What follows belongs to an exercise in optimizing a design on an open flow for small area, a short achievable clock period and few clock cycles per item; a production flow would make more cautious choices.
RTL that was checked went through simulation tests only; none was proved equivalent to the original.
Some runs may be left out. An edit can pass the tests and still lose a function that they never use.
Only the layout flow was run in run 5; the RTL was not checked for function there.
Power figures rest on the tool's default switching activity, not on a simulated workload.

<file path="design/flow/run.sh">
#!/bin/bash
# synth_recipe.tcl (not shown) runs the flow's synth.tcl, then flattens the netlist and writes it again
# the make line also repeats each setting of config.mk as NAME=value (left out here)
make -C /OpenROAD-flow-scripts/flow DESIGN_CONFIG=/design/flow/config.mk WORK_HOME=/design/flow/orfs CLKGATE_MAP_FILE= SYNTH_SCRIPT=/design/flow/synth_recipe.tcl finish
</file>
<file path="design/flow/config.mk">
export PLATFORM = sky130hd
export DESIGN_NAME = fir
export DESIGN_NICKNAME = fir
export VERILOG_FILES = /design/flow/design.v
export SDC_FILE = /design/flow/constraint.sdc
export NUM_CORES = 4
export LEC_CHECK = 0
export CAP_MARGIN = 20
export CORE_MARGIN = 2
export CORE_UTILIZATION = 40
export PLACE_DENSITY = 0.6
export SLEW_MARGIN = 20
</file>
<file path="design/flow/constraint.sdc">
create_clock -name core_clock -period 8.5 [get_ports {ap_clk}]
set_input_delay 1.7000 -clock core_clock [delete_from_list [all_inputs] [get_ports {ap_clk}]]
set_output_delay 1.7000 -clock core_clock [all_outputs]
set_load 0.01 [all_outputs]
</file>
<file path="design/flow/design.v">
`timescale 1 ns / 1 ps
module fir_shift_reg_ram (addr0, ce0, d0, we0, q0,  clk, reset);
parameter DWIDTH = 32;
parameter AWIDTH = 4;
parameter MEM_SIZE = 11;
input[AWIDTH-1:0] addr0;
input ce0;
input[DWIDTH-1:0] d0;
input we0;
output reg[DWIDTH-1:0] q0;
input clk;
input reset;
(* ram_style = "distributed" *)reg [DWIDTH-1:0] ram[0:MEM_SIZE-1];
integer i;
always @(posedge clk)  
begin 
    if (reset) begin
        for (i = 0; i < MEM_SIZE; i = i + 1)
            ram[i] <= {DWIDTH{1'b0}};
    end else if (ce0) begin
        if (we0) 
            ram[addr0] <= d0; 
        q0 <= ram[addr0];
    end
end
endmodule
`timescale 1 ns / 1 ps
module fir_shift_reg(
    reset,
    clk,
    address0,
    ce0,
    we0,
    d0,
    q0);
parameter DataWidth = 32'd32;
parameter AddressRange = 32'd11;
parameter AddressWidth = 32'd4;
input reset;
input clk;
input[AddressWidth - 1:0] address0;
input ce0;
input we0;
input[DataWidth - 1:0] d0;
output[DataWidth - 1:0] q0;
fir_shift_reg_ram fir_shift_reg_ram_U(
    .clk( clk ),
    .reset( reset ),
    .addr0( address0 ),
    .ce0( ce0 ),
    .we0( we0 ),
    .d0( d0 ),
    .q0( q0 ));
endmodule
`timescale 1 ns / 1 ps
module fir_mul_32s_32s_3bkb_MulnS_0(clk, ce, a, b, p);
input clk;
input ce;
input[32 - 1 : 0] a; 
input[32 - 1 : 0] b; 
output[32 - 1 : 0] p;
reg signed [32 - 1 : 0] a_reg0;
reg signed [32 - 1 : 0] b_reg0;
wire signed [32 - 1 : 0] tmp_product;
reg signed [32 - 1 : 0] buff0;
reg signed [32 - 1 : 0] buff1;
reg signed [32 - 1 : 0] buff2;
reg signed [32 - 1 : 0] buff3;
reg signed [32 - 1 : 0] buff4;
assign p = buff4;
assign tmp_product = a_reg0 * b_reg0;
always @ (posedge clk) begin
    if (ce) begin
        a_reg0 <= a;
        b_reg0 <= b;
        buff0 <= tmp_product;
        buff1 <= buff0;
        buff2 <= buff1;
        buff3 <= buff2;
        buff4 <= buff3;
    end
end
endmodule
`timescale 1 ns / 1 ps
module fir_mul_32s_32s_3bkb(
    clk,
    reset,
    ce,
    din0,
    din1,
    dout);
parameter ID = 32'd1;
parameter NUM_STAGE = 32'd1;
parameter din0_WIDTH = 32'd1;
parameter din1_WIDTH = 32'd1;
parameter dout_WIDTH = 32'd1;
input clk;
input reset;
input ce;
input[din0_WIDTH - 1:0] din0;
input[din1_WIDTH - 1:0] din1;
output[dout_WIDTH - 1:0] dout;
fir_mul_32s_32s_3bkb_MulnS_0 fir_mul_32s_32s_3bkb_MulnS_0_U(
    .clk( clk ),
    .ce( ce ),
    .a( din0 ),
    .b( din1 ),
    .p( dout ));
endmodule
`timescale 1 ns / 1 ps 
(* CORE_GENERATION_INFO="fir,hls_ip_2019_2,{HLS_INPUT_TYPE=c,HLS_INPUT_FLOAT=0,HLS_INPUT_FIXED=0,HLS_INPUT_PART=xc7k160t-fbg484-1,HLS_INPUT_CLOCK=3.333000,HLS_INPUT_ARCH=others,HLS_SYN_CLOCK=2.850000,HLS_SYN_LAT=122,HLS_SYN_TPT=none,HLS_SYN_MEM=0,HLS_SYN_DSP=3,HLS_SYN_FF=494,HLS_SYN_LUT=224,HLS_VERSION=2019_2}" *)
module fir (
        ap_clk,
        ap_rst,
        ap_start,
        ap_done,
        ap_idle,
        ap_ready,
        y,
        y_ap_vld,
        c_address0,
        c_ce0,
        c_q0,
        x
);
parameter    ap_ST_fsm_state1 = 12'd1;
parameter    ap_ST_fsm_state2 = 12'd2;
parameter    ap_ST_fsm_state3 = 12'd4;
parameter    ap_ST_fsm_state4 = 12'd8;
parameter    ap_ST_fsm_state5 = 12'd16;
parameter    ap_ST_fsm_state6 = 12'd32;
parameter    ap_ST_fsm_state7 = 12'd64;
parameter    ap_ST_fsm_state8 = 12'd128;
parameter    ap_ST_fsm_state9 = 12'd256;
parameter    ap_ST_fsm_state10 = 12'd512;
parameter    ap_ST_fsm_state11 = 12'd1024;
parameter    ap_ST_fsm_state12 = 12'd2048;
input   ap_clk;
input   ap_rst;
input   ap_start;
output   ap_done;
output   ap_idle;
output   ap_ready;
output  [31:0] y;
output   y_ap_vld;
output  [3:0] c_address0;
output   c_ce0;
input  [31:0] c_q0;
input  [31:0] x;
reg ap_done;
reg ap_idle;
reg ap_ready;
reg y_ap_vld;
reg c_ce0;
(* fsm_encoding = "none" *) reg   [11:0] ap_CS_fsm;
wire    ap_CS_fsm_state1;
reg   [3:0] shift_reg_address0;
reg    shift_reg_ce0;
reg    shift_reg_we0;
reg   [31:0] shift_reg_d0;
wire   [31:0] shift_reg_q0;
wire  signed [31:0] sext_ln60_fu_133_p1;
reg  signed [31:0] sext_ln60_reg_180;
wire    ap_CS_fsm_state2;
wire   [0:0] icmp_ln61_fu_145_p2;
reg   [0:0] icmp_ln61_reg_189;
wire   [0:0] tmp_fu_137_p3;
wire    ap_CS_fsm_state3;
wire   [4:0] grp_fu_126_p2;
reg   [4:0] i_reg_208;
reg  signed [31:0] c_load_reg_213;
wire    ap_CS_fsm_state4;
wire   [31:0] grp_fu_164_p2;
reg   [31:0] mul_ln68_reg_218;
wire    ap_CS_fsm_state11;
wire   [31:0] acc_fu_169_p2;
wire    ap_CS_fsm_state12;
reg   [31:0] acc_0_reg_91;
wire  signed [4:0] ap_phi_mux_i_0_phi_fu_108_p4;
reg  signed [4:0] i_0_reg_104;
reg  signed [31:0] data_0_reg_116;
wire   [63:0] zext_ln65_fu_151_p1;
wire   [63:0] zext_ln65_1_fu_156_p1;
wire   [63:0] zext_ln68_fu_160_p1;
reg  signed [4:0] grp_fu_126_p0;
wire    ap_CS_fsm_state5;
reg   [11:0] ap_NS_fsm;
fir_shift_reg #(
    .DataWidth( 32 ),
    .AddressRange( 11 ),
    .AddressWidth( 4 ))
shift_reg_U(
    .clk(ap_clk),
    .reset(ap_rst),
    .address0(shift_reg_address0),
    .ce0(shift_reg_ce0),
    .we0(shift_reg_we0),
    .d0(shift_reg_d0),
    .q0(shift_reg_q0)
);
fir_mul_32s_32s_3bkb #(
    .ID( 1 ),
    .NUM_STAGE( 7 ),
    .din0_WIDTH( 32 ),
    .din1_WIDTH( 32 ),
    .dout_WIDTH( 32 ))
fir_mul_32s_32s_3bkb_U1(
    .clk(ap_clk),
    .reset(ap_rst),
    .din0(c_load_reg_213),
    .din1(data_0_reg_116),
    .ce(1'b1),
    .dout(grp_fu_164_p2)
);
always @ (posedge ap_clk) begin
    if (ap_rst == 1'b1) begin
        ap_CS_fsm <= ap_ST_fsm_state1;
    end else begin
        ap_CS_fsm <= ap_NS_fsm;
    end
end
always @ (posedge ap_clk) begin
    if ((1'b1 == ap_CS_fsm_state12)) begin
        acc_0_reg_91 <= acc_fu_169_p2;
    end else if (((1'b1 == ap_CS_fsm_state1) & (ap_start == 1'b1))) begin
        acc_0_reg_91 <= 32'd0;
    end
end
always @ (posedge ap_clk) begin
    if (((icmp_ln61_reg_189 == 1'd0) & (1'b1 == ap_CS_fsm_state3))) begin
        data_0_reg_116 <= shift_reg_q0;
    end else if (((tmp_fu_137_p3 == 1'd0) & (icmp_ln61_fu_145_p2 == 1'd1) & (1'b1 == ap_CS_fsm_state2))) begin
        data_0_reg_116 <= x;
    end
end
always @ (posedge ap_clk) begin
    if ((1'b1 == ap_CS_fsm_state12)) begin
        i_0_reg_104 <= i_reg_208;
    end else if (((1'b1 == ap_CS_fsm_state1) & (ap_start == 1'b1))) begin
        i_0_reg_104 <= 5'd10;
    end
end
always @ (posedge ap_clk) begin
    if ((1'b1 == ap_CS_fsm_state4)) begin
        c_load_reg_213 <= c_q0;
    end
end
always @ (posedge ap_clk) begin
    if ((1'b1 == ap_CS_fsm_state3)) begin
        i_reg_208 <= grp_fu_126_p2;
    end
end
always @ (posedge ap_clk) begin
    if (((tmp_fu_137_p3 == 1'd0) & (1'b1 == ap_CS_fsm_state2))) begin
        icmp_ln61_reg_189 <= icmp_ln61_fu_145_p2;
    end
end
always @ (posedge ap_clk) begin
    if ((1'b1 == ap_CS_fsm_state11)) begin
        mul_ln68_reg_218 <= grp_fu_164_p2;
    end
end
always @ (posedge ap_clk) begin
    if ((1'b1 == ap_CS_fsm_state2)) begin
        sext_ln60_reg_180 <= sext_ln60_fu_133_p1;
    end
end
always @ (*) begin
    if (((tmp_fu_137_p3 == 1'd1) & (1'b1 == ap_CS_fsm_state2))) begin
        ap_done = 1'b1;
    end else begin
        ap_done = 1'b0;
    end
end
always @ (*) begin
    if (((ap_start == 1'b0) & (1'b1 == ap_CS_fsm_state1))) begin
        ap_idle = 1'b1;
    end else begin
        ap_idle = 1'b0;
    end
end
always @ (*) begin
    if (((tmp_fu_137_p3 == 1'd1) & (1'b1 == ap_CS_fsm_state2))) begin
        ap_ready = 1'b1;
    end else begin
        ap_ready = 1'b0;
    end
end
always @ (*) begin
    if ((1'b1 == ap_CS_fsm_state3)) begin
        c_ce0 = 1'b1;
    end else begin
        c_ce0 = 1'b0;
    end
end
always @ (*) begin
    if ((1'b1 == ap_CS_fsm_state3)) begin
        grp_fu_126_p0 = i_0_reg_104;
    end else if ((1'b1 == ap_CS_fsm_state2)) begin
        grp_fu_126_p0 = ap_phi_mux_i_0_phi_fu_108_p4;
    end else begin
        grp_fu_126_p0 = 'bx;
    end
end
always @ (*) begin
    if ((1'b1 == ap_CS_fsm_state3)) begin
        shift_reg_address0 = zext_ln65_1_fu_156_p1;
    end else if (((tmp_fu_137_p3 == 1'd0) & (icmp_ln61_fu_145_p2 == 1'd1) & (1'b1 == ap_CS_fsm_state2))) begin
        shift_reg_address0 = 4'd0;
    end else if (((tmp_fu_137_p3 == 1'd0) & (icmp_ln61_fu_145_p2 == 1'd0) & (1'b1 == ap_CS_fsm_state2))) begin
        shift_reg_address0 = zext_ln65_fu_151_p1;
    end else begin
        shift_reg_address0 = 'bx;
    end
end
always @ (*) begin
    if (((1'b1 == ap_CS_fsm_state3) | ((tmp_fu_137_p3 == 1'd0) & (icmp_ln61_fu_145_p2 == 1'd0) & (1'b1 == ap_CS_fsm_state2)) | ((tmp_fu_137_p3 == 1'd0) & (icmp_ln61_fu_145_p2 == 1'd1) & (1'b1 == ap_CS_fsm_state2)))) begin
        shift_reg_ce0 = 1'b1;
    end else begin
        shift_reg_ce0 = 1'b0;
    end
end
always @ (*) begin
    if ((1'b1 == ap_CS_fsm_state3)) begin
        shift_reg_d0 = shift_reg_q0;
    end else if (((tmp_fu_137_p3 == 1'd0) & (icmp_ln61_fu_145_p2 == 1'd1) & (1'b1 == ap_CS_fsm_state2))) begin
        shift_reg_d0 = x;
    end else begin
        shift_reg_d0 = 'bx;
    end
end
always @ (*) begin
    if ((((icmp_ln61_reg_189 == 1'd0) & (1'b1 == ap_CS_fsm_state3)) | ((tmp_fu_137_p3 == 1'd0) & (icmp_ln61_fu_145_p2 == 1'd1) & (1'b1 == ap_CS_fsm_state2)))) begin
        shift_reg_we0 = 1'b1;
    end else begin
        shift_reg_we0 = 1'b0;
    end
end
always @ (*) begin
    if (((tmp_fu_137_p3 == 1'd1) & (1'b1 == ap_CS_fsm_state2))) begin
        y_ap_vld = 1'b1;
    end else begin
        y_ap_vld = 1'b0;
    end
end
always @ (*) begin
    case (ap_CS_fsm)
        ap_ST_fsm_state1 : begin
            if (((1'b1 == ap_CS_fsm_state1) & (ap_start == 1'b1))) begin
                ap_NS_fsm = ap_ST_fsm_state2;
            end else begin
                ap_NS_fsm = ap_ST_fsm_state1;
            end
        end
        ap_ST_fsm_state2 : begin
            if (((tmp_fu_137_p3 == 1'd1) & (1'b1 == ap_CS_fsm_state2))) begin
                ap_NS_fsm = ap_ST_fsm_state1;
            end else begin
                ap_NS_fsm = ap_ST_fsm_state3;
            end
        end
        ap_ST_fsm_state3 : begin
            ap_NS_fsm = ap_ST_fsm_state4;
        end
        ap_ST_fsm_state4 : begin
            ap_NS_fsm = ap_ST_fsm_state5;
        end
        ap_ST_fsm_state5 : begin
            ap_NS_fsm = ap_ST_fsm_state6;
        end
        ap_ST_fsm_state6 : begin
            ap_NS_fsm = ap_ST_fsm_state7;
        end
        ap_ST_fsm_state7 : begin
            ap_NS_fsm = ap_ST_fsm_state8;
        end
        ap_ST_fsm_state8 : begin
            ap_NS_fsm = ap_ST_fsm_state9;
        end
        ap_ST_fsm_state9 : begin
            ap_NS_fsm = ap_ST_fsm_state10;
        end
        ap_ST_fsm_state10 : begin
            ap_NS_fsm = ap_ST_fsm_state11;
        end
        ap_ST_fsm_state11 : begin
            ap_NS_fsm = ap_ST_fsm_state12;
        end
        ap_ST_fsm_state12 : begin
            ap_NS_fsm = ap_ST_fsm_state2;
        end
        default : begin
            ap_NS_fsm = 'bx;
        end
    endcase
end
assign acc_fu_169_p2 = (mul_ln68_reg_218 + acc_0_reg_91);
assign ap_CS_fsm_state1 = ap_CS_fsm[32'd0];
assign ap_CS_fsm_state11 = ap_CS_fsm[32'd10];
assign ap_CS_fsm_state12 = ap_CS_fsm[32'd11];
assign ap_CS_fsm_state2 = ap_CS_fsm[32'd1];
assign ap_CS_fsm_state3 = ap_CS_fsm[32'd2];
assign ap_CS_fsm_state4 = ap_CS_fsm[32'd3];
assign ap_CS_fsm_state5 = ap_CS_fsm[32'd4];
assign ap_phi_mux_i_0_phi_fu_108_p4 = i_0_reg_104;
assign c_address0 = zext_ln68_fu_160_p1;
assign grp_fu_126_p2 = ($signed(grp_fu_126_p0) + $signed(5'd31));
assign icmp_ln61_fu_145_p2 = ((i_0_reg_104 == 5'd0) ? 1'b1 : 1'b0);
assign sext_ln60_fu_133_p1 = i_0_reg_104;
assign tmp_fu_137_p3 = i_0_reg_104[32'd4];
assign y = acc_0_reg_91;
assign zext_ln65_1_fu_156_p1 = $unsigned(sext_ln60_reg_180);
assign zext_ln65_fu_151_p1 = grp_fu_126_p2;
assign zext_ln68_fu_160_p1 = $unsigned(sext_ln60_reg_180);
endmodule  
</file>
run_1/class_map.png
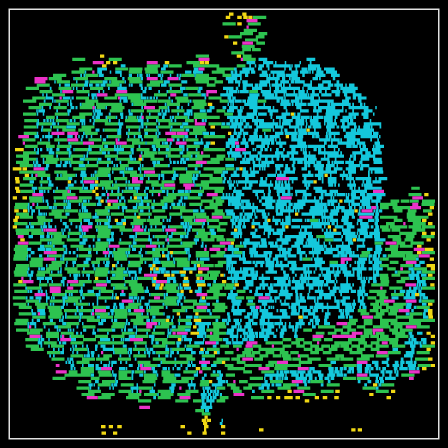
Key: remaining buffers and delay cells = yellow [cells 177]; registers = green [cells 923]; remaining logic cells = cyan [cells 3452]; clock drivers and dummy loads = magenta [cells 182]
design area: 57200 µm²
Core Util, Final: 0.450
Std-Cell Rows: 131
Seq area share: 0.438
Core Region: 127000 µm²

run_1/critical_path.png
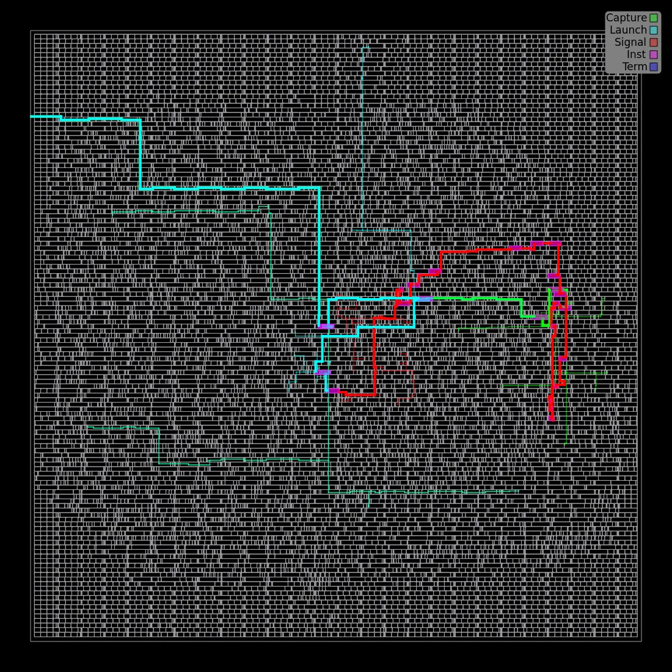
sum of negative setup slack: 0 ns
final critical-path required period: 7.71 ns
Worst Setup Slack, final: 0.792 ns

run_1/ff_map.png
The bar under the picture is 100 µm long. Other sequential cells in the stronger grey, the rest of the logic in the fainter grey.
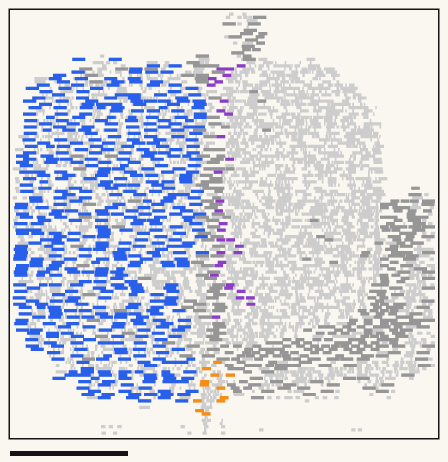
Key: ap_CS_fsm = orange [flops 12, where bottom middle]; fir_mul_32s_32s_3bkb_U1.fir_mul_32s_32s_3bkb_MulnS_0_U.b_reg0 = purple [flops 32]; shift_reg_U.fir_shift_reg_ram_U.ram = blue [flops 512]

==> flow_summary.ini, run 1 <==
[drt]
routed-via-count = 33452
wirelength_um = 134000
antenna_violation_net_count_after_detailed_routing = 0
avgRoutedWirePerCell_um = 21.0
drtIter0Drc = 2784
post-route-drc-count = 0
drt-vias-per-instance = 5.23
firstDrtPassIters = 6

[yosys]
ys_top_cells_by_count = 827 x nand2_1, 655 x edfxtp_1, 490 x inv_1
postSynthAreaPerCell_um2 = 11.0
synthesis.instances = 4634
yosysSeqAreaShare = 0.490
synth_compound_gate_area_share = 0.0496
synth-edff-count = 655
synth_area_um2 = 51000
postSynth.asyncResetShare = 0
yosys.cell_count.top_type = nand2_1
synth_flop_cell = edfxtp_1
synthDominantAreaCellType = edfxtp_1
synth-simple-area-share = 0.163
yosys.area_share.adder = 0.205
ys_ff_latch = 923
synth_top_family_by_area = adder cells
synthDominantCellAreaShare = 0.385
ys.warnings.count = 3
muxShareOfSynthArea = 0.0151
yosys.area_share.xor_xnor = 0.0194
yosysUniqueCellTypes = 68
post_synthesis_net_count = 5292
synth.area.top_cells = edfxtp_1 39%, fa_1 16%, dfxtp_1 11%, nand2_1 6.1%, ha_1 4.5%

[place]
dpl_cell_area_um2 = 53800
place.detailed.instances = 6213
port-buffer-count = 107
hpwlAfterDp_um = 85700
pre_cts_ws_ns = 0.822
gp_congestion = 0.831

[finish]
top_register = shift_reg_U.fir_shift_reg_ram_U.ram
ff_latch_area_um2 = 25000
multi_input_comb_area_um2 = 23200
layout.sequential_cells = 923
non_clock_inverter_count = 490
multi_input_area_share = 0.407
nClkBuffers = 134
signal_buffer_area_fraction = 0.0285
insertedDiodeCount = 0
area_delta_synth_final_pct = 12.0
layout.filler_cells = 11667
max_ffs_per_register = 512
layout.clock.cell_area_share = 0.0584
final_layout_size_suffix_gt1_frac = 0.0720
cell_group_occupying_the_most_layout_area = sequential cells
buffers_excl_clock = 177
layout.comb_gates.multi_input = 2962
final_cells = 6396
final_net_count = 5308

[global_routing]
grt_antenna_before_repair = 5
globalRouteOverflowTotal = 0
grt_pass1_vias = 33950
grt_pass1_wl_um = 204000
overall_track_demand_over_capacity_in_global_routing = 0.206
grt_start_max_net_pins = 182

[clock_tree]
cts_tree = yes
cts_htree_levels = 3
clkSlewWorstSetupHoldPaths_ns = 0.06
cts-resized-gates = 0
cts_num_sinks = 923
clock_tree_root_driver_cell = clkbuf_16
max-clock-path-buffers = 3
post_cts_buffers = 0
tritoncts.num_buffers = 96
worst_skew_pair.late_latency_ns = 0.72
holdBufCountCts = 0

[worst_setup_path]
crit_type = reg2reg
cp.required_ns = 9.07
cells_along_the_critical_path = and2_1 > fa_1 > fa_1 > inv_1 > fa_1 > fa_1 > inv_1 > fa_1 > fa_1 > fa_1 > fa_1 > ha_1 > and3_1 > nand2_1 > or3_1 > o311ai_0 > a31o_2 > a21oi_1 > xnor2_1
arrival_ns = 8.28
crit_path_end_kind = register
delay_of_the_slowest_cell_on_the_worst_path_ns = 0.98
critPathTopFamily = adder cells
setup.worst_path.start_class = register
critical_path.n_buffers_inverters = 2
worst-path-max-fanout = 29
worst_path_max_delay_cell = dfxtp_1
worst_path_most_repeated_cell = fa_1

[timing]
hold_slack_ns = 0.320
skew_ns = 0.0484
rsz0062_at_grt = false
final_min_period_over_clock_period = 0.907
clock.fmax_mhz = 130
timing.max_slew.rel_slack = 0.287
timing_worst_slew_pin_value_ns = 1.07
slew_viol_final = 0
setup-violations-final = 0
final-hold-violation-count = 0

[floorplan]
floorplan.die.height_um = 361
chipWidth_um = 361
die_footprint_um2 = 130000
start_util = 0.402
ioPinCount = 108
floorplan.tapcells = 1662

[pwr]
irDropWorstVdd_uv = 178
power_uw = 10500
power.leakage_uw = 0.0230
power_density_nw_per_um2 = 184

[min_path]
worstHoldPathType = reg2reg

[flow_run]
drv.max_cap_violation_count = 0

[outcome]
run_status = complete, no violations
Testbench counts for the RTL of run 1, summed over its fixed seeds: cycles 196,800, items 1,600.
[run 1: layout by cell type, fill, tap and decap left out, drive strengths merged, types with 85 or more instances in the layout]
| cell | count |
|---|---|
| a21oi | 108 |
| edfxtp | 655 |
| ha | 182 |
| dfxtp | 268 |
| inv | 494 |
| a311oi | 96 |
| nand2 | 827 |
| fa | 409 |
| xnor2 | 85 |
| clkbuf | 134 |
| clkdlybuf4s50 | 106 |
| nor2 | 323 |
| nand3 | 176 |
| and2 | 337 |
[run 1: routing by layer]
metal,vias to the layer above,track usage,routed length [µm]
li1,15225,-,-
met5,-,0,0
met3,254,0.0355,9420
met2,1109,0.349,65300
met4,0,0.0651,4210
met1,16864,0.267,55100
[run 1: worst paths after layout]
check | startpoint | to | slack [ns] | depth (start not counted)
min reg2reg | register | register | 0.32 | 0
min | register | register | 0.32 | 0
max reg2reg | register | register | 0.79 | 19
max | register | register | 0.79 | 19
[run 1: power breakdown]
part	internal [µW]	switching (µW)	leakage, µW
logic	393	589	0.0123
clock network	2510	1840	0.00165
registers	5120	76.6	0.00901
total	8030	2500	0.0230
--- run 2 (changed files replaced; the others as in run 1) ---
==> design/flow/design.v <==
module fir (
    input  wire        ap_clk,
    input  wire        ap_rst,
    input  wire        ap_start,
    output wire        ap_done,
    output wire        ap_idle,
    output wire        ap_ready,
    output wire [31:0] y,
    output wire        y_ap_vld,
    output wire [3:0]  c_address0,
    output wire        c_ce0,
    input  wire [31:0] c_q0,
    input  wire [31:0] x
);
reg  [3:0]  cnt;       
reg  [3:0]  ph;        
reg  [3:0]  nvalid;    
reg         done_q;
reg         clr;       
reg  [31:0] ring [0:9];
reg  [31:0] c_reg;
reg  [15:0] bone, btwo, bneg;
reg  [31:0] acc_s, acc_c;
wire busy_rd = (cnt <= 4'd10);
wire ld_ring = (cnt >= 4'd1) && (cnt <= 4'd10);
assign ap_idle    = ~ap_start;
assign ap_done    = done_q;
assign ap_ready   = done_q;
assign y_ap_vld   = done_q;
assign c_ce0      = ap_start & busy_rd;
assign c_address0 = (cnt == 4'd10) ? 4'd0 : ((ph == 4'd9) ? 4'd1 : ph + 4'd2);
assign y          = acc_s + acc_c;
always @(posedge ap_clk) begin
    if (ap_rst) begin
        cnt    <= 4'd0;
        done_q <= 1'b0;
        clr    <= 1'b0;
        ph     <= 4'd0;
        nvalid <= 4'd0;
    end else begin
        if (cnt == 4'd0)
            cnt <= {3'd0, ap_start};
        else if (cnt == 4'd13)
            cnt <= 4'd0;
        else
            cnt <= cnt + 4'd1;
        done_q <= (cnt == 4'd12);
        clr    <= (cnt == 4'd1);
        if (done_q) begin
            ph <= (ph >= 4'd8) ? ph - 4'd8 : ph + 4'd2;
            if (nvalid != 4'd10)
                nvalid <= nvalid + 4'd1;
        end else begin
            ph <= (ph == 4'd9) ? 4'd0 : ph + 4'd1;
        end
    end
end
integer r;
always @(posedge ap_clk) begin
    for (r = 0; r < 9; r = r + 1)
        ring[r] <= ring[r + 1];
    ring[9] <= (ld_ring && ph == 4'd9) ? x : ring[0];
end
wire [31:0] dsel = (cnt == 4'd11) ? x : ((ph < nvalid) ? ring[0] : 32'd0);
wire [32:0] dx   = {dsel, 1'b0};
integer g;
always @(posedge ap_clk) begin
    c_reg <= c_q0;
    for (g = 0; g < 16; g = g + 1) begin
        bone[g] <= (dx[2*g+1] ^ dx[2*g]);
        btwo[g] <= ((dx[2*g+2] & ~dx[2*g+1] & ~dx[2*g]) | (~dx[2*g+2] & dx[2*g+1] & dx[2*g]));
        bneg[g] <= dx[2*g+2];
    end
end
wire [31:0] pp0 = ((c_reg[31:0] & {32{bone[0]}}) | ({c_reg[30:0], 1'b0} & {32{btwo[0]}})) ^ {32{bneg[0]}};
wire [29:0] pp1 = ((c_reg[29:0] & {30{bone[1]}}) | ({c_reg[28:0], 1'b0} & {30{btwo[1]}})) ^ {30{bneg[1]}};
wire [27:0] pp2 = ((c_reg[27:0] & {28{bone[2]}}) | ({c_reg[26:0], 1'b0} & {28{btwo[2]}})) ^ {28{bneg[2]}};
wire [25:0] pp3 = ((c_reg[25:0] & {26{bone[3]}}) | ({c_reg[24:0], 1'b0} & {26{btwo[3]}})) ^ {26{bneg[3]}};
wire [23:0] pp4 = ((c_reg[23:0] & {24{bone[4]}}) | ({c_reg[22:0], 1'b0} & {24{btwo[4]}})) ^ {24{bneg[4]}};
wire [21:0] pp5 = ((c_reg[21:0] & {22{bone[5]}}) | ({c_reg[20:0], 1'b0} & {22{btwo[5]}})) ^ {22{bneg[5]}};
wire [19:0] pp6 = ((c_reg[19:0] & {20{bone[6]}}) | ({c_reg[18:0], 1'b0} & {20{btwo[6]}})) ^ {20{bneg[6]}};
wire [17:0] pp7 = ((c_reg[17:0] & {18{bone[7]}}) | ({c_reg[16:0], 1'b0} & {18{btwo[7]}})) ^ {18{bneg[7]}};
wire [15:0] pp8 = ((c_reg[15:0] & {16{bone[8]}}) | ({c_reg[14:0], 1'b0} & {16{btwo[8]}})) ^ {16{bneg[8]}};
wire [13:0] pp9 = ((c_reg[13:0] & {14{bone[9]}}) | ({c_reg[12:0], 1'b0} & {14{btwo[9]}})) ^ {14{bneg[9]}};
wire [11:0] pp10 = ((c_reg[11:0] & {12{bone[10]}}) | ({c_reg[10:0], 1'b0} & {12{btwo[10]}})) ^ {12{bneg[10]}};
wire [9:0] pp11 = ((c_reg[9:0] & {10{bone[11]}}) | ({c_reg[8:0], 1'b0} & {10{btwo[11]}})) ^ {10{bneg[11]}};
wire [7:0] pp12 = ((c_reg[7:0] & {8{bone[12]}}) | ({c_reg[6:0], 1'b0} & {8{btwo[12]}})) ^ {8{bneg[12]}};
wire [5:0] pp13 = ((c_reg[5:0] & {6{bone[13]}}) | ({c_reg[4:0], 1'b0} & {6{btwo[13]}})) ^ {6{bneg[13]}};
wire [3:0] pp14 = ((c_reg[3:0] & {4{bone[14]}}) | ({c_reg[2:0], 1'b0} & {4{btwo[14]}})) ^ {4{bneg[14]}};
wire [1:0] pp15 = ((c_reg[1:0] & {2{bone[15]}}) | ({c_reg[0:0], 1'b0} & {2{btwo[15]}})) ^ {2{bneg[15]}};
wire [31:0] sm = acc_s & {32{~clr}};
wire [31:0] cm = acc_c & {32{~clr}};
wire s_1 = bneg[0] ^ sm[0] ^ cm[0];
wire c_2 = (bneg[0] & sm[0]) | (cm[0] & (bneg[0] ^ sm[0]));
wire s_3 = sm[1] ^ cm[1] ^ pp0[1];
wire c_4 = (sm[1] & cm[1]) | (pp0[1] & (sm[1] ^ cm[1]));
wire s_5 = bneg[1] ^ sm[2] ^ cm[2];
wire c_6 = (bneg[1] & sm[2]) | (cm[2] & (bneg[1] ^ sm[2]));
wire s_7 = pp0[2] ^ pp1[0] ^ s_5;
wire c_8 = (pp0[2] & pp1[0]) | (s_5 & (pp0[2] ^ pp1[0]));
wire s_9 = sm[3] ^ cm[3] ^ pp0[3];
wire c_10 = (sm[3] & cm[3]) | (pp0[3] & (sm[3] ^ cm[3]));
wire s_11 = pp1[1] ^ c_6 ^ s_9;
wire c_12 = (pp1[1] & c_6) | (s_9 & (pp1[1] ^ c_6));
wire s_13 = bneg[2] ^ sm[4] ^ cm[4];
wire c_14 = (bneg[2] & sm[4]) | (cm[4] & (bneg[2] ^ sm[4]));
wire s_15 = pp0[4] ^ pp1[2] ^ pp2[0];
wire c_16 = (pp0[4] & pp1[2]) | (pp2[0] & (pp0[4] ^ pp1[2]));
wire s_17 = s_13 ^ c_10 ^ s_15;
wire c_18 = (s_13 & c_10) | (s_15 & (s_13 ^ c_10));
wire s_19 = sm[5] ^ cm[5] ^ pp0[5];
wire c_20 = (sm[5] & cm[5]) | (pp0[5] & (sm[5] ^ cm[5]));
wire s_21 = pp1[3] ^ pp2[1] ^ c_14;
wire c_22 = (pp1[3] & pp2[1]) | (c_14 & (pp1[3] ^ pp2[1]));
wire s_23 = c_16 ^ s_19 ^ s_21;
wire c_24 = (c_16 & s_19) | (s_21 & (c_16 ^ s_19));
wire s_25 = bneg[3] ^ sm[6] ^ cm[6];
wire c_26 = (bneg[3] & sm[6]) | (cm[6] & (bneg[3] ^ sm[6]));
wire s_27 = pp0[6] ^ pp1[4] ^ pp2[2];
wire c_28 = (pp0[6] & pp1[4]) | (pp2[2] & (pp0[6] ^ pp1[4]));
wire s_29 = pp3[0] ^ s_25 ^ c_20;
wire c_30 = (pp3[0] & s_25) | (c_20 & (pp3[0] ^ s_25));
wire s_31 = s_27 ^ c_22 ^ s_29;
wire c_32 = (s_27 & c_22) | (s_29 & (s_27 ^ c_22));
wire s_33 = sm[7] ^ cm[7] ^ pp0[7];
wire c_34 = (sm[7] & cm[7]) | (pp0[7] & (sm[7] ^ cm[7]));
wire s_35 = pp1[5] ^ pp2[3] ^ pp3[1];
wire c_36 = (pp1[5] & pp2[3]) | (pp3[1] & (pp1[5] ^ pp2[3]));
wire s_37 = c_26 ^ c_28 ^ s_33;
wire c_38 = (c_26 & c_28) | (s_33 & (c_26 ^ c_28));
wire s_39 = s_35 ^ c_30 ^ s_37;
wire c_40 = (s_35 & c_30) | (s_37 & (s_35 ^ c_30));
wire s_41 = bneg[4] ^ sm[8] ^ cm[8];
wire c_42 = (bneg[4] & sm[8]) | (cm[8] & (bneg[4] ^ sm[8]));
wire s_43 = pp0[8] ^ pp1[6] ^ pp2[4];
wire c_44 = (pp0[8] & pp1[6]) | (pp2[4] & (pp0[8] ^ pp1[6]));
wire s_45 = pp3[2] ^ pp4[0] ^ s_41;
wire c_46 = (pp3[2] & pp4[0]) | (s_41 & (pp3[2] ^ pp4[0]));
wire s_47 = c_34 ^ c_36 ^ s_43;
wire c_48 = (c_34 & c_36) | (s_43 & (c_34 ^ c_36));
wire s_49 = s_45 ^ c_38 ^ s_47;
wire c_50 = (s_45 & c_38) | (s_47 & (s_45 ^ c_38));
wire s_51 = sm[9] ^ cm[9] ^ pp0[9];
wire c_52 = (sm[9] & cm[9]) | (pp0[9] & (sm[9] ^ cm[9]));
wire s_53 = pp1[7] ^ pp2[5] ^ pp3[3];
wire c_54 = (pp1[7] & pp2[5]) | (pp3[3] & (pp1[7] ^ pp2[5]));
wire s_55 = pp4[1] ^ c_42 ^ c_44;
wire c_56 = (pp4[1] & c_42) | (c_44 & (pp4[1] ^ c_42));
wire s_57 = s_51 ^ s_53 ^ c_46;
wire c_58 = (s_51 & s_53) | (c_46 & (s_51 ^ s_53));
wire s_59 = c_48 ^ s_55 ^ s_57;
wire c_60 = (c_48 & s_55) | (s_57 & (c_48 ^ s_55));
wire s_61 = bneg[5] ^ sm[10] ^ cm[10];
wire c_62 = (bneg[5] & sm[10]) | (cm[10] & (bneg[5] ^ sm[10]));
wire s_63 = pp0[10] ^ pp1[8] ^ pp2[6];
wire c_64 = (pp0[10] & pp1[8]) | (pp2[6] & (pp0[10] ^ pp1[8]));
wire s_65 = pp3[4] ^ pp4[2] ^ pp5[0];
wire c_66 = (pp3[4] & pp4[2]) | (pp5[0] & (pp3[4] ^ pp4[2]));
wire s_67 = s_61 ^ c_52 ^ c_54;
wire c_68 = (s_61 & c_52) | (c_54 & (s_61 ^ c_52));
wire s_69 = s_63 ^ s_65 ^ c_56;
wire c_70 = (s_63 & s_65) | (c_56 & (s_63 ^ s_65));
wire s_71 = s_67 ^ c_58 ^ s_69;
wire c_72 = (s_67 & c_58) | (s_69 & (s_67 ^ c_58));
wire s_73 = sm[11] ^ cm[11] ^ pp0[11];
wire c_74 = (sm[11] & cm[11]) | (pp0[11] & (sm[11] ^ cm[11]));
wire s_75 = pp1[9] ^ pp2[7] ^ pp3[5];
wire c_76 = (pp1[9] & pp2[7]) | (pp3[5] & (pp1[9] ^ pp2[7]));
wire s_77 = pp4[3] ^ pp5[1] ^ c_62;
wire c_78 = (pp4[3] & pp5[1]) | (c_62 & (pp4[3] ^ pp5[1]));
wire s_79 = c_64 ^ c_66 ^ s_73;
wire c_80 = (c_64 & c_66) | (s_73 & (c_64 ^ c_66));
wire s_81 = s_75 ^ s_77 ^ c_68;
wire c_82 = (s_75 & s_77) | (c_68 & (s_75 ^ s_77));
wire s_83 = s_79 ^ c_70 ^ s_81;
wire c_84 = (s_79 & c_70) | (s_81 & (s_79 ^ c_70));
wire s_85 = bneg[6] ^ sm[12] ^ cm[12];
wire c_86 = (bneg[6] & sm[12]) | (cm[12] & (bneg[6] ^ sm[12]));
wire s_87 = pp0[12] ^ pp1[10] ^ pp2[8];
wire c_88 = (pp0[12] & pp1[10]) | (pp2[8] & (pp0[12] ^ pp1[10]));
wire s_89 = pp3[6] ^ pp4[4] ^ pp5[2];
wire c_90 = (pp3[6] & pp4[4]) | (pp5[2] & (pp3[6] ^ pp4[4]));
wire s_91 = pp6[0] ^ s_85 ^ c_74;
wire c_92 = (pp6[0] & s_85) | (c_74 & (pp6[0] ^ s_85));
wire s_93 = c_76 ^ s_87 ^ s_89;
wire c_94 = (c_76 & s_87) | (s_89 & (c_76 ^ s_87));
wire s_95 = c_78 ^ c_80 ^ s_91;
wire c_96 = (c_78 & c_80) | (s_91 & (c_78 ^ c_80));
wire s_97 = s_93 ^ c_82 ^ s_95;
wire c_98 = (s_93 & c_82) | (s_95 & (s_93 ^ c_82));
wire s_99 = sm[13] ^ cm[13] ^ pp0[13];
wire c_100 = (sm[13] & cm[13]) | (pp0[13] & (sm[13] ^ cm[13]));
wire s_101 = pp1[11] ^ pp2[9] ^ pp3[7];
wire c_102 = (pp1[11] & pp2[9]) | (pp3[7] & (pp1[11] ^ pp2[9]));
wire s_103 = pp4[5] ^ pp5[3] ^ pp6[1];
wire c_104 = (pp4[5] & pp5[3]) | (pp6[1] & (pp4[5] ^ pp5[3]));
wire s_105 = c_86 ^ c_88 ^ c_90;
wire c_106 = (c_86 & c_88) | (c_90 & (c_86 ^ c_88));
wire s_107 = s_99 ^ s_101 ^ s_103;
wire c_108 = (s_99 & s_101) | (s_103 & (s_99 ^ s_101));
wire s_109 = c_92 ^ c_94 ^ s_105;
wire c_110 = (c_92 & c_94) | (s_105 & (c_92 ^ c_94));
wire s_111 = s_107 ^ c_96 ^ s_109;
wire c_112 = (s_107 & c_96) | (s_109 & (s_107 ^ c_96));
wire s_113 = bneg[7] ^ sm[14] ^ cm[14];
wire c_114 = (bneg[7] & sm[14]) | (cm[14] & (bneg[7] ^ sm[14]));
wire s_115 = pp0[14] ^ pp1[12] ^ pp2[10];
wire c_116 = (pp0[14] & pp1[12]) | (pp2[10] & (pp0[14] ^ pp1[12]));
wire s_117 = pp3[8] ^ pp4[6] ^ pp5[4];
wire c_118 = (pp3[8] & pp4[6]) | (pp5[4] & (pp3[8] ^ pp4[6]));
wire s_119 = pp6[2] ^ pp7[0] ^ s_113;
wire c_120 = (pp6[2] & pp7[0]) | (s_113 & (pp6[2] ^ pp7[0]));
wire s_121 = c_100 ^ c_102 ^ c_104;
wire c_122 = (c_100 & c_102) | (c_104 & (c_100 ^ c_102));
wire s_123 = s_115 ^ s_117 ^ s_119;
wire c_124 = (s_115 & s_117) | (s_119 & (s_115 ^ s_117));
wire s_125 = c_106 ^ c_108 ^ s_121;
wire c_126 = (c_106 & c_108) | (s_121 & (c_106 ^ c_108));
wire s_127 = s_123 ^ c_110 ^ s_125;
wire c_128 = (s_123 & c_110) | (s_125 & (s_123 ^ c_110));
wire s_129 = sm[15] ^ cm[15] ^ pp0[15];
wire c_130 = (sm[15] & cm[15]) | (pp0[15] & (sm[15] ^ cm[15]));
wire s_131 = pp1[13] ^ pp2[11] ^ pp3[9];
wire c_132 = (pp1[13] & pp2[11]) | (pp3[9] & (pp1[13] ^ pp2[11]));
wire s_133 = pp4[7] ^ pp5[5] ^ pp6[3];
wire c_134 = (pp4[7] & pp5[5]) | (pp6[3] & (pp4[7] ^ pp5[5]));
wire s_135 = pp7[1] ^ c_114 ^ c_116;
wire c_136 = (pp7[1] & c_114) | (c_116 & (pp7[1] ^ c_114));
wire s_137 = c_118 ^ s_129 ^ s_131;
wire c_138 = (c_118 & s_129) | (s_131 & (c_118 ^ s_129));
wire s_139 = s_133 ^ c_120 ^ c_122;
wire c_140 = (s_133 & c_120) | (c_122 & (s_133 ^ c_120));
wire s_141 = s_135 ^ s_137 ^ c_124;
wire c_142 = (s_135 & s_137) | (c_124 & (s_135 ^ s_137));
wire s_143 = c_126 ^ s_139 ^ s_141;
wire c_144 = (c_126 & s_139) | (s_141 & (c_126 ^ s_139));
wire s_145 = bneg[8] ^ sm[16] ^ cm[16];
wire c_146 = (bneg[8] & sm[16]) | (cm[16] & (bneg[8] ^ sm[16]));
wire s_147 = pp0[16] ^ pp1[14] ^ pp2[12];
wire c_148 = (pp0[16] & pp1[14]) | (pp2[12] & (pp0[16] ^ pp1[14]));
wire s_149 = pp3[10] ^ pp4[8] ^ pp5[6];
wire c_150 = (pp3[10] & pp4[8]) | (pp5[6] & (pp3[10] ^ pp4[8]));
wire s_151 = pp6[4] ^ pp7[2] ^ pp8[0];
wire c_152 = (pp6[4] & pp7[2]) | (pp8[0] & (pp6[4] ^ pp7[2]));
wire s_153 = s_145 ^ c_130 ^ c_132;
wire c_154 = (s_145 & c_130) | (c_132 & (s_145 ^ c_130));
wire s_155 = c_134 ^ s_147 ^ s_149;
wire c_156 = (c_134 & s_147) | (s_149 & (c_134 ^ s_147));
wire s_157 = s_151 ^ c_136 ^ c_138;
wire c_158 = (s_151 & c_136) | (c_138 & (s_151 ^ c_136));
wire s_159 = s_153 ^ s_155 ^ c_140;
wire c_160 = (s_153 & s_155) | (c_140 & (s_153 ^ s_155));
wire s_161 = s_157 ^ c_142 ^ s_159;
wire c_162 = (s_157 & c_142) | (s_159 & (s_157 ^ c_142));
wire s_163 = sm[17] ^ cm[17] ^ pp0[17];
wire c_164 = (sm[17] & cm[17]) | (pp0[17] & (sm[17] ^ cm[17]));
wire s_165 = pp1[15] ^ pp2[13] ^ pp3[11];
wire c_166 = (pp1[15] & pp2[13]) | (pp3[11] & (pp1[15] ^ pp2[13]));
wire s_167 = pp4[9] ^ pp5[7] ^ pp6[5];
wire c_168 = (pp4[9] & pp5[7]) | (pp6[5] & (pp4[9] ^ pp5[7]));
wire s_169 = pp7[3] ^ pp8[1] ^ c_146;
wire c_170 = (pp7[3] & pp8[1]) | (c_146 & (pp7[3] ^ pp8[1]));
wire s_171 = c_148 ^ c_150 ^ c_152;
wire c_172 = (c_148 & c_150) | (c_152 & (c_148 ^ c_150));
wire s_173 = s_163 ^ s_165 ^ s_167;
wire c_174 = (s_163 & s_165) | (s_167 & (s_163 ^ s_165));
wire s_175 = s_169 ^ c_154 ^ c_156;
wire c_176 = (s_169 & c_154) | (c_156 & (s_169 ^ c_154));
wire s_177 = s_171 ^ s_173 ^ c_158;
wire c_178 = (s_171 & s_173) | (c_158 & (s_171 ^ s_173));
wire s_179 = s_175 ^ c_160 ^ s_177;
wire c_180 = (s_175 & c_160) | (s_177 & (s_175 ^ c_160));
wire s_181 = bneg[9] ^ sm[18] ^ cm[18];
wire c_182 = (bneg[9] & sm[18]) | (cm[18] & (bneg[9] ^ sm[18]));
wire s_183 = pp0[18] ^ pp1[16] ^ pp2[14];
wire c_184 = (pp0[18] & pp1[16]) | (pp2[14] & (pp0[18] ^ pp1[16]));
wire s_185 = pp3[12] ^ pp4[10] ^ pp5[8];
wire c_186 = (pp3[12] & pp4[10]) | (pp5[8] & (pp3[12] ^ pp4[10]));
wire s_187 = pp6[6] ^ pp7[4] ^ pp8[2];
wire c_188 = (pp6[6] & pp7[4]) | (pp8[2] & (pp6[6] ^ pp7[4]));
wire s_189 = pp9[0] ^ s_181 ^ c_164;
wire c_190 = (pp9[0] & s_181) | (c_164 & (pp9[0] ^ s_181));
wire s_191 = c_166 ^ c_168 ^ s_183;
wire c_192 = (c_166 & c_168) | (s_183 & (c_166 ^ c_168));
wire s_193 = s_185 ^ s_187 ^ c_170;
wire c_194 = (s_185 & s_187) | (c_170 & (s_185 ^ s_187));
wire s_195 = c_172 ^ c_174 ^ s_189;
wire c_196 = (c_172 & c_174) | (s_189 & (c_172 ^ c_174));
wire s_197 = s_191 ^ s_193 ^ c_176;
wire c_198 = (s_191 & s_193) | (c_176 & (s_191 ^ s_193));
wire s_199 = s_195 ^ c_178 ^ s_197;
wire c_200 = (s_195 & c_178) | (s_197 & (s_195 ^ c_178));
wire s_201 = sm[19] ^ cm[19] ^ pp0[19];
wire c_202 = (sm[19] & cm[19]) | (pp0[19] & (sm[19] ^ cm[19]));
wire s_203 = pp1[17] ^ pp2[15] ^ pp3[13];
wire c_204 = (pp1[17] & pp2[15]) | (pp3[13] & (pp1[17] ^ pp2[15]));
wire s_205 = pp4[11] ^ pp5[9] ^ pp6[7];
wire c_206 = (pp4[11] & pp5[9]) | (pp6[7] & (pp4[11] ^ pp5[9]));
wire s_207 = pp7[5] ^ pp8[3] ^ pp9[1];
wire c_208 = (pp7[5] & pp8[3]) | (pp9[1] & (pp7[5] ^ pp8[3]));
wire s_209 = c_182 ^ c_184 ^ c_186;
wire c_210 = (c_182 & c_184) | (c_186 & (c_182 ^ c_184));
wire s_211 = c_188 ^ s_201 ^ s_203;
wire c_212 = (c_188 & s_201) | (s_203 & (c_188 ^ s_201));
wire s_213 = s_205 ^ s_207 ^ c_190;
wire c_214 = (s_205 & s_207) | (c_190 & (s_205 ^ s_207));
wire s_215 = c_192 ^ s_209 ^ s_211;
wire c_216 = (c_192 & s_209) | (s_211 & (c_192 ^ s_209));
wire s_217 = c_194 ^ c_196 ^ s_213;
wire c_218 = (c_194 & c_196) | (s_213 & (c_194 ^ c_196));
wire s_219 = s_215 ^ c_198 ^ s_217;
wire c_220 = (s_215 & c_198) | (s_217 & (s_215 ^ c_198));
wire s_221 = bneg[10] ^ sm[20] ^ cm[20];
wire c_222 = (bneg[10] & sm[20]) | (cm[20] & (bneg[10] ^ sm[20]));
wire s_223 = pp0[20] ^ pp1[18] ^ pp2[16];
wire c_224 = (pp0[20] & pp1[18]) | (pp2[16] & (pp0[20] ^ pp1[18]));
wire s_225 = pp3[14] ^ pp4[12] ^ pp5[10];
wire c_226 = (pp3[14] & pp4[12]) | (pp5[10] & (pp3[14] ^ pp4[12]));
wire s_227 = pp6[8] ^ pp7[6] ^ pp8[4];
wire c_228 = (pp6[8] & pp7[6]) | (pp8[4] & (pp6[8] ^ pp7[6]));
wire s_229 = pp9[2] ^ pp10[0] ^ s_221;
wire c_230 = (pp9[2] & pp10[0]) | (s_221 & (pp9[2] ^ pp10[0]));
wire s_231 = c_202 ^ c_204 ^ c_206;
wire c_232 = (c_202 & c_204) | (c_206 & (c_202 ^ c_204));
wire s_233 = c_208 ^ s_223 ^ s_225;
wire c_234 = (c_208 & s_223) | (s_225 & (c_208 ^ s_223));
wire s_235 = s_227 ^ s_229 ^ c_210;
wire c_236 = (s_227 & s_229) | (c_210 & (s_227 ^ s_229));
wire s_237 = c_212 ^ s_231 ^ s_233;
wire c_238 = (c_212 & s_231) | (s_233 & (c_212 ^ s_231));
wire s_239 = c_214 ^ s_235 ^ c_216;
wire c_240 = (c_214 & s_235) | (c_216 & (c_214 ^ s_235));
wire s_241 = s_237 ^ c_218 ^ s_239;
wire c_242 = (s_237 & c_218) | (s_239 & (s_237 ^ c_218));
wire s_243 = sm[21] ^ cm[21] ^ pp0[21];
wire c_244 = (sm[21] & cm[21]) | (pp0[21] & (sm[21] ^ cm[21]));
wire s_245 = pp1[19] ^ pp2[17] ^ pp3[15];
wire c_246 = (pp1[19] & pp2[17]) | (pp3[15] & (pp1[19] ^ pp2[17]));
wire s_247 = pp4[13] ^ pp5[11] ^ pp6[9];
wire c_248 = (pp4[13] & pp5[11]) | (pp6[9] & (pp4[13] ^ pp5[11]));
wire s_249 = pp7[7] ^ pp8[5] ^ pp9[3];
wire c_250 = (pp7[7] & pp8[5]) | (pp9[3] & (pp7[7] ^ pp8[5]));
wire s_251 = pp10[1] ^ c_222 ^ c_224;
wire c_252 = (pp10[1] & c_222) | (c_224 & (pp10[1] ^ c_222));
wire s_253 = c_226 ^ c_228 ^ s_243;
wire c_254 = (c_226 & c_228) | (s_243 & (c_226 ^ c_228));
wire s_255 = s_245 ^ s_247 ^ s_249;
wire c_256 = (s_245 & s_247) | (s_249 & (s_245 ^ s_247));
wire s_257 = c_230 ^ c_232 ^ c_234;
wire c_258 = (c_230 & c_232) | (c_234 & (c_230 ^ c_232));
wire s_259 = s_251 ^ s_253 ^ s_255;
wire c_260 = (s_251 & s_253) | (s_255 & (s_251 ^ s_253));
wire s_261 = c_236 ^ c_238 ^ s_257;
wire c_262 = (c_236 & c_238) | (s_257 & (c_236 ^ c_238));
wire s_263 = s_259 ^ c_240 ^ s_261;
wire c_264 = (s_259 & c_240) | (s_261 & (s_259 ^ c_240));
wire s_265 = bneg[11] ^ sm[22] ^ cm[22];
wire c_266 = (bneg[11] & sm[22]) | (cm[22] & (bneg[11] ^ sm[22]));
wire s_267 = pp0[22] ^ pp1[20] ^ pp2[18];
wire c_268 = (pp0[22] & pp1[20]) | (pp2[18] & (pp0[22] ^ pp1[20]));
wire s_269 = pp3[16] ^ pp4[14] ^ pp5[12];
wire c_270 = (pp3[16] & pp4[14]) | (pp5[12] & (pp3[16] ^ pp4[14]));
wire s_271 = pp6[10] ^ pp7[8] ^ pp8[6];
wire c_272 = (pp6[10] & pp7[8]) | (pp8[6] & (pp6[10] ^ pp7[8]));
wire s_273 = pp9[4] ^ pp10[2] ^ pp11[0];
wire c_274 = (pp9[4] & pp10[2]) | (pp11[0] & (pp9[4] ^ pp10[2]));
wire s_275 = s_265 ^ c_244 ^ c_246;
wire c_276 = (s_265 & c_244) | (c_246 & (s_265 ^ c_244));
wire s_277 = c_248 ^ c_250 ^ s_267;
wire c_278 = (c_248 & c_250) | (s_267 & (c_248 ^ c_250));
wire s_279 = s_269 ^ s_271 ^ s_273;
wire c_280 = (s_269 & s_271) | (s_273 & (s_269 ^ s_271));
wire s_281 = c_252 ^ c_254 ^ c_256;
wire c_282 = (c_252 & c_254) | (c_256 & (c_252 ^ c_254));
wire s_283 = s_275 ^ s_277 ^ s_279;
wire c_284 = (s_275 & s_277) | (s_279 & (s_275 ^ s_277));
wire s_285 = c_258 ^ c_260 ^ s_281;
wire c_286 = (c_258 & c_260) | (s_281 & (c_258 ^ c_260));
wire s_287 = s_283 ^ c_262 ^ s_285;
wire c_288 = (s_283 & c_262) | (s_285 & (s_283 ^ c_262));
wire s_289 = sm[23] ^ cm[23] ^ pp0[23];
wire c_290 = (sm[23] & cm[23]) | (pp0[23] & (sm[23] ^ cm[23]));
wire s_291 = pp1[21] ^ pp2[19] ^ pp3[17];
wire c_292 = (pp1[21] & pp2[19]) | (pp3[17] & (pp1[21] ^ pp2[19]));
wire s_293 = pp4[15] ^ pp5[13] ^ pp6[11];
wire c_294 = (pp4[15] & pp5[13]) | (pp6[11] & (pp4[15] ^ pp5[13]));
wire s_295 = pp7[9] ^ pp8[7] ^ pp9[5];
wire c_296 = (pp7[9] & pp8[7]) | (pp9[5] & (pp7[9] ^ pp8[7]));
wire s_297 = pp10[3] ^ pp11[1] ^ c_266;
wire c_298 = (pp10[3] & pp11[1]) | (c_266 & (pp10[3] ^ pp11[1]));
wire s_299 = c_268 ^ c_270 ^ c_272;
wire c_300 = (c_268 & c_270) | (c_272 & (c_268 ^ c_270));
wire s_301 = c_274 ^ s_289 ^ s_291;
wire c_302 = (c_274 & s_289) | (s_291 & (c_274 ^ s_289));
wire s_303 = s_293 ^ s_295 ^ s_297;
wire c_304 = (s_293 & s_295) | (s_297 & (s_293 ^ s_295));
wire s_305 = c_276 ^ c_278 ^ c_280;
wire c_306 = (c_276 & c_278) | (c_280 & (c_276 ^ c_278));
wire s_307 = s_299 ^ s_301 ^ s_303;
wire c_308 = (s_299 & s_301) | (s_303 & (s_299 ^ s_301));
wire s_309 = c_282 ^ c_284 ^ s_305;
wire c_310 = (c_282 & c_284) | (s_305 & (c_282 ^ c_284));
wire s_311 = s_307 ^ c_286 ^ s_309;
wire c_312 = (s_307 & c_286) | (s_309 & (s_307 ^ c_286));
wire s_313 = bneg[12] ^ sm[24] ^ cm[24];
wire c_314 = (bneg[12] & sm[24]) | (cm[24] & (bneg[12] ^ sm[24]));
wire s_315 = pp0[24] ^ pp1[22] ^ pp2[20];
wire c_316 = (pp0[24] & pp1[22]) | (pp2[20] & (pp0[24] ^ pp1[22]));
wire s_317 = pp3[18] ^ pp4[16] ^ pp5[14];
wire c_318 = (pp3[18] & pp4[16]) | (pp5[14] & (pp3[18] ^ pp4[16]));
wire s_319 = pp6[12] ^ pp7[10] ^ pp8[8];
wire c_320 = (pp6[12] & pp7[10]) | (pp8[8] & (pp6[12] ^ pp7[10]));
wire s_321 = pp9[6] ^ pp10[4] ^ pp11[2];
wire c_322 = (pp9[6] & pp10[4]) | (pp11[2] & (pp9[6] ^ pp10[4]));
wire s_323 = pp12[0] ^ s_313 ^ c_290;
wire c_324 = (pp12[0] & s_313) | (c_290 & (pp12[0] ^ s_313));
wire s_325 = c_292 ^ c_294 ^ c_296;
wire c_326 = (c_292 & c_294) | (c_296 & (c_292 ^ c_294));
wire s_327 = s_315 ^ s_317 ^ s_319;
wire c_328 = (s_315 & s_317) | (s_319 & (s_315 ^ s_317));
wire s_329 = s_321 ^ c_298 ^ c_300;
wire c_330 = (s_321 & c_298) | (c_300 & (s_321 ^ c_298));
wire s_331 = c_302 ^ s_323 ^ s_325;
wire c_332 = (c_302 & s_323) | (s_325 & (c_302 ^ s_323));
wire s_333 = s_327 ^ c_304 ^ c_306;
wire c_334 = (s_327 & c_304) | (c_306 & (s_327 ^ c_304));
wire s_335 = s_329 ^ s_331 ^ c_308;
wire c_336 = (s_329 & s_331) | (c_308 & (s_329 ^ s_331));
wire s_337 = c_310 ^ s_333 ^ s_335;
wire c_338 = (c_310 & s_333) | (s_335 & (c_310 ^ s_333));
wire s_339 = sm[25] ^ cm[25] ^ pp0[25];
wire c_340 = (sm[25] & cm[25]) | (pp0[25] & (sm[25] ^ cm[25]));
wire s_341 = pp1[23] ^ pp2[21] ^ pp3[19];
wire c_342 = (pp1[23] & pp2[21]) | (pp3[19] & (pp1[23] ^ pp2[21]));
wire s_343 = pp4[17] ^ pp5[15] ^ pp6[13];
wire c_344 = (pp4[17] & pp5[15]) | (pp6[13] & (pp4[17] ^ pp5[15]));
wire s_345 = pp7[11] ^ pp8[9] ^ pp9[7];
wire c_346 = (pp7[11] & pp8[9]) | (pp9[7] & (pp7[11] ^ pp8[9]));
wire s_347 = pp10[5] ^ pp11[3] ^ pp12[1];
wire c_348 = (pp10[5] & pp11[3]) | (pp12[1] & (pp10[5] ^ pp11[3]));
wire s_349 = c_314 ^ c_316 ^ c_318;
wire c_350 = (c_314 & c_316) | (c_318 & (c_314 ^ c_316));
wire s_351 = c_320 ^ c_322 ^ s_339;
wire c_352 = (c_320 & c_322) | (s_339 & (c_320 ^ c_322));
wire s_353 = s_341 ^ s_343 ^ s_345;
wire c_354 = (s_341 & s_343) | (s_345 & (s_341 ^ s_343));
wire s_355 = s_347 ^ c_324 ^ c_326;
wire c_356 = (s_347 & c_324) | (c_326 & (s_347 ^ c_324));
wire s_357 = c_328 ^ s_349 ^ s_351;
wire c_358 = (c_328 & s_349) | (s_351 & (c_328 ^ s_349));
wire s_359 = s_353 ^ c_330 ^ c_332;
wire c_360 = (s_353 & c_330) | (c_332 & (s_353 ^ c_330));
wire s_361 = s_355 ^ s_357 ^ c_334;
wire c_362 = (s_355 & s_357) | (c_334 & (s_355 ^ s_357));
wire s_363 = s_359 ^ c_336 ^ s_361;
wire c_364 = (s_359 & c_336) | (s_361 & (s_359 ^ c_336));
wire s_365 = bneg[13] ^ sm[26] ^ cm[26];
wire c_366 = (bneg[13] & sm[26]) | (cm[26] & (bneg[13] ^ sm[26]));
wire s_367 = pp0[26] ^ pp1[24] ^ pp2[22];
wire c_368 = (pp0[26] & pp1[24]) | (pp2[22] & (pp0[26] ^ pp1[24]));
wire s_369 = pp3[20] ^ pp4[18] ^ pp5[16];
wire c_370 = (pp3[20] & pp4[18]) | (pp5[16] & (pp3[20] ^ pp4[18]));
wire s_371 = pp6[14] ^ pp7[12] ^ pp8[10];
wire c_372 = (pp6[14] & pp7[12]) | (pp8[10] & (pp6[14] ^ pp7[12]));
wire s_373 = pp9[8] ^ pp10[6] ^ pp11[4];
wire c_374 = (pp9[8] & pp10[6]) | (pp11[4] & (pp9[8] ^ pp10[6]));
wire s_375 = pp12[2] ^ pp13[0] ^ s_365;
wire c_376 = (pp12[2] & pp13[0]) | (s_365 & (pp12[2] ^ pp13[0]));
wire s_377 = c_340 ^ c_342 ^ c_344;
wire c_378 = (c_340 & c_342) | (c_344 & (c_340 ^ c_342));
wire s_379 = c_346 ^ c_348 ^ s_367;
wire c_380 = (c_346 & c_348) | (s_367 & (c_346 ^ c_348));
wire s_381 = s_369 ^ s_371 ^ s_373;
wire c_382 = (s_369 & s_371) | (s_373 & (s_369 ^ s_371));
wire s_383 = s_375 ^ c_350 ^ c_352;
wire c_384 = (s_375 & c_350) | (c_352 & (s_375 ^ c_350));
wire s_385 = c_354 ^ s_377 ^ s_379;
wire c_386 = (c_354 & s_377) | (s_379 & (c_354 ^ s_377));
wire s_387 = s_381 ^ c_356 ^ c_358;
wire c_388 = (s_381 & c_356) | (c_358 & (s_381 ^ c_356));
wire s_389 = s_383 ^ s_385 ^ c_360;
wire c_390 = (s_383 & s_385) | (c_360 & (s_383 ^ s_385));
wire s_391 = s_387 ^ c_362 ^ s_389;
wire c_392 = (s_387 & c_362) | (s_389 & (s_387 ^ c_362));
wire s_393 = sm[27] ^ cm[27] ^ pp0[27];
wire c_394 = (sm[27] & cm[27]) | (pp0[27] & (sm[27] ^ cm[27]));
wire s_395 = pp1[25] ^ pp2[23] ^ pp3[21];
wire c_396 = (pp1[25] & pp2[23]) | (pp3[21] & (pp1[25] ^ pp2[23]));
wire s_397 = pp4[19] ^ pp5[17] ^ pp6[15];
wire c_398 = (pp4[19] & pp5[17]) | (pp6[15] & (pp4[19] ^ pp5[17]));
wire s_399 = pp7[13] ^ pp8[11] ^ pp9[9];
wire c_400 = (pp7[13] & pp8[11]) | (pp9[9] & (pp7[13] ^ pp8[11]));
wire s_401 = pp10[7] ^ pp11[5] ^ pp12[3];
wire c_402 = (pp10[7] & pp11[5]) | (pp12[3] & (pp10[7] ^ pp11[5]));
wire s_403 = pp13[1] ^ c_366 ^ c_368;
wire c_404 = (pp13[1] & c_366) | (c_368 & (pp13[1] ^ c_366));
wire s_405 = c_370 ^ c_372 ^ c_374;
wire c_406 = (c_370 & c_372) | (c_374 & (c_370 ^ c_372));
wire s_407 = s_393 ^ s_395 ^ s_397;
wire c_408 = (s_393 & s_395) | (s_397 & (s_393 ^ s_395));
wire s_409 = s_399 ^ s_401 ^ c_376;
wire c_410 = (s_399 & s_401) | (c_376 & (s_399 ^ s_401));
wire s_411 = c_378 ^ c_380 ^ c_382;
wire c_412 = (c_378 & c_380) | (c_382 & (c_378 ^ c_380));
wire s_413 = s_403 ^ s_405 ^ s_407;
wire c_414 = (s_403 & s_405) | (s_407 & (s_403 ^ s_405));
wire s_415 = s_409 ^ c_384 ^ c_386;
wire c_416 = (s_409 & c_384) | (c_386 & (s_409 ^ c_384));
wire s_417 = s_411 ^ s_413 ^ c_388;
wire c_418 = (s_411 & s_413) | (c_388 & (s_411 ^ s_413));
wire s_419 = s_415 ^ c_390 ^ s_417;
wire c_420 = (s_415 & c_390) | (s_417 & (s_415 ^ c_390));
wire s_421 = bneg[14] ^ sm[28] ^ cm[28];
wire c_422 = (bneg[14] & sm[28]) | (cm[28] & (bneg[14] ^ sm[28]));
wire s_423 = pp0[28] ^ pp1[26] ^ pp2[24];
wire c_424 = (pp0[28] & pp1[26]) | (pp2[24] & (pp0[28] ^ pp1[26]));
wire s_425 = pp3[22] ^ pp4[20] ^ pp5[18];
wire c_426 = (pp3[22] & pp4[20]) | (pp5[18] & (pp3[22] ^ pp4[20]));
wire s_427 = pp6[16] ^ pp7[14] ^ pp8[12];
wire c_428 = (pp6[16] & pp7[14]) | (pp8[12] & (pp6[16] ^ pp7[14]));
wire s_429 = pp9[10] ^ pp10[8] ^ pp11[6];
wire c_430 = (pp9[10] & pp10[8]) | (pp11[6] & (pp9[10] ^ pp10[8]));
wire s_431 = pp12[4] ^ pp13[2] ^ pp14[0];
wire c_432 = (pp12[4] & pp13[2]) | (pp14[0] & (pp12[4] ^ pp13[2]));
wire s_433 = s_421 ^ c_394 ^ c_396;
wire c_434 = (s_421 & c_394) | (c_396 & (s_421 ^ c_394));
wire s_435 = c_398 ^ c_400 ^ c_402;
wire c_436 = (c_398 & c_400) | (c_402 & (c_398 ^ c_400));
wire s_437 = s_423 ^ s_425 ^ s_427;
wire c_438 = (s_423 & s_425) | (s_427 & (s_423 ^ s_425));
wire s_439 = s_429 ^ s_431 ^ c_404;
wire c_440 = (s_429 & s_431) | (c_404 & (s_429 ^ s_431));
wire s_441 = c_406 ^ c_408 ^ s_433;
wire c_442 = (c_406 & c_408) | (s_433 & (c_406 ^ c_408));
wire s_443 = s_435 ^ s_437 ^ c_410;
wire c_444 = (s_435 & s_437) | (c_410 & (s_435 ^ s_437));
wire s_445 = c_412 ^ s_439 ^ c_414;
wire c_446 = (c_412 & s_439) | (c_414 & (c_412 ^ s_439));
wire s_447 = s_441 ^ s_443 ^ c_416;
wire c_448 = (s_441 & s_443) | (c_416 & (s_441 ^ s_443));
wire s_449 = s_445 ^ c_418 ^ s_447;
wire c_450 = (s_445 & c_418) | (s_447 & (s_445 ^ c_418));
wire s_451 = sm[29] ^ cm[29] ^ pp0[29];
wire c_452 = (sm[29] & cm[29]) | (pp0[29] & (sm[29] ^ cm[29]));
wire s_453 = pp1[27] ^ pp2[25] ^ pp3[23];
wire c_454 = (pp1[27] & pp2[25]) | (pp3[23] & (pp1[27] ^ pp2[25]));
wire s_455 = pp4[21] ^ pp5[19] ^ pp6[17];
wire c_456 = (pp4[21] & pp5[19]) | (pp6[17] & (pp4[21] ^ pp5[19]));
wire s_457 = pp7[15] ^ pp8[13] ^ pp9[11];
wire c_458 = (pp7[15] & pp8[13]) | (pp9[11] & (pp7[15] ^ pp8[13]));
wire s_459 = pp10[9] ^ pp11[7] ^ pp12[5];
wire c_460 = (pp10[9] & pp11[7]) | (pp12[5] & (pp10[9] ^ pp11[7]));
wire s_461 = pp13[3] ^ pp14[1] ^ c_422;
wire c_462 = (pp13[3] & pp14[1]) | (c_422 & (pp13[3] ^ pp14[1]));
wire s_463 = c_424 ^ c_426 ^ c_428;
wire c_464 = (c_424 & c_426) | (c_428 & (c_424 ^ c_426));
wire s_465 = c_430 ^ c_432 ^ s_451;
wire c_466 = (c_430 & c_432) | (s_451 & (c_430 ^ c_432));
wire s_467 = s_453 ^ s_455 ^ s_457;
wire c_468 = (s_453 & s_455) | (s_457 & (s_453 ^ s_455));
wire s_469 = s_459 ^ s_461 ^ c_434;
wire c_470 = (s_459 & s_461) | (c_434 & (s_459 ^ s_461));
wire s_471 = c_436 ^ c_438 ^ s_463;
wire c_472 = (c_436 & c_438) | (s_463 & (c_436 ^ c_438));
wire s_473 = s_465 ^ s_467 ^ c_440;
wire c_474 = (s_465 & s_467) | (c_440 & (s_465 ^ s_467));
wire s_475 = c_442 ^ s_469 ^ s_471;
wire c_476 = (c_442 & s_469) | (s_471 & (c_442 ^ s_469));
wire s_477 = c_444 ^ s_473 ^ c_446;
wire c_478 = (c_444 & s_473) | (c_446 & (c_444 ^ s_473));
wire s_479 = s_475 ^ c_448 ^ s_477;
wire c_480 = (s_475 & c_448) | (s_477 & (s_475 ^ c_448));
wire s_481 = bneg[15] ^ sm[30] ^ cm[30];
wire c_482 = (bneg[15] & sm[30]) | (cm[30] & (bneg[15] ^ sm[30]));
wire s_483 = pp0[30] ^ pp1[28] ^ pp2[26];
wire c_484 = (pp0[30] & pp1[28]) | (pp2[26] & (pp0[30] ^ pp1[28]));
wire s_485 = pp3[24] ^ pp4[22] ^ pp5[20];
wire c_486 = (pp3[24] & pp4[22]) | (pp5[20] & (pp3[24] ^ pp4[22]));
wire s_487 = pp6[18] ^ pp7[16] ^ pp8[14];
wire c_488 = (pp6[18] & pp7[16]) | (pp8[14] & (pp6[18] ^ pp7[16]));
wire s_489 = pp9[12] ^ pp10[10] ^ pp11[8];
wire c_490 = (pp9[12] & pp10[10]) | (pp11[8] & (pp9[12] ^ pp10[10]));
wire s_491 = pp12[6] ^ pp13[4] ^ pp14[2];
wire c_492 = (pp12[6] & pp13[4]) | (pp14[2] & (pp12[6] ^ pp13[4]));
wire s_493 = pp15[0] ^ s_481 ^ c_452;
wire c_494 = (pp15[0] & s_481) | (c_452 & (pp15[0] ^ s_481));
wire s_495 = c_454 ^ c_456 ^ c_458;
wire c_496 = (c_454 & c_456) | (c_458 & (c_454 ^ c_456));
wire s_497 = c_460 ^ s_483 ^ s_485;
wire c_498 = (c_460 & s_483) | (s_485 & (c_460 ^ s_483));
wire s_499 = s_487 ^ s_489 ^ s_491;
wire c_500 = (s_487 & s_489) | (s_491 & (s_487 ^ s_489));
wire s_501 = c_462 ^ c_464 ^ c_466;
wire c_502 = (c_462 & c_464) | (c_466 & (c_462 ^ c_464));
wire s_503 = c_468 ^ s_493 ^ s_495;
wire c_504 = (c_468 & s_493) | (s_495 & (c_468 ^ s_493));
wire s_505 = s_497 ^ s_499 ^ c_470;
wire c_506 = (s_497 & s_499) | (c_470 & (s_497 ^ s_499));
wire s_507 = c_472 ^ s_501 ^ s_503;
wire c_508 = (c_472 & s_501) | (s_503 & (c_472 ^ s_501));
wire s_509 = c_474 ^ s_505 ^ c_476;
wire c_510 = (c_474 & s_505) | (c_476 & (c_474 ^ s_505));
wire s_511 = s_507 ^ c_478 ^ s_509;
wire c_512 = (s_507 & c_478) | (s_509 & (s_507 ^ c_478));
wire s_513 = sm[31] ^ cm[31] ^ pp0[31];
wire s_514 = pp1[29] ^ pp2[27] ^ pp3[25];
wire s_515 = pp4[23] ^ pp5[21] ^ pp6[19];
wire s_516 = pp7[17] ^ pp8[15] ^ pp9[13];
wire s_517 = pp10[11] ^ pp11[9] ^ pp12[7];
wire s_518 = pp13[5] ^ pp14[3] ^ pp15[1];
wire s_519 = c_482 ^ c_484 ^ c_486;
wire s_520 = c_488 ^ c_490 ^ c_492;
wire s_521 = s_513 ^ s_514 ^ s_515;
wire s_522 = s_516 ^ s_517 ^ s_518;
wire s_523 = c_494 ^ c_496 ^ c_498;
wire s_524 = c_500 ^ s_519 ^ s_520;
wire s_525 = s_521 ^ s_522 ^ c_502;
wire s_526 = c_504 ^ s_523 ^ s_524;
wire s_527 = c_506 ^ c_508 ^ s_525;
wire s_528 = s_526 ^ c_510 ^ s_527;
wire [31:0] nxt_s = {c_512, c_480, c_450, c_420, c_392, c_364, c_338, c_312, c_288, c_264, c_242, c_220, c_200, c_180, c_162, c_144, c_128, c_112, c_98, c_84, c_72, c_60, c_50, c_40, c_32, c_24, c_18, c_12, c_8, c_4, c_2, pp0[0]};
wire [31:0] nxt_c = {s_528, s_511, s_479, s_449, s_419, s_391, s_363, s_337, s_311, s_287, s_263, s_241, s_219, s_199, s_179, s_161, s_143, s_127, s_111, s_97, s_83, s_71, s_59, s_49, s_39, s_31, s_23, s_17, s_11, s_7, s_3, s_1};
always @(posedge ap_clk) begin
    acc_s <= nxt_s;
    acc_c <= nxt_c;
end
endmodule
==> design/flow/config.mk <==
export PLATFORM = sky130hd
export DESIGN_NAME = fir
export DESIGN_NICKNAME = fir
export VERILOG_FILES = /design/flow/design.v
export SDC_FILE = /design/flow/constraint.sdc
export NUM_CORES = 4
export LEC_CHECK = 0
export ABC_CLOCK_PERIOD_IN_PS = 3500
export CAP_MARGIN = 20
export CORE_MARGIN = 2
export CORE_UTILIZATION = 40
export PLACE_DENSITY = 0.6
export SETUP_SLACK_MARGIN = 4.5
export SLEW_MARGIN = 20
==> run 2 against run 1 <==
  * Cell count down 52%
  * Setup slack better by 2.8 ns
  * Fmax up 56%
  * Area after synthesis down 53%
  * Sequential share of layout area down 11 points
  * Power down 47%
  * Clock power down 49%
==> flow_summary.ini, run 2 <==
[outcome]
run_status = complete, no violations

[yosys]
yosysSeqAreaShare = 0.397
synth-edff-count = 0
muxShareOfSynthArea = 0.0154
ys_ff_latch = 478
synthesis.instances = 2142
postSynthAreaPerCell_um2 = 11.3
yosys.area_share.xor_xnor = 0.128
synth_area_um2 = 24100
yosys.area_share.adder = 0.235
ys.warnings.count = 2
ys_top_cells_by_count = 478 x dfxtp_1, 271 x a22oi_1, 257 x fa_1
synth-simple-area-share = 0.0448
synthDominantCellAreaShare = 0.397
synth_flop_cell = dfxtp_1
synth.area.top_cells = dfxtp_1 40%, fa_1 21%, a22oi_1 8.4%, xor2_1 7.2%, xnor2_1 5.7%
yosys.cell_count.top_type = dfxtp_1
synthDominantAreaCellType = dfxtp_1
post_synthesis_net_count = 2508
synth_compound_gate_area_share = 0.122
yosysUniqueCellTypes = 52
postSynth.asyncResetShare = 0
synth_top_family_by_area = adder cells

[pwr]
power.leakage_uw = 0.0112
pwr.group.clock_uw = 2200
power_top_consumer = registers
power_switching_share = 0.266
p_int_uw = 4060
pwr-share-clk = 0.397
p_seq_uw = 2420
power_frac_seq = 0.439
pwr.group.combinational_uw = 907
pwr-share-comb = 0.164
power_density_nw_per_um2 = 186
power.switching_uw = 1470
irDropWorstVdd_uv = 187

[clock_tree]
tritoncts.num_buffers = 47
cts_tree = yes
cts_num_sinks = 478
holdBufCountCts = 0
clkSlewWorstSetupHoldPaths_ns = 0.06
clock_tree_root_driver_cell = clkbuf_16
worst_skew_pair.late_latency_ns = 0.58
max-clock-path-buffers = 3
cts_htree_levels = 2

[floorplan]
floorplan.die.height_um = 250
ioPinCount = 108
chipWidth_um = 250
start_util = 0.402
die_footprint_um2 = 62300

[flow_run]
drv.max_cap_violation_count = 0

[timing]
rsz0062_at_grt = true
final-hold-violation-count = 0
clock.fmax_mhz = 202
timing_worst_slew_pin_value_ns = 0.631
final_critical_path_required_period_ns = 4.96
setup-violations-final = 0
timing.max_slew.rel_slack = 0.579
skew_ns = 0.0286
slew_viol_final = 0
tns_ns = 0
final_min_period_over_clock_period = 0.583

[finish]
max_ffs_per_register = 320
insertedDiodeCount = 0
final_layout_size_suffix_gt1_frac = 0.202
top_register = ring
commonest_cells_after_routing_fill_and_taps_aside = 422 x dfxtp_1, 231 x a22oi_1, 222 x fa_1
area_delta_synth_final_pct = 23.0
layout.filler_cells = 5244
final_net_count = 2622
multi_input_comb_area_um2 = 13900
ff_latch_area_um2 = 9720

[drt]
firstDrtPassIters = 6
antenna_violation_net_count_after_detailed_routing = 0
drtIter0Drc = 1365
avgRoutedWirePerCell_um = 22.0
wirelength_um = 67500
routed-via-count = 16328
post-route-drc-count = 0
drt-vias-per-instance = 5.31

[global_routing]
grt_start_max_net_pins = 51
globalRouteOverflowTotal = 0
grt_pass1_wl_um = 103000
overall_track_demand_over_capacity_in_global_routing = 0.215
grt_pass1_vias = 17321
grt_antenna_before_repair = 0

[worst_setup_path]
worst-path-stages = 13
worst_path_max_delay_cell = dfxtp_2
arrival_ns = 3.26
crit_end = y[28]
critPathTopFamily = compound AO/OA/AOI/OAI gates
crit_path_end_kind = output port
critical_path.n_buffers_inverters = 2
cp.required_ns = 6.80
cells_along_the_critical_path = ha_4 > inv_2 > fa_2 > nor2b_4 > o31a_4 > o31ai_4 > a211oi_4 > a21oi_4 > o31ai_4 > a22o_4 > o41ai_4 > xnor2_1 > buf_2
worstReg2RegStart = bneg[0]
r2r.worst_path.cells = 15
timing.rr.end = acc_c[31]
worst-path-max-fanout = 3
crit_type = reg2out
regToRegSetupSlack_ns = 4.49
critical_path.startpoint = acc_s[0]
delay_of_the_slowest_cell_on_the_worst_path_ns = 0.33
worst_path_most_repeated_cell = o31ai_4
setup.worst_path.start_class = register

[place]
gp_congestion = 0.881
port-buffer-count = 107
hpwlAfterDp_um = 43200
dpl_cell_area_um2 = 25900

[min_path]
worstHoldPathCells = 0
worstHoldPathType = reg2reg
whs_endpoint = ring[7][9]
hold_start = ring[8][9]
Testbench counts for the RTL of run 2, summed over its fixed seeds: cycles 22,400, items 1,600.
## run 2: area by class of cell
type,instances,area share
Multi-Input combinational cell,1297,0.470
Tap cell,782,0.0330
Inverter,214,0.0273
Clock inverter,24,0.0129
Timing Repair Buffer,218,0.0859
Clock buffer,61,0.0435
Sequential cell,478,0.328
## run 2: timing repair
action,in CTS,in global routing
cloned,9,7
setup endpoints to repair,61,41
buffers inserted,40,17
gates resized for setup,334,121
pin swaps,48,59
## run 2: per-layer routing
metal	global-route usage	vias up	share of wire	routed length [µm]
li1	-	7191	-	-
met1	0.281	8145	0.41	27600
met2	0.341	803	0.47	31400
met3	0.0452	189	0.079	5360
met4	0.101	0	0.046	3140
met5	0	-	0	0
## run 2: per-stage QoR
step | setup slack [ns] | hold slack, ns | std cells | total power (µW) | utilization
after floorplan | 4.36 | 0.310 | 2142 | 2990 | -
after global placement | 3.14 | 0.311 | 2916 | 3340 | 0.432
after detailed placement | 3.16 | 0.312 | 2916 | 3360 | 0.432
after CTS | 3.43 | 0.322 | 3050 | 5570 | 0.481
after global routing | 3.38 | 0.321 | 3074 | 5810 | 0.494
final | 3.54 | 0.319 | 3074 | 5530 | 0.494
run_2/gates.png
The bar under the picture is 50 µm long.
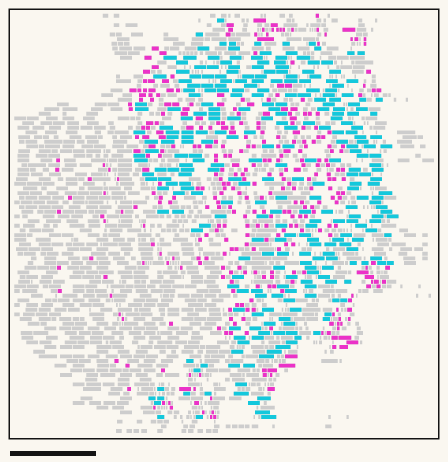
Key: fa/ha/maj cells = cyan [cells 299]; aoi and oai cells = magenta [cells 363]
multi-input combinational area share: 0.470
most common cell after layout, fill and taps aside: dfxtp_1
number of non-filler instances in the completed layout: 3074

run_2/ff_map.png
The bar under the picture is 50 µm long. Other sequential cells in the stronger grey, the rest of the logic in the fainter grey.
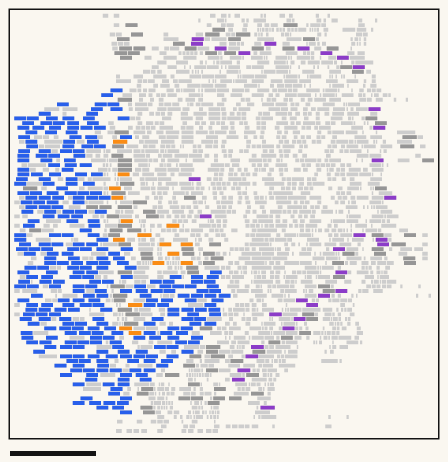
Key: bneg = orange [flops 16]; acc_c = purple [flops 32]; ring = blue [flops 320]
Another 110 sequential cells are not coloured.

run_2/class_map.png
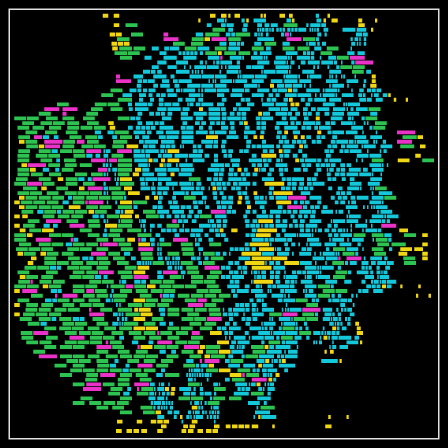
Key: registers = green [cells 478]; remaining buffers and delay cells = yellow [cells 218]; clock drivers and dummy loads = magenta [cells 85]; remaining logic cells = cyan [cells 1511]
design area: 29700 µm²
Seq area share: 0.328
Core Region: 60000 µm²
Std-Cell Rows: 90

==> run 2 -> run 3 <==
--- a/design/flow/config.mk
+++ b/design/flow/config.mk
@@ -6,9 +6,7 @@
 export NUM_CORES = 4
 export LEC_CHECK = 0
-export ABC_CLOCK_PERIOD_IN_PS = 3500
 export CAP_MARGIN = 20
 export CORE_MARGIN = 2
 export CORE_UTILIZATION = 40
 export PLACE_DENSITY = 0.6
-export SETUP_SLACK_MARGIN = 4.5
 export SLEW_MARGIN = 20
==> run 3 against run 2 <==
  * Still clean on timing, DRC and antenna
  * Global-route usage shrank 1.9 points
  * Sequential share of layout area grew 2.0 points
  * Register-to-register slack lost 0.65 ns
  * Power shrank 2.0%
  * Hold slack lost 0.0011 ns
  * Fmax shrank 16%
  * First-iteration DRC count shrank 13%
  * Combinational power shrank 2%
  * Sequential cell count is the same
  * Area after synthesis is the same
  * Clock skew shrank 0.0093 ns
  * Sequential power is essentially flat
  * Critical path type unchanged
==> flow_summary.ini, run 3 <==
[finish]
layout.sequential_cells = 478
non_clock_inverter_count = 214
final_cells = 3003
final_util = 0.458
commonest_cells_after_routing_fill_and_taps_aside = 475 x dfxtp_1, 271 x a22oi_1, 257 x fa_1
signal_buffer_area_fraction = 0.0499
ff_latch_area_um2 = 9570
layout.filler_cells = 5463
seq_share = 0.348
nClkBuffers = 63
max_ffs_per_register = 320
insertedDiodeCount = 0
final_layout_size_suffix_gt1_frac = 0.0779
multi_input_comb_area_um2 = 13200
buffers_excl_clock = 147
layout.clock.cell_area_share = 0.0586
most_common_cell_after_layout_fill_and_taps_aside = dfxtp_1
cell_group_occupying_the_most_layout_area = multi-input gates
layout.comb_gates.multi_input = 1297
area_delta_synth_final_pct = 14.0
multi_input_area_share = 0.479
final_net_count = 2552
top_register = ring

[min_path]
worstHoldPathType = reg2reg

[timing]
final-hold-violation-count = 0
final_critical_path_required_period_ns = 5.90
setup-violations-final = 0
timing_worst_slew_pin_value_ns = 1.05
tns_ns = 0
clock.fmax_mhz = 169
final_min_period_over_clock_period = 0.695
timing.max_slew.rel_slack = 0.302
rsz0062_at_grt = false
slew_viol_final = 0

[drt]
detail_route.wirelength.met1_um = 25700
wirelength_um = 59900
drt-vias-per-instance = 5.15
post-route-drc-count = 0
firstDrtPassIters = 5
antenna_violation_net_count_after_detailed_routing = 0
avgRoutedWirePerCell_um = 19.9
drtIter0Drc = 1194
routed-via-count = 15466
wl_met3_um = 3460
routed-wl-met2_um = 28300
route.top_layer_used = met4

[worst_setup_path]
setup.worst_path.start_class = register
critical_path.n_buffers_inverters = 2
critPathTopFamily = compound AO/OA/AOI/OAI gates
cp.required_ns = 6.80
worst_path_max_delay_cell = clkdlybuf4s50_1
delay_of_the_slowest_cell_on_the_worst_path_ns = 0.57
worst-path-max-fanout = 4
arrival_ns = 4.20
crit_type = reg2out
cells_along_the_critical_path = ha_1 > inv_1 > fa_1 > nor2b_4 > o31a_4 > o31ai_4 > a211oi_2 > a21oi_2 > o31ai_1 > a22o_1 > a31oi_1 > xnor2_1 > clkdlybuf4s50_1
crit_path_end_kind = output port

[pwr]
power.leakage_uw = 0.0104
power_switching_share = 0.266
power_top_consumer = registers
pwr.group.combinational_uw = 888
irDropWorstVdd_uv = 180
p_int_uw = 3980
power_density_nw_per_um2 = 197
power_uw = 5420
pwr-share-comb = 0.164
power_frac_seq = 0.445
p_seq_uw = 2410
power.switching_uw = 1440

[global_routing]
global_route.usage.met2 = 0.317
gr-usage-met3 = 0.0329
grt_pass1_vias = 16510
most_utilized_layer_in_the_global_route_result = met2
grt_antenna_before_repair = 0
globalRouteOverflowTotal = 0
grt_start_max_net_pins = 64
grt_pass1_wl_um = 95600
overall_track_demand_over_capacity_in_global_routing = 0.196
global_route.usage.met1 = 0.259

[clock_tree]
tritoncts.num_buffers = 48
cts_tree = yes
cts_num_sinks = 478
clkSlewWorstSetupHoldPaths_ns = 0.06
max-clock-path-buffers = 3
cts_htree_levels = 2
cts-resized-gates = 0
post_cts_buffers = 0
clock_tree_root_driver_cell = clkbuf_16
holdBufCountCts = 0

[yosys]
synth_area_um2 = 24100
synthesis.instances = 2142
ys_top_cells_by_count = 478 x dfxtp_1, 271 x a22oi_1, 257 x fa_1
yosysSeqAreaShare = 0.397
post_synthesis_net_count = 2508
synthDominantAreaCellType = dfxtp_1
yosysUniqueCellTypes = 52
synth.area.top_cells = dfxtp_1 40%, fa_1 21%, a22oi_1 8.4%, xor2_1 7.2%, xnor2_1 5.7%
yosys.cell_count.top_type = dfxtp_1
postSynthAreaPerCell_um2 = 11.3
postSynth.asyncResetShare = 0
synth-edff-count = 0
synth_flop_cell = dfxtp_1
ys_ff_latch = 478
ys.warnings.count = 2
synthDominantCellAreaShare = 0.397

[place]
gp_congestion = 0.900
place.detailed.instances = 2918
port-buffer-count = 107
hpwlAfterDp_um = 42900

[floorplan]
chipWidth_um = 250
die_footprint_um2 = 62300
coreArea_um2 = 60000
start_util = 0.402
ioPinCount = 108
fp-row-count = 90
floorplan.tapcells = 782
floorplan.die.height_um = 250

[outcome]
run_status = complete, no violations

[flow_run]
drv.max_cap_violation_count = 0
[run 3: kinds of logic (layout without fill, tap and decap cells)]
kind of cell / count (synthesis) / after routing / share of synthesized area
buffers and inverters: 367 / 446 / 0.0577
multiplexers: 33 / 33 / 0.0154
adder cells (fa/ha/maj): 299 / 299 / 0.235
AO/OA/AOI/OAI: 398 / 398 / 0.122
XOR/XNOR: 353 / 353 / 0.128
AND/OR/NAND/NOR: 214 / 214 / 0.0448
flip-flops: 478 / 478 / 0.397
[run 3: per-stage QoR]
step | hold WS, ns | setup slack [ns] | instance area [µm²]
global route | 0.326 | 2.39 | 27500
finish | 0.318 | 2.60 | 27500
CTS | 0.322 | 2.54 | 27500
detailed placement | 0.312 | 3.19 | 25900
floorplan | 0.310 | 3.94 | 24100
global placement | 0.310 | 3.19 | 25900
[run 3: final timing paths]
kind | from | endpoint | slack (ns) | depth (start not counted)
worst min register to register | ring[4][8] | ring[3][8] | 0.32 | 0
worst min-delay path | ring[4][8] | ring[3][8] | 0.32 | 0
worst max register to register | bneg[0] | acc_c[31] | 3.84 | 13
worst max-delay path | acc_s[0] | y[30] | 2.60 | 13
run_3/ff_map.png
The bar under the picture is 50 µm long. Other sequential cells in the stronger grey, the rest of the logic in the fainter grey.
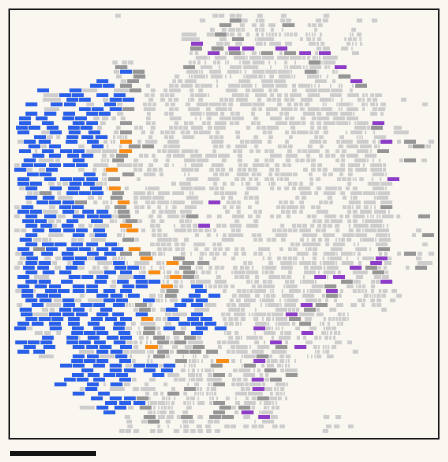
Key: bneg = orange [flops 16]; acc_c = purple [flops 32]; ring = blue [flops 320]

run_3/gates.png
The bar under the picture is 50 µm long.
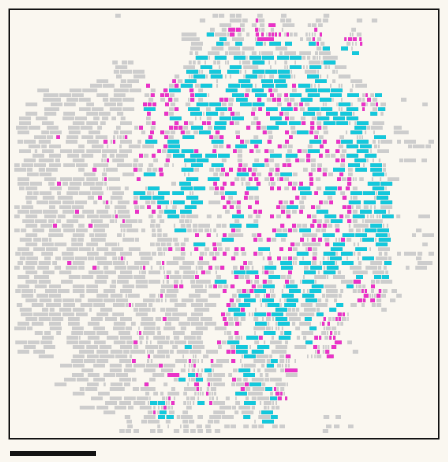
Key: fa/ha/maj cells = cyan [cells 299]; aoi and oai cells = magenta [cells 363]

run_3/clock_wires.png
The bar under the picture is 50 µm long.
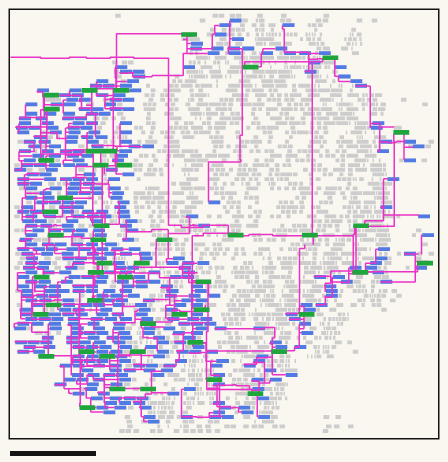
Key: clock-net drivers = green [count 48]; clock wires = magenta [length 5680 µm]; flip-flops = blue [count 478]
There are 49 routed clock nets.
Worst-Skew Late Latency: 0.58 ns
worst setup skew after layout: 0.0193 ns
clk pwr: 2120 µW
share of total power in the clock network: 0.392

==> run 3 -> run 4 <==
--- a/design/flow/config.mk
+++ b/design/flow/config.mk
@@ -6,7 +6,9 @@
 export NUM_CORES = 4
 export LEC_CHECK = 0
+export ABC_CLOCK_PERIOD_IN_PS = 4000
 export CAP_MARGIN = 20
 export CORE_MARGIN = 2
-export CORE_UTILIZATION = 40
-export PLACE_DENSITY = 0.6
+export CORE_UTILIZATION = 60
+export PLACE_DENSITY = 0.7
+export SETUP_SLACK_MARGIN = 4.0
 export SLEW_MARGIN = 20
==> run 4 against run 3 <==
  * Power decreased by 1.4%
  * Cell count decreased by 7.7%
  * Clock power decreased by 4%
  * Sequential power about the same
  * Largest cell class unchanged
==> flow_summary.ini, run 4 <==
[clock_tree]
max-clock-path-buffers = 3
worst_skew_pair.late_latency_ns = 0.58
cts_num_sinks = 478
cts-resized-gates = 152
post_cts_buffers = 16
cts_tree = yes
clock_tree_root_driver_cell = clkbuf_16
tritoncts.num_buffers = 45
clkSlewWorstSetupHoldPaths_ns = 0.07
holdBufCountCts = 0

[timing]
clock.fmax_mhz = 198
setup_slack_ns = 3.45
timing_worst_slew_pin_value_ns = 0.817
final-hold-violation-count = 0
final_critical_path_required_period_ns = 5.05
final_min_period_over_clock_period = 0.594
tns_ns = 0
timing.max_slew.rel_slack = 0.441
skew_ns = 0.0204
slew_viol_final = 0
setup-violations-final = 0

[yosys]
post_synthesis_net_count = 2508
synth.area.top_cells = dfxtp_1 40%, fa_1 21%, a22oi_1 8.4%, xor2_1 7.2%, xnor2_1 5.7%
synthDominantCellAreaShare = 0.397
synthesis.instances = 2142
synth_area_um2 = 24100
ys_top_cells_by_count = 478 x dfxtp_1, 271 x a22oi_1, 257 x fa_1
synth_flop_cell = dfxtp_1
yosys.cell_count.top_type = dfxtp_1
synth-edff-count = 0
synthDominantAreaCellType = dfxtp_1
yosysUniqueCellTypes = 52
postSynthAreaPerCell_um2 = 11.3
yosysSeqAreaShare = 0.397

[pwr]
pwr.group.combinational_uw = 886
pwr-share-clk = 0.380
power_density_nw_per_um2 = 192
power_frac_seq = 0.454
p_int_uw = 3900
power_top_consumer = registers
pwr.group.clock_uw = 2030
power.leakage_uw = 0.0106
power.switching_uw = 1450
power_uw = 5350
power_switching_share = 0.270
p_seq_uw = 2430

[worst_setup_path]
cp.required_ns = 6.80
critPathTopFamily = compound AO/OA/AOI/OAI gates
delay_of_the_slowest_cell_on_the_worst_path_ns = 0.35
worst-path-max-fanout = 3
critical_path.n_buffers_inverters = 4
arrival_ns = 3.35
cells_along_the_critical_path = buf_4 > inv_1 > fa_2 > nor2b_4 > o31a_4 > o31ai_4 > a211oi_4 > a21oi_4 > buf_12 > o31ai_4 > a22o_4 > o41ai_4 > xnor2_1 > buf_2
crit_type = reg2out
crit_path_end_kind = output port
setup.worst_path.start_class = register

[floorplan]
start_util = 0.607
fp-row-count = 73
ioPinCount = 108
chipWidth_um = 204
die_footprint_um2 = 41800
floorplan.die.height_um = 204

[finish]
final_cells = 2773
final_cell_area_um2 = 27800
final_net_count = 2581
max_ffs_per_register = 320
top_register = ring
insertedDiodeCount = 0
commonest_cells_after_routing_fill_and_taps_aside = 447 x dfxtp_1, 271 x a22oi_1, 256 x fa_1
area_delta_synth_final_pct = 15.3

[drt]
routed-wl-met2_um = 28700
route.top_layer_used = met4
antenna_violation_net_count_after_detailed_routing = 0
drt-vias-per-instance = 5.75
detail_route.wirelength.met1_um = 23800
wirelength_um = 59800
firstDrtPassIters = 7
avgRoutedWirePerCell_um = 21.6
wl_met3_um = 4390

[min_path]
worstHoldPathType = reg2reg

[place]
port-buffer-count = 107
dpl_cell_area_um2 = 25600
hpwlAfterDp_um = 40500

[global_routing]
globalRouteOverflowTotal = 0
grt_pass1_vias = 17083
grt_antenna_before_repair = 0
grt_start_max_net_pins = 64

[flow_run]
drv.max_cap_violation_count = 0

[outcome]
run_status = complete, no violations
## run 4: path summary, 6_finish.rpt
kind,from,to,slack (ns),depth (start not counted)
max,acc_c[1],y[28],3.45,14
min,ring[5][6],ring[4][6],0.32,0
max reg2reg,bone[1],acc_c[31],4.16,14
min reg2reg,ring[5][6],ring[4][6],0.32,0
## run 4: area by class of cell
| cell class | count | area [µm²] | share of cell area |
|---|---|---|---|
| multi-input combinational | 1297 | 13600 | 0.489 |
| sequential | 478 | 9620 | 0.346 |
| timing repair buffer | 179 | 1630 | 0.0585 |
| clock buffer | 60 | 1250 | 0.0451 |
| inverter | 214 | 803 | 0.0289 |
| tap | 525 | 657 | 0.0236 |
| clock inverter | 20 | 253 | 0.00909 |
## run 4: kinds of logic after synthesis
logic type               synth area share
flip-flops                          0.397
AO/OA/AOI/OAI                       0.122
buffers and inverters              0.0577
XOR/XNOR                            0.128
adder cells (fa/ha/maj)             0.235
AND/OR/NAND/NOR                    0.0448
multiplexers                       0.0154
## run 4: metal layers
| layer | track usage | vias up |
|---|---|---|
| met5 | 0 | - |
| met4 | 0.156 | 0 |
| met3 | 0.0636 | 195 |
| met2 | 0.477 | 707 |
| met1 | 0.370 | 7933 |
| li1 | - | 7098 |
run_4/class_map.png
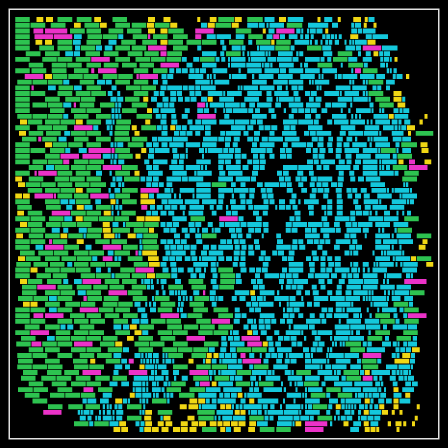
Key: registers = green [cells 478]; remaining buffers and delay cells = yellow [cells 179]; remaining logic cells = cyan [cells 1511]; clock drivers and dummy loads = magenta [cells 80]
Core Region: 39700 µm²
Core Util, Final: 0.700
Seq area share: 0.346

run_4/gates.png
The bar under the picture is 50 µm long.
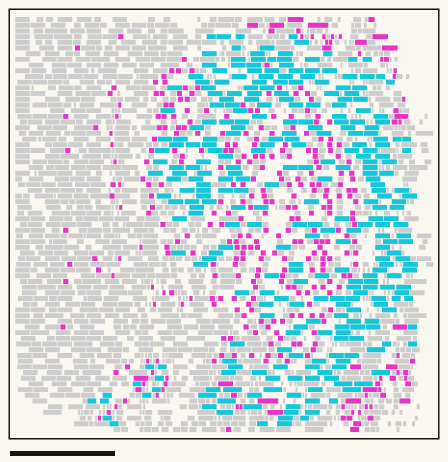
Key: fa/ha/maj cells = cyan [cells 299]; aoi and oai cells = magenta [cells 363]

run_4/ff_map.png
The bar under the picture is 50 µm long. Other sequential cells in the stronger grey, the rest of the logic in the fainter grey.
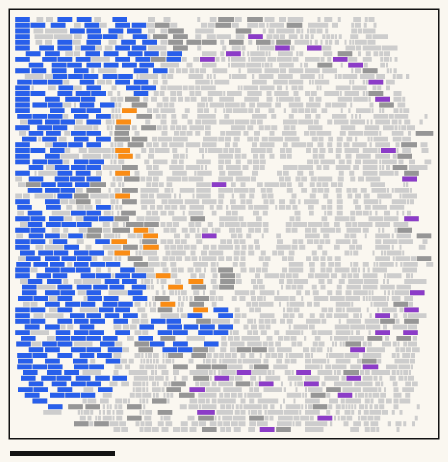
Key: acc_c = purple [flops 32]; bneg = orange [flops 16]; ring = blue [flops 320]
Another 110 sequential cells are not coloured.

==> run 4 -> run 5 <==
--- a/design/flow/design.v
+++ b/design/flow/design.v
@@ -30,5 +30,4 @@
 assign c_ce0      = ap_start & busy_rd;
 assign c_address0 = (cnt == 4'd10) ? 4'd0 : ((ph == 4'd9) ? 4'd1 : ph + 4'd2);
-assign y          = acc_s + acc_c;
 always @(posedge ap_clk) begin
     if (ap_rst) begin
@@ -121,6 +120,6 @@
 wire s_29 = pp3[0] ^ s_25 ^ c_20;
 wire c_30 = (pp3[0] & s_25) | (c_20 & (pp3[0] ^ s_25));
-wire s_31 = s_27 ^ c_22 ^ s_29;
-wire c_32 = (s_27 & c_22) | (s_29 & (s_27 ^ c_22));
+wire s_31 = c_22 ^ s_27 ^ s_29;
+wire c_32 = (c_22 & s_27) | (s_29 & (c_22 ^ s_27));
 wire s_33 = sm[7] ^ cm[7] ^ pp0[7];
 wire c_34 = (sm[7] & cm[7]) | (pp0[7] & (sm[7] ^ cm[7]));
@@ -183,8 +182,8 @@
 wire s_91 = pp6[0] ^ s_85 ^ c_74;
 wire c_92 = (pp6[0] & s_85) | (c_74 & (pp6[0] ^ s_85));
-wire s_93 = c_76 ^ s_87 ^ s_89;
-wire c_94 = (c_76 & s_87) | (s_89 & (c_76 ^ s_87));
-wire s_95 = c_78 ^ c_80 ^ s_91;
-wire c_96 = (c_78 & c_80) | (s_91 & (c_78 ^ c_80));
+wire s_93 = c_76 ^ c_78 ^ s_87;
+wire c_94 = (c_76 & c_78) | (s_87 & (c_76 ^ c_78));
+wire s_95 = s_89 ^ c_80 ^ s_91;
+wire c_96 = (s_89 & c_80) | (s_91 & (s_89 ^ c_80));
 wire s_97 = s_93 ^ c_82 ^ s_95;
 wire c_98 = (s_93 & c_82) | (s_95 & (s_93 ^ c_82));
@@ -233,6 +232,6 @@
 wire s_141 = s_135 ^ s_137 ^ c_124;
 wire c_142 = (s_135 & s_137) | (c_124 & (s_135 ^ s_137));
-wire s_143 = c_126 ^ s_139 ^ s_141;
-wire c_144 = (c_126 & s_139) | (s_141 & (c_126 ^ s_139));
+wire s_143 = s_139 ^ c_126 ^ s_141;
+wire c_144 = (s_139 & c_126) | (s_141 & (s_139 ^ c_126));
 wire s_145 = bneg[8] ^ sm[16] ^ cm[16];
 wire c_146 = (bneg[8] & sm[16]) | (cm[16] & (bneg[8] ^ sm[16]));
@@ -281,8 +280,8 @@
 wire s_189 = pp9[0] ^ s_181 ^ c_164;
 wire c_190 = (pp9[0] & s_181) | (c_164 & (pp9[0] ^ s_181));
-wire s_191 = c_166 ^ c_168 ^ s_183;
-wire c_192 = (c_166 & c_168) | (s_183 & (c_166 ^ c_168));
-wire s_193 = s_185 ^ s_187 ^ c_170;
-wire c_194 = (s_185 & s_187) | (c_170 & (s_185 ^ s_187));
+wire s_191 = c_166 ^ c_168 ^ c_170;
+wire c_192 = (c_166 & c_168) | (c_170 & (c_166 ^ c_168));
+wire s_193 = s_183 ^ s_185 ^ s_187;
+wire c_194 = (s_183 & s_185) | (s_187 & (s_183 ^ s_185));
 wire s_195 = c_172 ^ c_174 ^ s_189;
 wire c_196 = (c_172 & c_174) | (s_189 & (c_172 ^ c_174));
@@ -305,8 +304,8 @@
 wire s_213 = s_205 ^ s_207 ^ c_190;
 wire c_214 = (s_205 & s_207) | (c_190 & (s_205 ^ s_207));
-wire s_215 = c_192 ^ s_209 ^ s_211;
-wire c_216 = (c_192 & s_209) | (s_211 & (c_192 ^ s_209));
-wire s_217 = c_194 ^ c_196 ^ s_213;
-wire c_218 = (c_194 & c_196) | (s_213 & (c_194 ^ c_196));
+wire s_215 = c_192 ^ c_194 ^ s_209;
+wire c_216 = (c_192 & c_194) | (s_209 & (c_192 ^ c_194));
+wire s_217 = s_211 ^ s_213 ^ c_196;
+wire c_218 = (s_211 & s_213) | (c_196 & (s_211 ^ s_213));
 wire s_219 = s_215 ^ c_198 ^ s_217;
 wire c_220 = (s_215 & c_198) | (s_217 & (s_215 ^ c_198));
@@ -351,6 +350,6 @@
 wire s_259 = s_251 ^ s_253 ^ s_255;
 wire c_260 = (s_251 & s_253) | (s_255 & (s_251 ^ s_253));
-wire s_261 = c_236 ^ c_238 ^ s_257;
-wire c_262 = (c_236 & c_238) | (s_257 & (c_236 ^ c_238));
+wire s_261 = c_236 ^ s_257 ^ c_238;
+wire c_262 = (c_236 & s_257) | (c_238 & (c_236 ^ s_257));
 wire s_263 = s_259 ^ c_240 ^ s_261;
 wire c_264 = (s_259 & c_240) | (s_261 & (s_259 ^ c_240));
@@ -375,6 +374,6 @@
 wire s_283 = s_275 ^ s_277 ^ s_279;
 wire c_284 = (s_275 & s_277) | (s_279 & (s_275 ^ s_277));
-wire s_285 = c_258 ^ c_260 ^ s_281;
-wire c_286 = (c_258 & c_260) | (s_281 & (c_258 ^ c_260));
+wire s_285 = c_258 ^ s_281 ^ c_260;
+wire c_286 = (c_258 & s_281) | (c_260 & (c_258 ^ s_281));
 wire s_287 = s_283 ^ c_262 ^ s_285;
 wire c_288 = (s_283 & c_262) | (s_285 & (s_283 ^ c_262));
@@ -399,6 +398,6 @@
 wire s_307 = s_299 ^ s_301 ^ s_303;
 wire c_308 = (s_299 & s_301) | (s_303 & (s_299 ^ s_301));
-wire s_309 = c_282 ^ c_284 ^ s_305;
-wire c_310 = (c_282 & c_284) | (s_305 & (c_282 ^ c_284));
+wire s_309 = c_282 ^ s_305 ^ c_284;
+wire c_310 = (c_282 & s_305) | (c_284 & (c_282 ^ s_305));
 wire s_311 = s_307 ^ c_286 ^ s_309;
 wire c_312 = (s_307 & c_286) | (s_309 & (s_307 ^ c_286));
@@ -417,16 +416,16 @@
 wire s_325 = c_292 ^ c_294 ^ c_296;
 wire c_326 = (c_292 & c_294) | (c_296 & (c_292 ^ c_294));
-wire s_327 = s_315 ^ s_317 ^ s_319;
-wire c_328 = (s_315 & s_317) | (s_319 & (s_315 ^ s_317));
-wire s_329 = s_321 ^ c_298 ^ c_300;
-wire c_330 = (s_321 & c_298) | (c_300 & (s_321 ^ c_298));
+wire s_327 = c_298 ^ s_315 ^ s_317;
+wire c_328 = (c_298 & s_315) | (s_317 & (c_298 ^ s_315));
+wire s_329 = s_319 ^ s_321 ^ c_300;
+wire c_330 = (s_319 & s_321) | (c_300 & (s_319 ^ s_321));
 wire s_331 = c_302 ^ s_323 ^ s_325;
 wire c_332 = (c_302 & s_323) | (s_325 & (c_302 ^ s_323));
-wire s_333 = s_327 ^ c_304 ^ c_306;
-wire c_334 = (s_327 & c_304) | (c_306 & (s_327 ^ c_304));
+wire s_333 = c_304 ^ s_327 ^ c_306;
+wire c_334 = (c_304 & s_327) | (c_306 & (c_304 ^ s_327));
 wire s_335 = s_329 ^ s_331 ^ c_308;
 wire c_336 = (s_329 & s_331) | (c_308 & (s_329 ^ s_331));
-wire s_337 = c_310 ^ s_333 ^ s_335;
-wire c_338 = (c_310 & s_333) | (s_335 & (c_310 ^ s_333));
+wire s_337 = s_333 ^ c_310 ^ s_335;
+wire c_338 = (s_333 & c_310) | (s_335 & (s_333 ^ c_310));
 wire s_339 = sm[25] ^ cm[25] ^ pp0[25];
 wire c_340 = (sm[25] & cm[25]) | (pp0[25] & (sm[25] ^ cm[25]));
@@ -449,8 +448,8 @@
 wire s_357 = c_328 ^ s_349 ^ s_351;
 wire c_358 = (c_328 & s_349) | (s_351 & (c_328 ^ s_349));
-wire s_359 = s_353 ^ c_330 ^ c_332;
-wire c_360 = (s_353 & c_330) | (c_332 & (s_353 ^ c_330));
-wire s_361 = s_355 ^ s_357 ^ c_334;
-wire c_362 = (s_355 & s_357) | (c_334 & (s_355 ^ s_357));
+wire s_359 = s_353 ^ c_330 ^ s_355;
+wire c_360 = (s_353 & c_330) | (s_355 & (s_353 ^ c_330));
+wire s_361 = c_332 ^ s_357 ^ c_334;
+wire c_362 = (c_332 & s_357) | (c_334 & (c_332 ^ s_357));
 wire s_363 = s_359 ^ c_336 ^ s_361;
 wire c_364 = (s_359 & c_336) | (s_361 & (s_359 ^ c_336));
@@ -477,8 +476,8 @@
 wire s_385 = c_354 ^ s_377 ^ s_379;
 wire c_386 = (c_354 & s_377) | (s_379 & (c_354 ^ s_377));
-wire s_387 = s_381 ^ c_356 ^ c_358;
-wire c_388 = (s_381 & c_356) | (c_358 & (s_381 ^ c_356));
-wire s_389 = s_383 ^ s_385 ^ c_360;
-wire c_390 = (s_383 & s_385) | (c_360 & (s_383 ^ s_385));
+wire s_387 = s_381 ^ c_356 ^ s_383;
+wire c_388 = (s_381 & c_356) | (s_383 & (s_381 ^ c_356));
+wire s_389 = c_358 ^ s_385 ^ c_360;
+wire c_390 = (c_358 & s_385) | (c_360 & (c_358 ^ s_385));
 wire s_391 = s_387 ^ c_362 ^ s_389;
 wire c_392 = (s_387 & c_362) | (s_389 & (s_387 ^ c_362));
@@ -505,8 +504,8 @@
 wire s_413 = s_403 ^ s_405 ^ s_407;
 wire c_414 = (s_403 & s_405) | (s_407 & (s_403 ^ s_405));
-wire s_415 = s_409 ^ c_384 ^ c_386;
-wire c_416 = (s_409 & c_384) | (c_386 & (s_409 ^ c_384));
-wire s_417 = s_411 ^ s_413 ^ c_388;
-wire c_418 = (s_411 & s_413) | (c_388 & (s_411 ^ s_413));
+wire s_415 = s_409 ^ c_384 ^ s_411;
+wire c_416 = (s_409 & c_384) | (s_411 & (s_409 ^ c_384));
+wire s_417 = c_386 ^ s_413 ^ c_388;
+wire c_418 = (c_386 & s_413) | (c_388 & (c_386 ^ s_413));
 wire s_419 = s_415 ^ c_390 ^ s_417;
 wire c_420 = (s_415 & c_390) | (s_417 & (s_415 ^ c_390));
@@ -533,6 +532,6 @@
 wire s_441 = c_406 ^ c_408 ^ s_433;
 wire c_442 = (c_406 & c_408) | (s_433 & (c_406 ^ c_408));
-wire s_443 = s_435 ^ s_437 ^ c_410;
-wire c_444 = (s_435 & s_437) | (c_410 & (s_435 ^ s_437));
+wire s_443 = s_435 ^ c_410 ^ s_437;
+wire c_444 = (s_435 & c_410) | (s_437 & (s_435 ^ c_410));
 wire s_445 = c_412 ^ s_439 ^ c_414;
 wire c_446 = (c_412 & s_439) | (c_414 & (c_412 ^ s_439));
@@ -565,8 +564,8 @@
 wire s_473 = s_465 ^ s_467 ^ c_440;
 wire c_474 = (s_465 & s_467) | (c_440 & (s_465 ^ s_467));
-wire s_475 = c_442 ^ s_469 ^ s_471;
-wire c_476 = (c_442 & s_469) | (s_471 & (c_442 ^ s_469));
-wire s_477 = c_444 ^ s_473 ^ c_446;
-wire c_478 = (c_444 & s_473) | (c_446 & (c_444 ^ s_473));
+wire s_475 = s_469 ^ c_442 ^ c_444;
+wire c_476 = (s_469 & c_442) | (c_444 & (s_469 ^ c_442));
+wire s_477 = s_471 ^ s_473 ^ c_446;
+wire c_478 = (s_471 & s_473) | (c_446 & (s_471 ^ s_473));
 wire s_479 = s_475 ^ c_448 ^ s_477;
 wire c_480 = (s_475 & c_448) | (s_477 & (s_475 ^ c_448));
@@ -587,10 +586,10 @@
 wire s_495 = c_454 ^ c_456 ^ c_458;
 wire c_496 = (c_454 & c_456) | (c_458 & (c_454 ^ c_456));
-wire s_497 = c_460 ^ s_483 ^ s_485;
-wire c_498 = (c_460 & s_483) | (s_485 & (c_460 ^ s_483));
-wire s_499 = s_487 ^ s_489 ^ s_491;
-wire c_500 = (s_487 & s_489) | (s_491 & (s_487 ^ s_489));
-wire s_501 = c_462 ^ c_464 ^ c_466;
-wire c_502 = (c_462 & c_464) | (c_466 & (c_462 ^ c_464));
+wire s_497 = c_460 ^ c_462 ^ s_483;
+wire c_498 = (c_460 & c_462) | (s_483 & (c_460 ^ c_462));
+wire s_499 = s_485 ^ s_487 ^ s_489;
+wire c_500 = (s_485 & s_487) | (s_489 & (s_485 ^ s_487));
+wire s_501 = s_491 ^ c_464 ^ c_466;
+wire c_502 = (s_491 & c_464) | (c_466 & (s_491 ^ c_464));
 wire s_503 = c_468 ^ s_493 ^ s_495;
 wire c_504 = (c_468 & s_493) | (s_495 & (c_468 ^ s_493));
@@ -603,22 +602,51 @@
 wire s_511 = s_507 ^ c_478 ^ s_509;
 wire c_512 = (s_507 & c_478) | (s_509 & (s_507 ^ c_478));
-wire s_513 = sm[31] ^ cm[31] ^ pp0[31];
-wire s_514 = pp1[29] ^ pp2[27] ^ pp3[25];
-wire s_515 = pp4[23] ^ pp5[21] ^ pp6[19];
-wire s_516 = pp7[17] ^ pp8[15] ^ pp9[13];
-wire s_517 = pp10[11] ^ pp11[9] ^ pp12[7];
-wire s_518 = pp13[5] ^ pp14[3] ^ pp15[1];
-wire s_519 = c_482 ^ c_484 ^ c_486;
-wire s_520 = c_488 ^ c_490 ^ c_492;
-wire s_521 = s_513 ^ s_514 ^ s_515;
-wire s_522 = s_516 ^ s_517 ^ s_518;
-wire s_523 = c_494 ^ c_496 ^ c_498;
-wire s_524 = c_500 ^ s_519 ^ s_520;
-wire s_525 = s_521 ^ s_522 ^ c_502;
-wire s_526 = c_504 ^ s_523 ^ s_524;
-wire s_527 = c_506 ^ c_508 ^ s_525;
-wire s_528 = s_526 ^ c_510 ^ s_527;
-wire [31:0] nxt_s = {c_512, c_480, c_450, c_420, c_392, c_364, c_338, c_312, c_288, c_264, c_242, c_220, c_200, c_180, c_162, c_144, c_128, c_112, c_98, c_84, c_72, c_60, c_50, c_40, c_32, c_24, c_18, c_12, c_8, c_4, c_2, pp0[0]};
-wire [31:0] nxt_c = {s_528, s_511, s_479, s_449, s_419, s_391, s_363, s_337, s_311, s_287, s_263, s_241, s_219, s_199, s_179, s_161, s_143, s_127, s_111, s_97, s_83, s_71, s_59, s_49, s_39, s_31, s_23, s_17, s_11, s_7, s_3, s_1};
+wire s_513 = sm[31] ^ cm[31];
+wire s_514 = s_513 ^ pp0[31];
+wire s_515 = pp1[29] ^ pp2[27];
+wire s_516 = pp3[25] ^ pp4[23];
+wire s_517 = pp5[21] ^ pp6[19];
+wire s_518 = pp7[17] ^ pp8[15];
+wire s_519 = pp9[13] ^ pp10[11];
+wire s_520 = pp11[9] ^ pp12[7];
+wire s_521 = pp13[5] ^ pp14[3];
+wire s_522 = pp15[1] ^ c_482;
+wire s_523 = s_514 ^ s_515;
+wire s_524 = s_516 ^ s_517;
+wire s_525 = s_518 ^ s_519;
+wire s_526 = s_520 ^ s_521;
+wire s_527 = s_522 ^ s_523;
+wire s_528 = s_524 ^ s_525;
+wire s_529 = s_526 ^ c_484;
+wire s_530 = c_486 ^ c_488;
+wire s_531 = c_490 ^ c_492;
+wire s_532 = s_527 ^ s_528;
+wire s_533 = s_529 ^ s_530;
+wire s_534 = s_531 ^ s_532;
+wire s_535 = s_533 ^ c_494;
+wire s_536 = c_496 ^ c_498;
+wire s_537 = c_500 ^ s_534;
+wire s_538 = s_535 ^ s_536;
+wire s_539 = s_537 ^ s_538;
+wire s_540 = c_502 ^ c_504;
+wire s_541 = s_539 ^ s_540;
+wire s_542 = c_506 ^ s_541;
+wire s_543 = c_508 ^ s_542;
+wire s_544 = s_543 ^ c_510;
+wire [31:0] nxt_s = {s_544, c_480, c_450, c_420, c_392, c_364, c_338, c_312, c_288, c_264, c_242, c_220, c_200, c_180, c_162, c_144, c_128, c_112, c_98, c_84, c_72, c_60, c_50, c_40, c_32, c_24, c_18, c_12, c_8, c_4, c_2, pp0[0]};
+wire [31:0] nxt_c = {c_512, s_511, s_479, s_449, s_419, s_391, s_363, s_337, s_311, s_287, s_263, s_241, s_219, s_199, s_179, s_161, s_143, s_127, s_111, s_97, s_83, s_71, s_59, s_49, s_39, s_31, s_23, s_17, s_11, s_7, s_3, s_1};
+wire [31:0] kg0 = acc_s & acc_c;
+wire [31:0] kp0 = acc_s ^ acc_c;
+wire [31:0] kg1 = kg0 | (kp0 & {kg0[30:0], 1'b0});
+wire [31:0] kp1 = kp0 & {kp0[30:0], 1'b0};
+wire [31:0] kg2 = kg1 | (kp1 & {kg1[29:0], 2'b0});
+wire [31:0] kp2 = kp1 & {kp1[29:0], 2'b0};
+wire [31:0] kg3 = kg2 | (kp2 & {kg2[27:0], 4'b0});
+wire [31:0] kp3 = kp2 & {kp2[27:0], 4'b0};
+wire [31:0] kg4 = kg3 | (kp3 & {kg3[23:0], 8'b0});
+wire [31:0] kp4 = kp3 & {kp3[23:0], 8'b0};
+wire [31:0] kg5 = kg4 | (kp4 & {kg4[15:0], 16'b0});
+wire [31:0] kp5 = kp4 & {kp4[15:0], 16'b0};
+assign y = kp0 ^ {kg5[30:0], 1'b0};
 always @(posedge ap_clk) begin
     acc_s <= nxt_s;
==> design/flow/config.mk (replaced) <==
export PLATFORM = sky130hd
export DESIGN_NAME = fir
export DESIGN_NICKNAME = fir
export VERILOG_FILES = /design/flow/design.v
export SDC_FILE = /design/flow/constraint.sdc
export NUM_CORES = 4
export LEC_CHECK = 0
export ABC_CLOCK_PERIOD_IN_PS = 2500
export CAP_MARGIN = 20
export CORE_MARGIN = 2
export CORE_UTILIZATION = 55
export PLACE_DENSITY = 0.65
export SETUP_SLACK_MARGIN = 4.8
export SLEW_MARGIN = 20
==> run 5 against run 4 <==
  * Hold slack worse by 0.0065 ns
  * Sequential power hardly changed
  * Cell count is 6.3% higher
  * Final area is 11% higher
  * Setup slack better by 0.13 ns
  * Via count is 5.0% higher
  * Critical path type unchanged
  * Critical endpoint is now y[18]
==> flow_summary.ini, run 5 <==
[outcome]
run_status = complete, no violations

[finish]
final_layout_size_suffix_gt1_frac = 0.303
commonest_cells_after_routing_fill_and_taps_aside = 404 x dfxtp_1, 198 x a22oi_1, 179 x inv_1
final_cell_area_um2 = 30800
area_delta_synth_final_pct = 27.1
max_ffs_per_register = 320
final_net_count = 2695
top_register = ring
multi_input_comb_area_um2 = 14800
layout.filler_cells = 2976
ff_latch_area_um2 = 9740
final_util = 0.711
most_common_cell_after_layout_fill_and_taps_aside = dfxtp_1

[pwr]
power_uw = 5480
power_density_nw_per_um2 = 178
power.leakage_uw = 0.0117
irDropWorstVdd_uv = 182

[yosys]
yosys.area_share.adder = 0.234
synth-simple-area-share = 0.0470
synth_area_um2 = 24200
synth-edff-count = 0
synthDominantAreaCellType = dfxtp_1
yosysSeqAreaShare = 0.395
synth_compound_gate_area_share = 0.122
synth_top_family_by_area = adder cells
muxShareOfSynthArea = 0.0157
postSynth.asyncResetShare = 0
synthDominantCellAreaShare = 0.395
yosys.area_share.xor_xnor = 0.127
ys.warnings.count = 2
yosysUniqueCellTypes = 61
yosys.cell_count.top_type = dfxtp_1
post_synthesis_net_count = 2528
postSynthAreaPerCell_um2 = 11.2
synthesis.instances = 2162
synth.area.top_cells = dfxtp_1 40%, fa_1 21%, a22oi_1 8.4%, xor2_1 6.6%, xnor2_1 6.1%
ys_top_cells_by_count = 478 x dfxtp_1, 271 x a22oi_1, 257 x fa_1
ys_ff_latch = 478
synth_flop_cell = dfxtp_1

[clock_tree]
max-clock-path-buffers = 3
cts_htree_levels = 2
cts_num_sinks = 478
post_cts_buffers = 72
tritoncts.num_buffers = 46
worst_skew_pair.late_latency_ns = 0.58
clock_tree_root_driver_cell = clkbuf_16
holdBufCountCts = 0
cts-resized-gates = 500
cts_tree = yes
clkSlewWorstSetupHoldPaths_ns = 0.06

[flow_run]
drv.max_cap_violation_count = 0

[global_routing]
grt_pass1_vias = 17355
grt_pass1_wl_um = 101000
grt_start_max_net_pins = 34
grt_antenna_before_repair = 1
overall_track_demand_over_capacity_in_global_routing = 0.295
globalRouteOverflowTotal = 0

[place]
port-buffer-count = 107
place.detailed.instances = 2738
gp_congestion = 0.881
hpwlAfterDp_um = 41300
dpl_cell_area_um2 = 26000
pre_cts_ws_ns = 3.71

[worst_setup_path]
arrival_ns = 3.21
cells_along_the_critical_path = ha_4 > a21oi_2 > and3b_1 > o21ai_1 > o21bai_4 > a21o_1 > a21o_1 > buf_4 > a2111o_1 > o311ai_2 > buf_2
cp.required_ns = 6.80
worst-path-max-fanout = 5
worst_path_max_delay_cell = a2111o_1
critPathTopFamily = compound AO/OA/AOI/OAI gates
worst_path_most_repeated_cell = a21o_1
crit_path_end_kind = output port
crit_type = reg2out
critical_path.n_buffers_inverters = 2
delay_of_the_slowest_cell_on_the_worst_path_ns = 0.42
setup.worst_path.start_class = register

[drt]
drtIter0Drc = 1534
firstDrtPassIters = 9
drt-vias-per-instance = 5.67
post-route-drc-count = 0
antenna_violation_net_count_after_detailed_routing = 0
wirelength_um = 66000
routed-via-count = 16727
avgRoutedWirePerCell_um = 22.4

[timing]
setup_slack_ns = 3.59
final_min_period_over_clock_period = 0.578
timing_worst_slew_pin_value_ns = 0.798
hold_slack_ns = 0.311
final-hold-violation-count = 0
rsz0062_at_grt = true
setup-violations-final = 0
final_critical_path_required_period_ns = 4.91
slew_viol_final = 0
clock.fmax_mhz = 204
tns_ns = 0
timing.max_slew.rel_slack = 0.468

[floorplan]
fp-row-count = 76
start_util = 0.560
ioPinCount = 108
coreArea_um2 = 43300
die_footprint_um2 = 45700
floorplan.die.height_um = 214
chipWidth_um = 214

[min_path]
worstHoldPathType = reg2reg
==> run 5: changes by cell type after synthesis, sizes merged, moves of 10 or more <==
cell	before	now
clkbuf	110	99
buf	43	54
inv	214	225
nor2	46	36
xor2	197	182
xnor2	156	168
==> run 5: final timing paths <==
path / from / endpoint / slack, ns / cells after the start
setup / recovery: acc_s[9] / y[18] / 3.59 / 11
hold reg to reg: ring[3][4] / ring[2][4] / 0.31 / 0
setup reg to reg: btwo[0] / acc_c[26] / 4.49 / 15
hold / removal: ring[3][4] / ring[2][4] / 0.31 / 0
==> run 5: where the power goes <==
group	leakage (µW)	switching [µW]	total, µW	internal (µW)
sequential	0.00394	101	2440	2340
clock	0.000716	865	1980	1120
combinational	0.00703	557	1060	507
==> run 5: per-layer routing <==
metal	track usage	routed length (µm)	share of wire
met1	0.374	25800	0.39
met3	0.0636	5430	0.082
met5	0	0	0
met2	0.474	31100	0.47
met4	0.159	3630	0.055
==> run 5: layout make-up <==
cell class / count / area share
multi-input combinational: 1306 / 0.479
sequential: 478 / 0.317
timing repair buffer: 272 / 0.104
clock buffer: 59 / 0.0409
inverter: 225 / 0.0280
tap: 585 / 0.0238
clock inverter: 23 / 0.00687
antenna: 1 / 0.0000813
run_5/ff_map.png
The bar under the picture is 50 µm long. Other sequential cells in the stronger grey, the rest of the logic in the fainter grey.
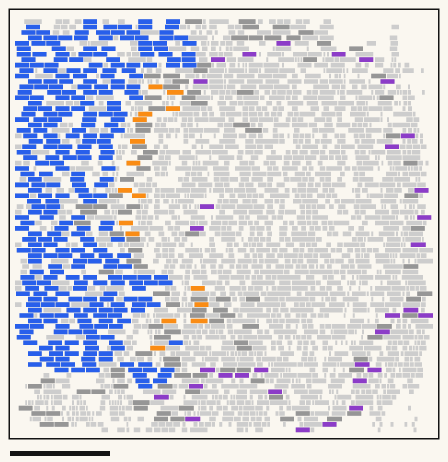
Key: bneg = orange [flops 16]; ring = blue [flops 320]; acc_c = purple [flops 32]

run_5/clock_wires.png
The bar under the picture is 50 µm long.
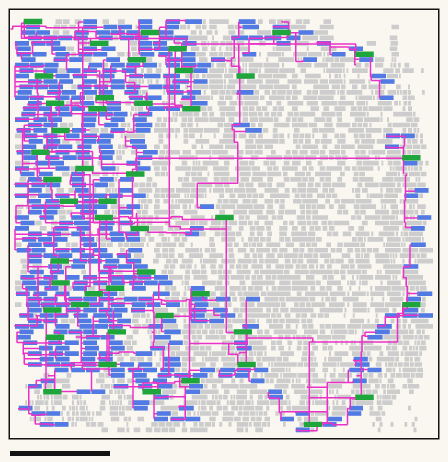
Key: clock wires = magenta [length 5330 µm]; flip-flops = blue [count 478]; clock-net drivers = green [count 46]
There are 47 routed clock nets.
worst setup skew after layout: 0.0263 ns
share of total power in the clock network: 0.362
clk pwr: 1980 µW

run_5/gates.png
The bar under the picture is 50 µm long.
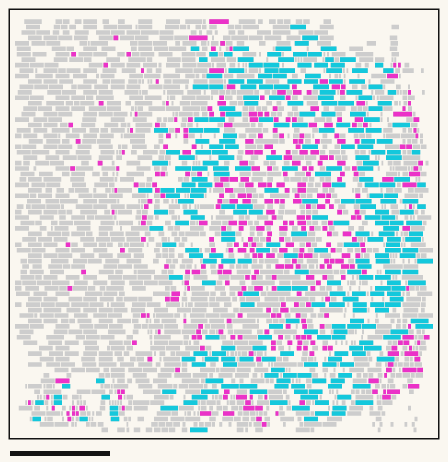
Key: fa/ha/maj cells = cyan [cells 299]; aoi and oai cells = magenta [cells 362]
number of non-filler instances in the completed layout: 2949
multi-input combinational area share: 0.479


==> notes/layouts.md <==
Pictures saved along the way, in no particular order.

Clock network drawn from the DEF.
(a)
The bar under the picture is 50 µm long.
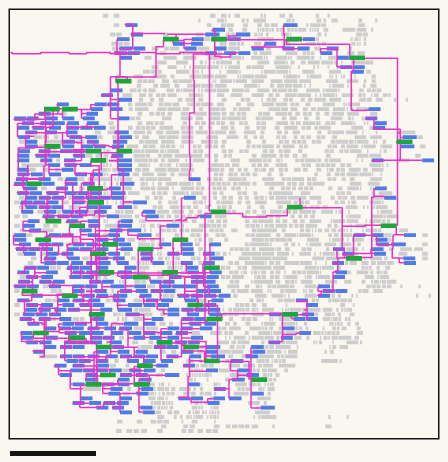
(b)
The bar under the picture is 50 µm long.
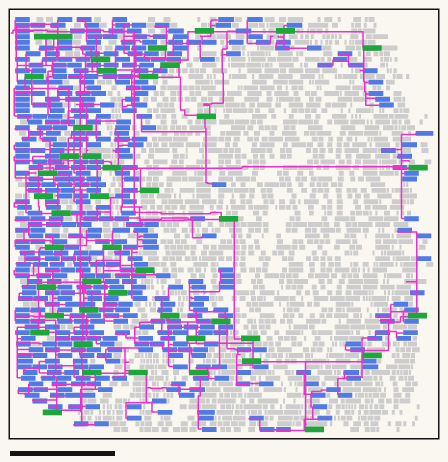
(c)
The bar under the picture is 100 µm long.
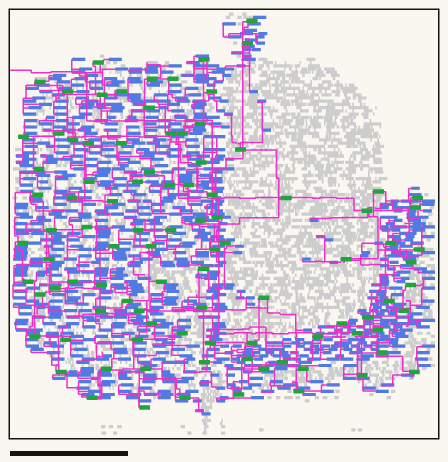
(c) is run 1.
(b) is run 4.
(a) is run 2.

Key to (c):
Key: clock wires = magenta [length 11700 µm]; clock-net drivers = green [count 96]; flip-flops = blue [count 923]
There are 97 routed clock nets. Position of the flops: spread over the die.

afterwards: timing with drivers on the ports:
In the flow no input, the clock included, has a driving cell. The finished layouts below were timed again as built, in two steps. Step 1 (the two cells are an assumption about what drives the block):
set clk [get_ports {ap_clk}]
set_driving_cell -lib_cell sky130_fd_sc_hd__clkbuf_16 $clk
set_driving_cell -lib_cell sky130_fd_sc_hd__buf_2 [delete_from_list [all_inputs] $clk]
Step 2, shift: input delay + t, output delay - t, t = (earliest + latest rising clock arrival at the registers) / 2. This alone moves slack from input paths to output paths. Slacks: no drivers / after step 1 / after step 2; pairs: no drivers / after step 1.
run | shift t [ns] | setup slack, ns | hold slack, ns | worst setup path at the end | latest minus earliest clock arrival (ns)
run 1 | 0.764 | 0.792 / 0.792 / 0.792 | 0.320 / 0.320 / 0.320 | register to register | 0.052 / 0.051
run 2 | 0.625 | 3.543 / 3.485 / 4.110 | 0.319 / 0.319 / 0.319 | register to output | 0.032 / 0.032
run 3 | 0.633 | 2.597 / 2.536 / 3.169 | 0.318 / 0.318 / 0.318 | register to output | 0.020 / 0.021
run 4 | 0.629 | 3.454 / 3.397 / 4.026 | 0.317 / 0.317 / 0.317 | register to output | 0.021 / 0.022
run 5 | 0.620 | 3.586 / 3.530 / 4.150 | 0.311 / 0.311 / 0.311 | register to output | 0.028 / 0.028
After both steps every run listed still meets setup and hold.
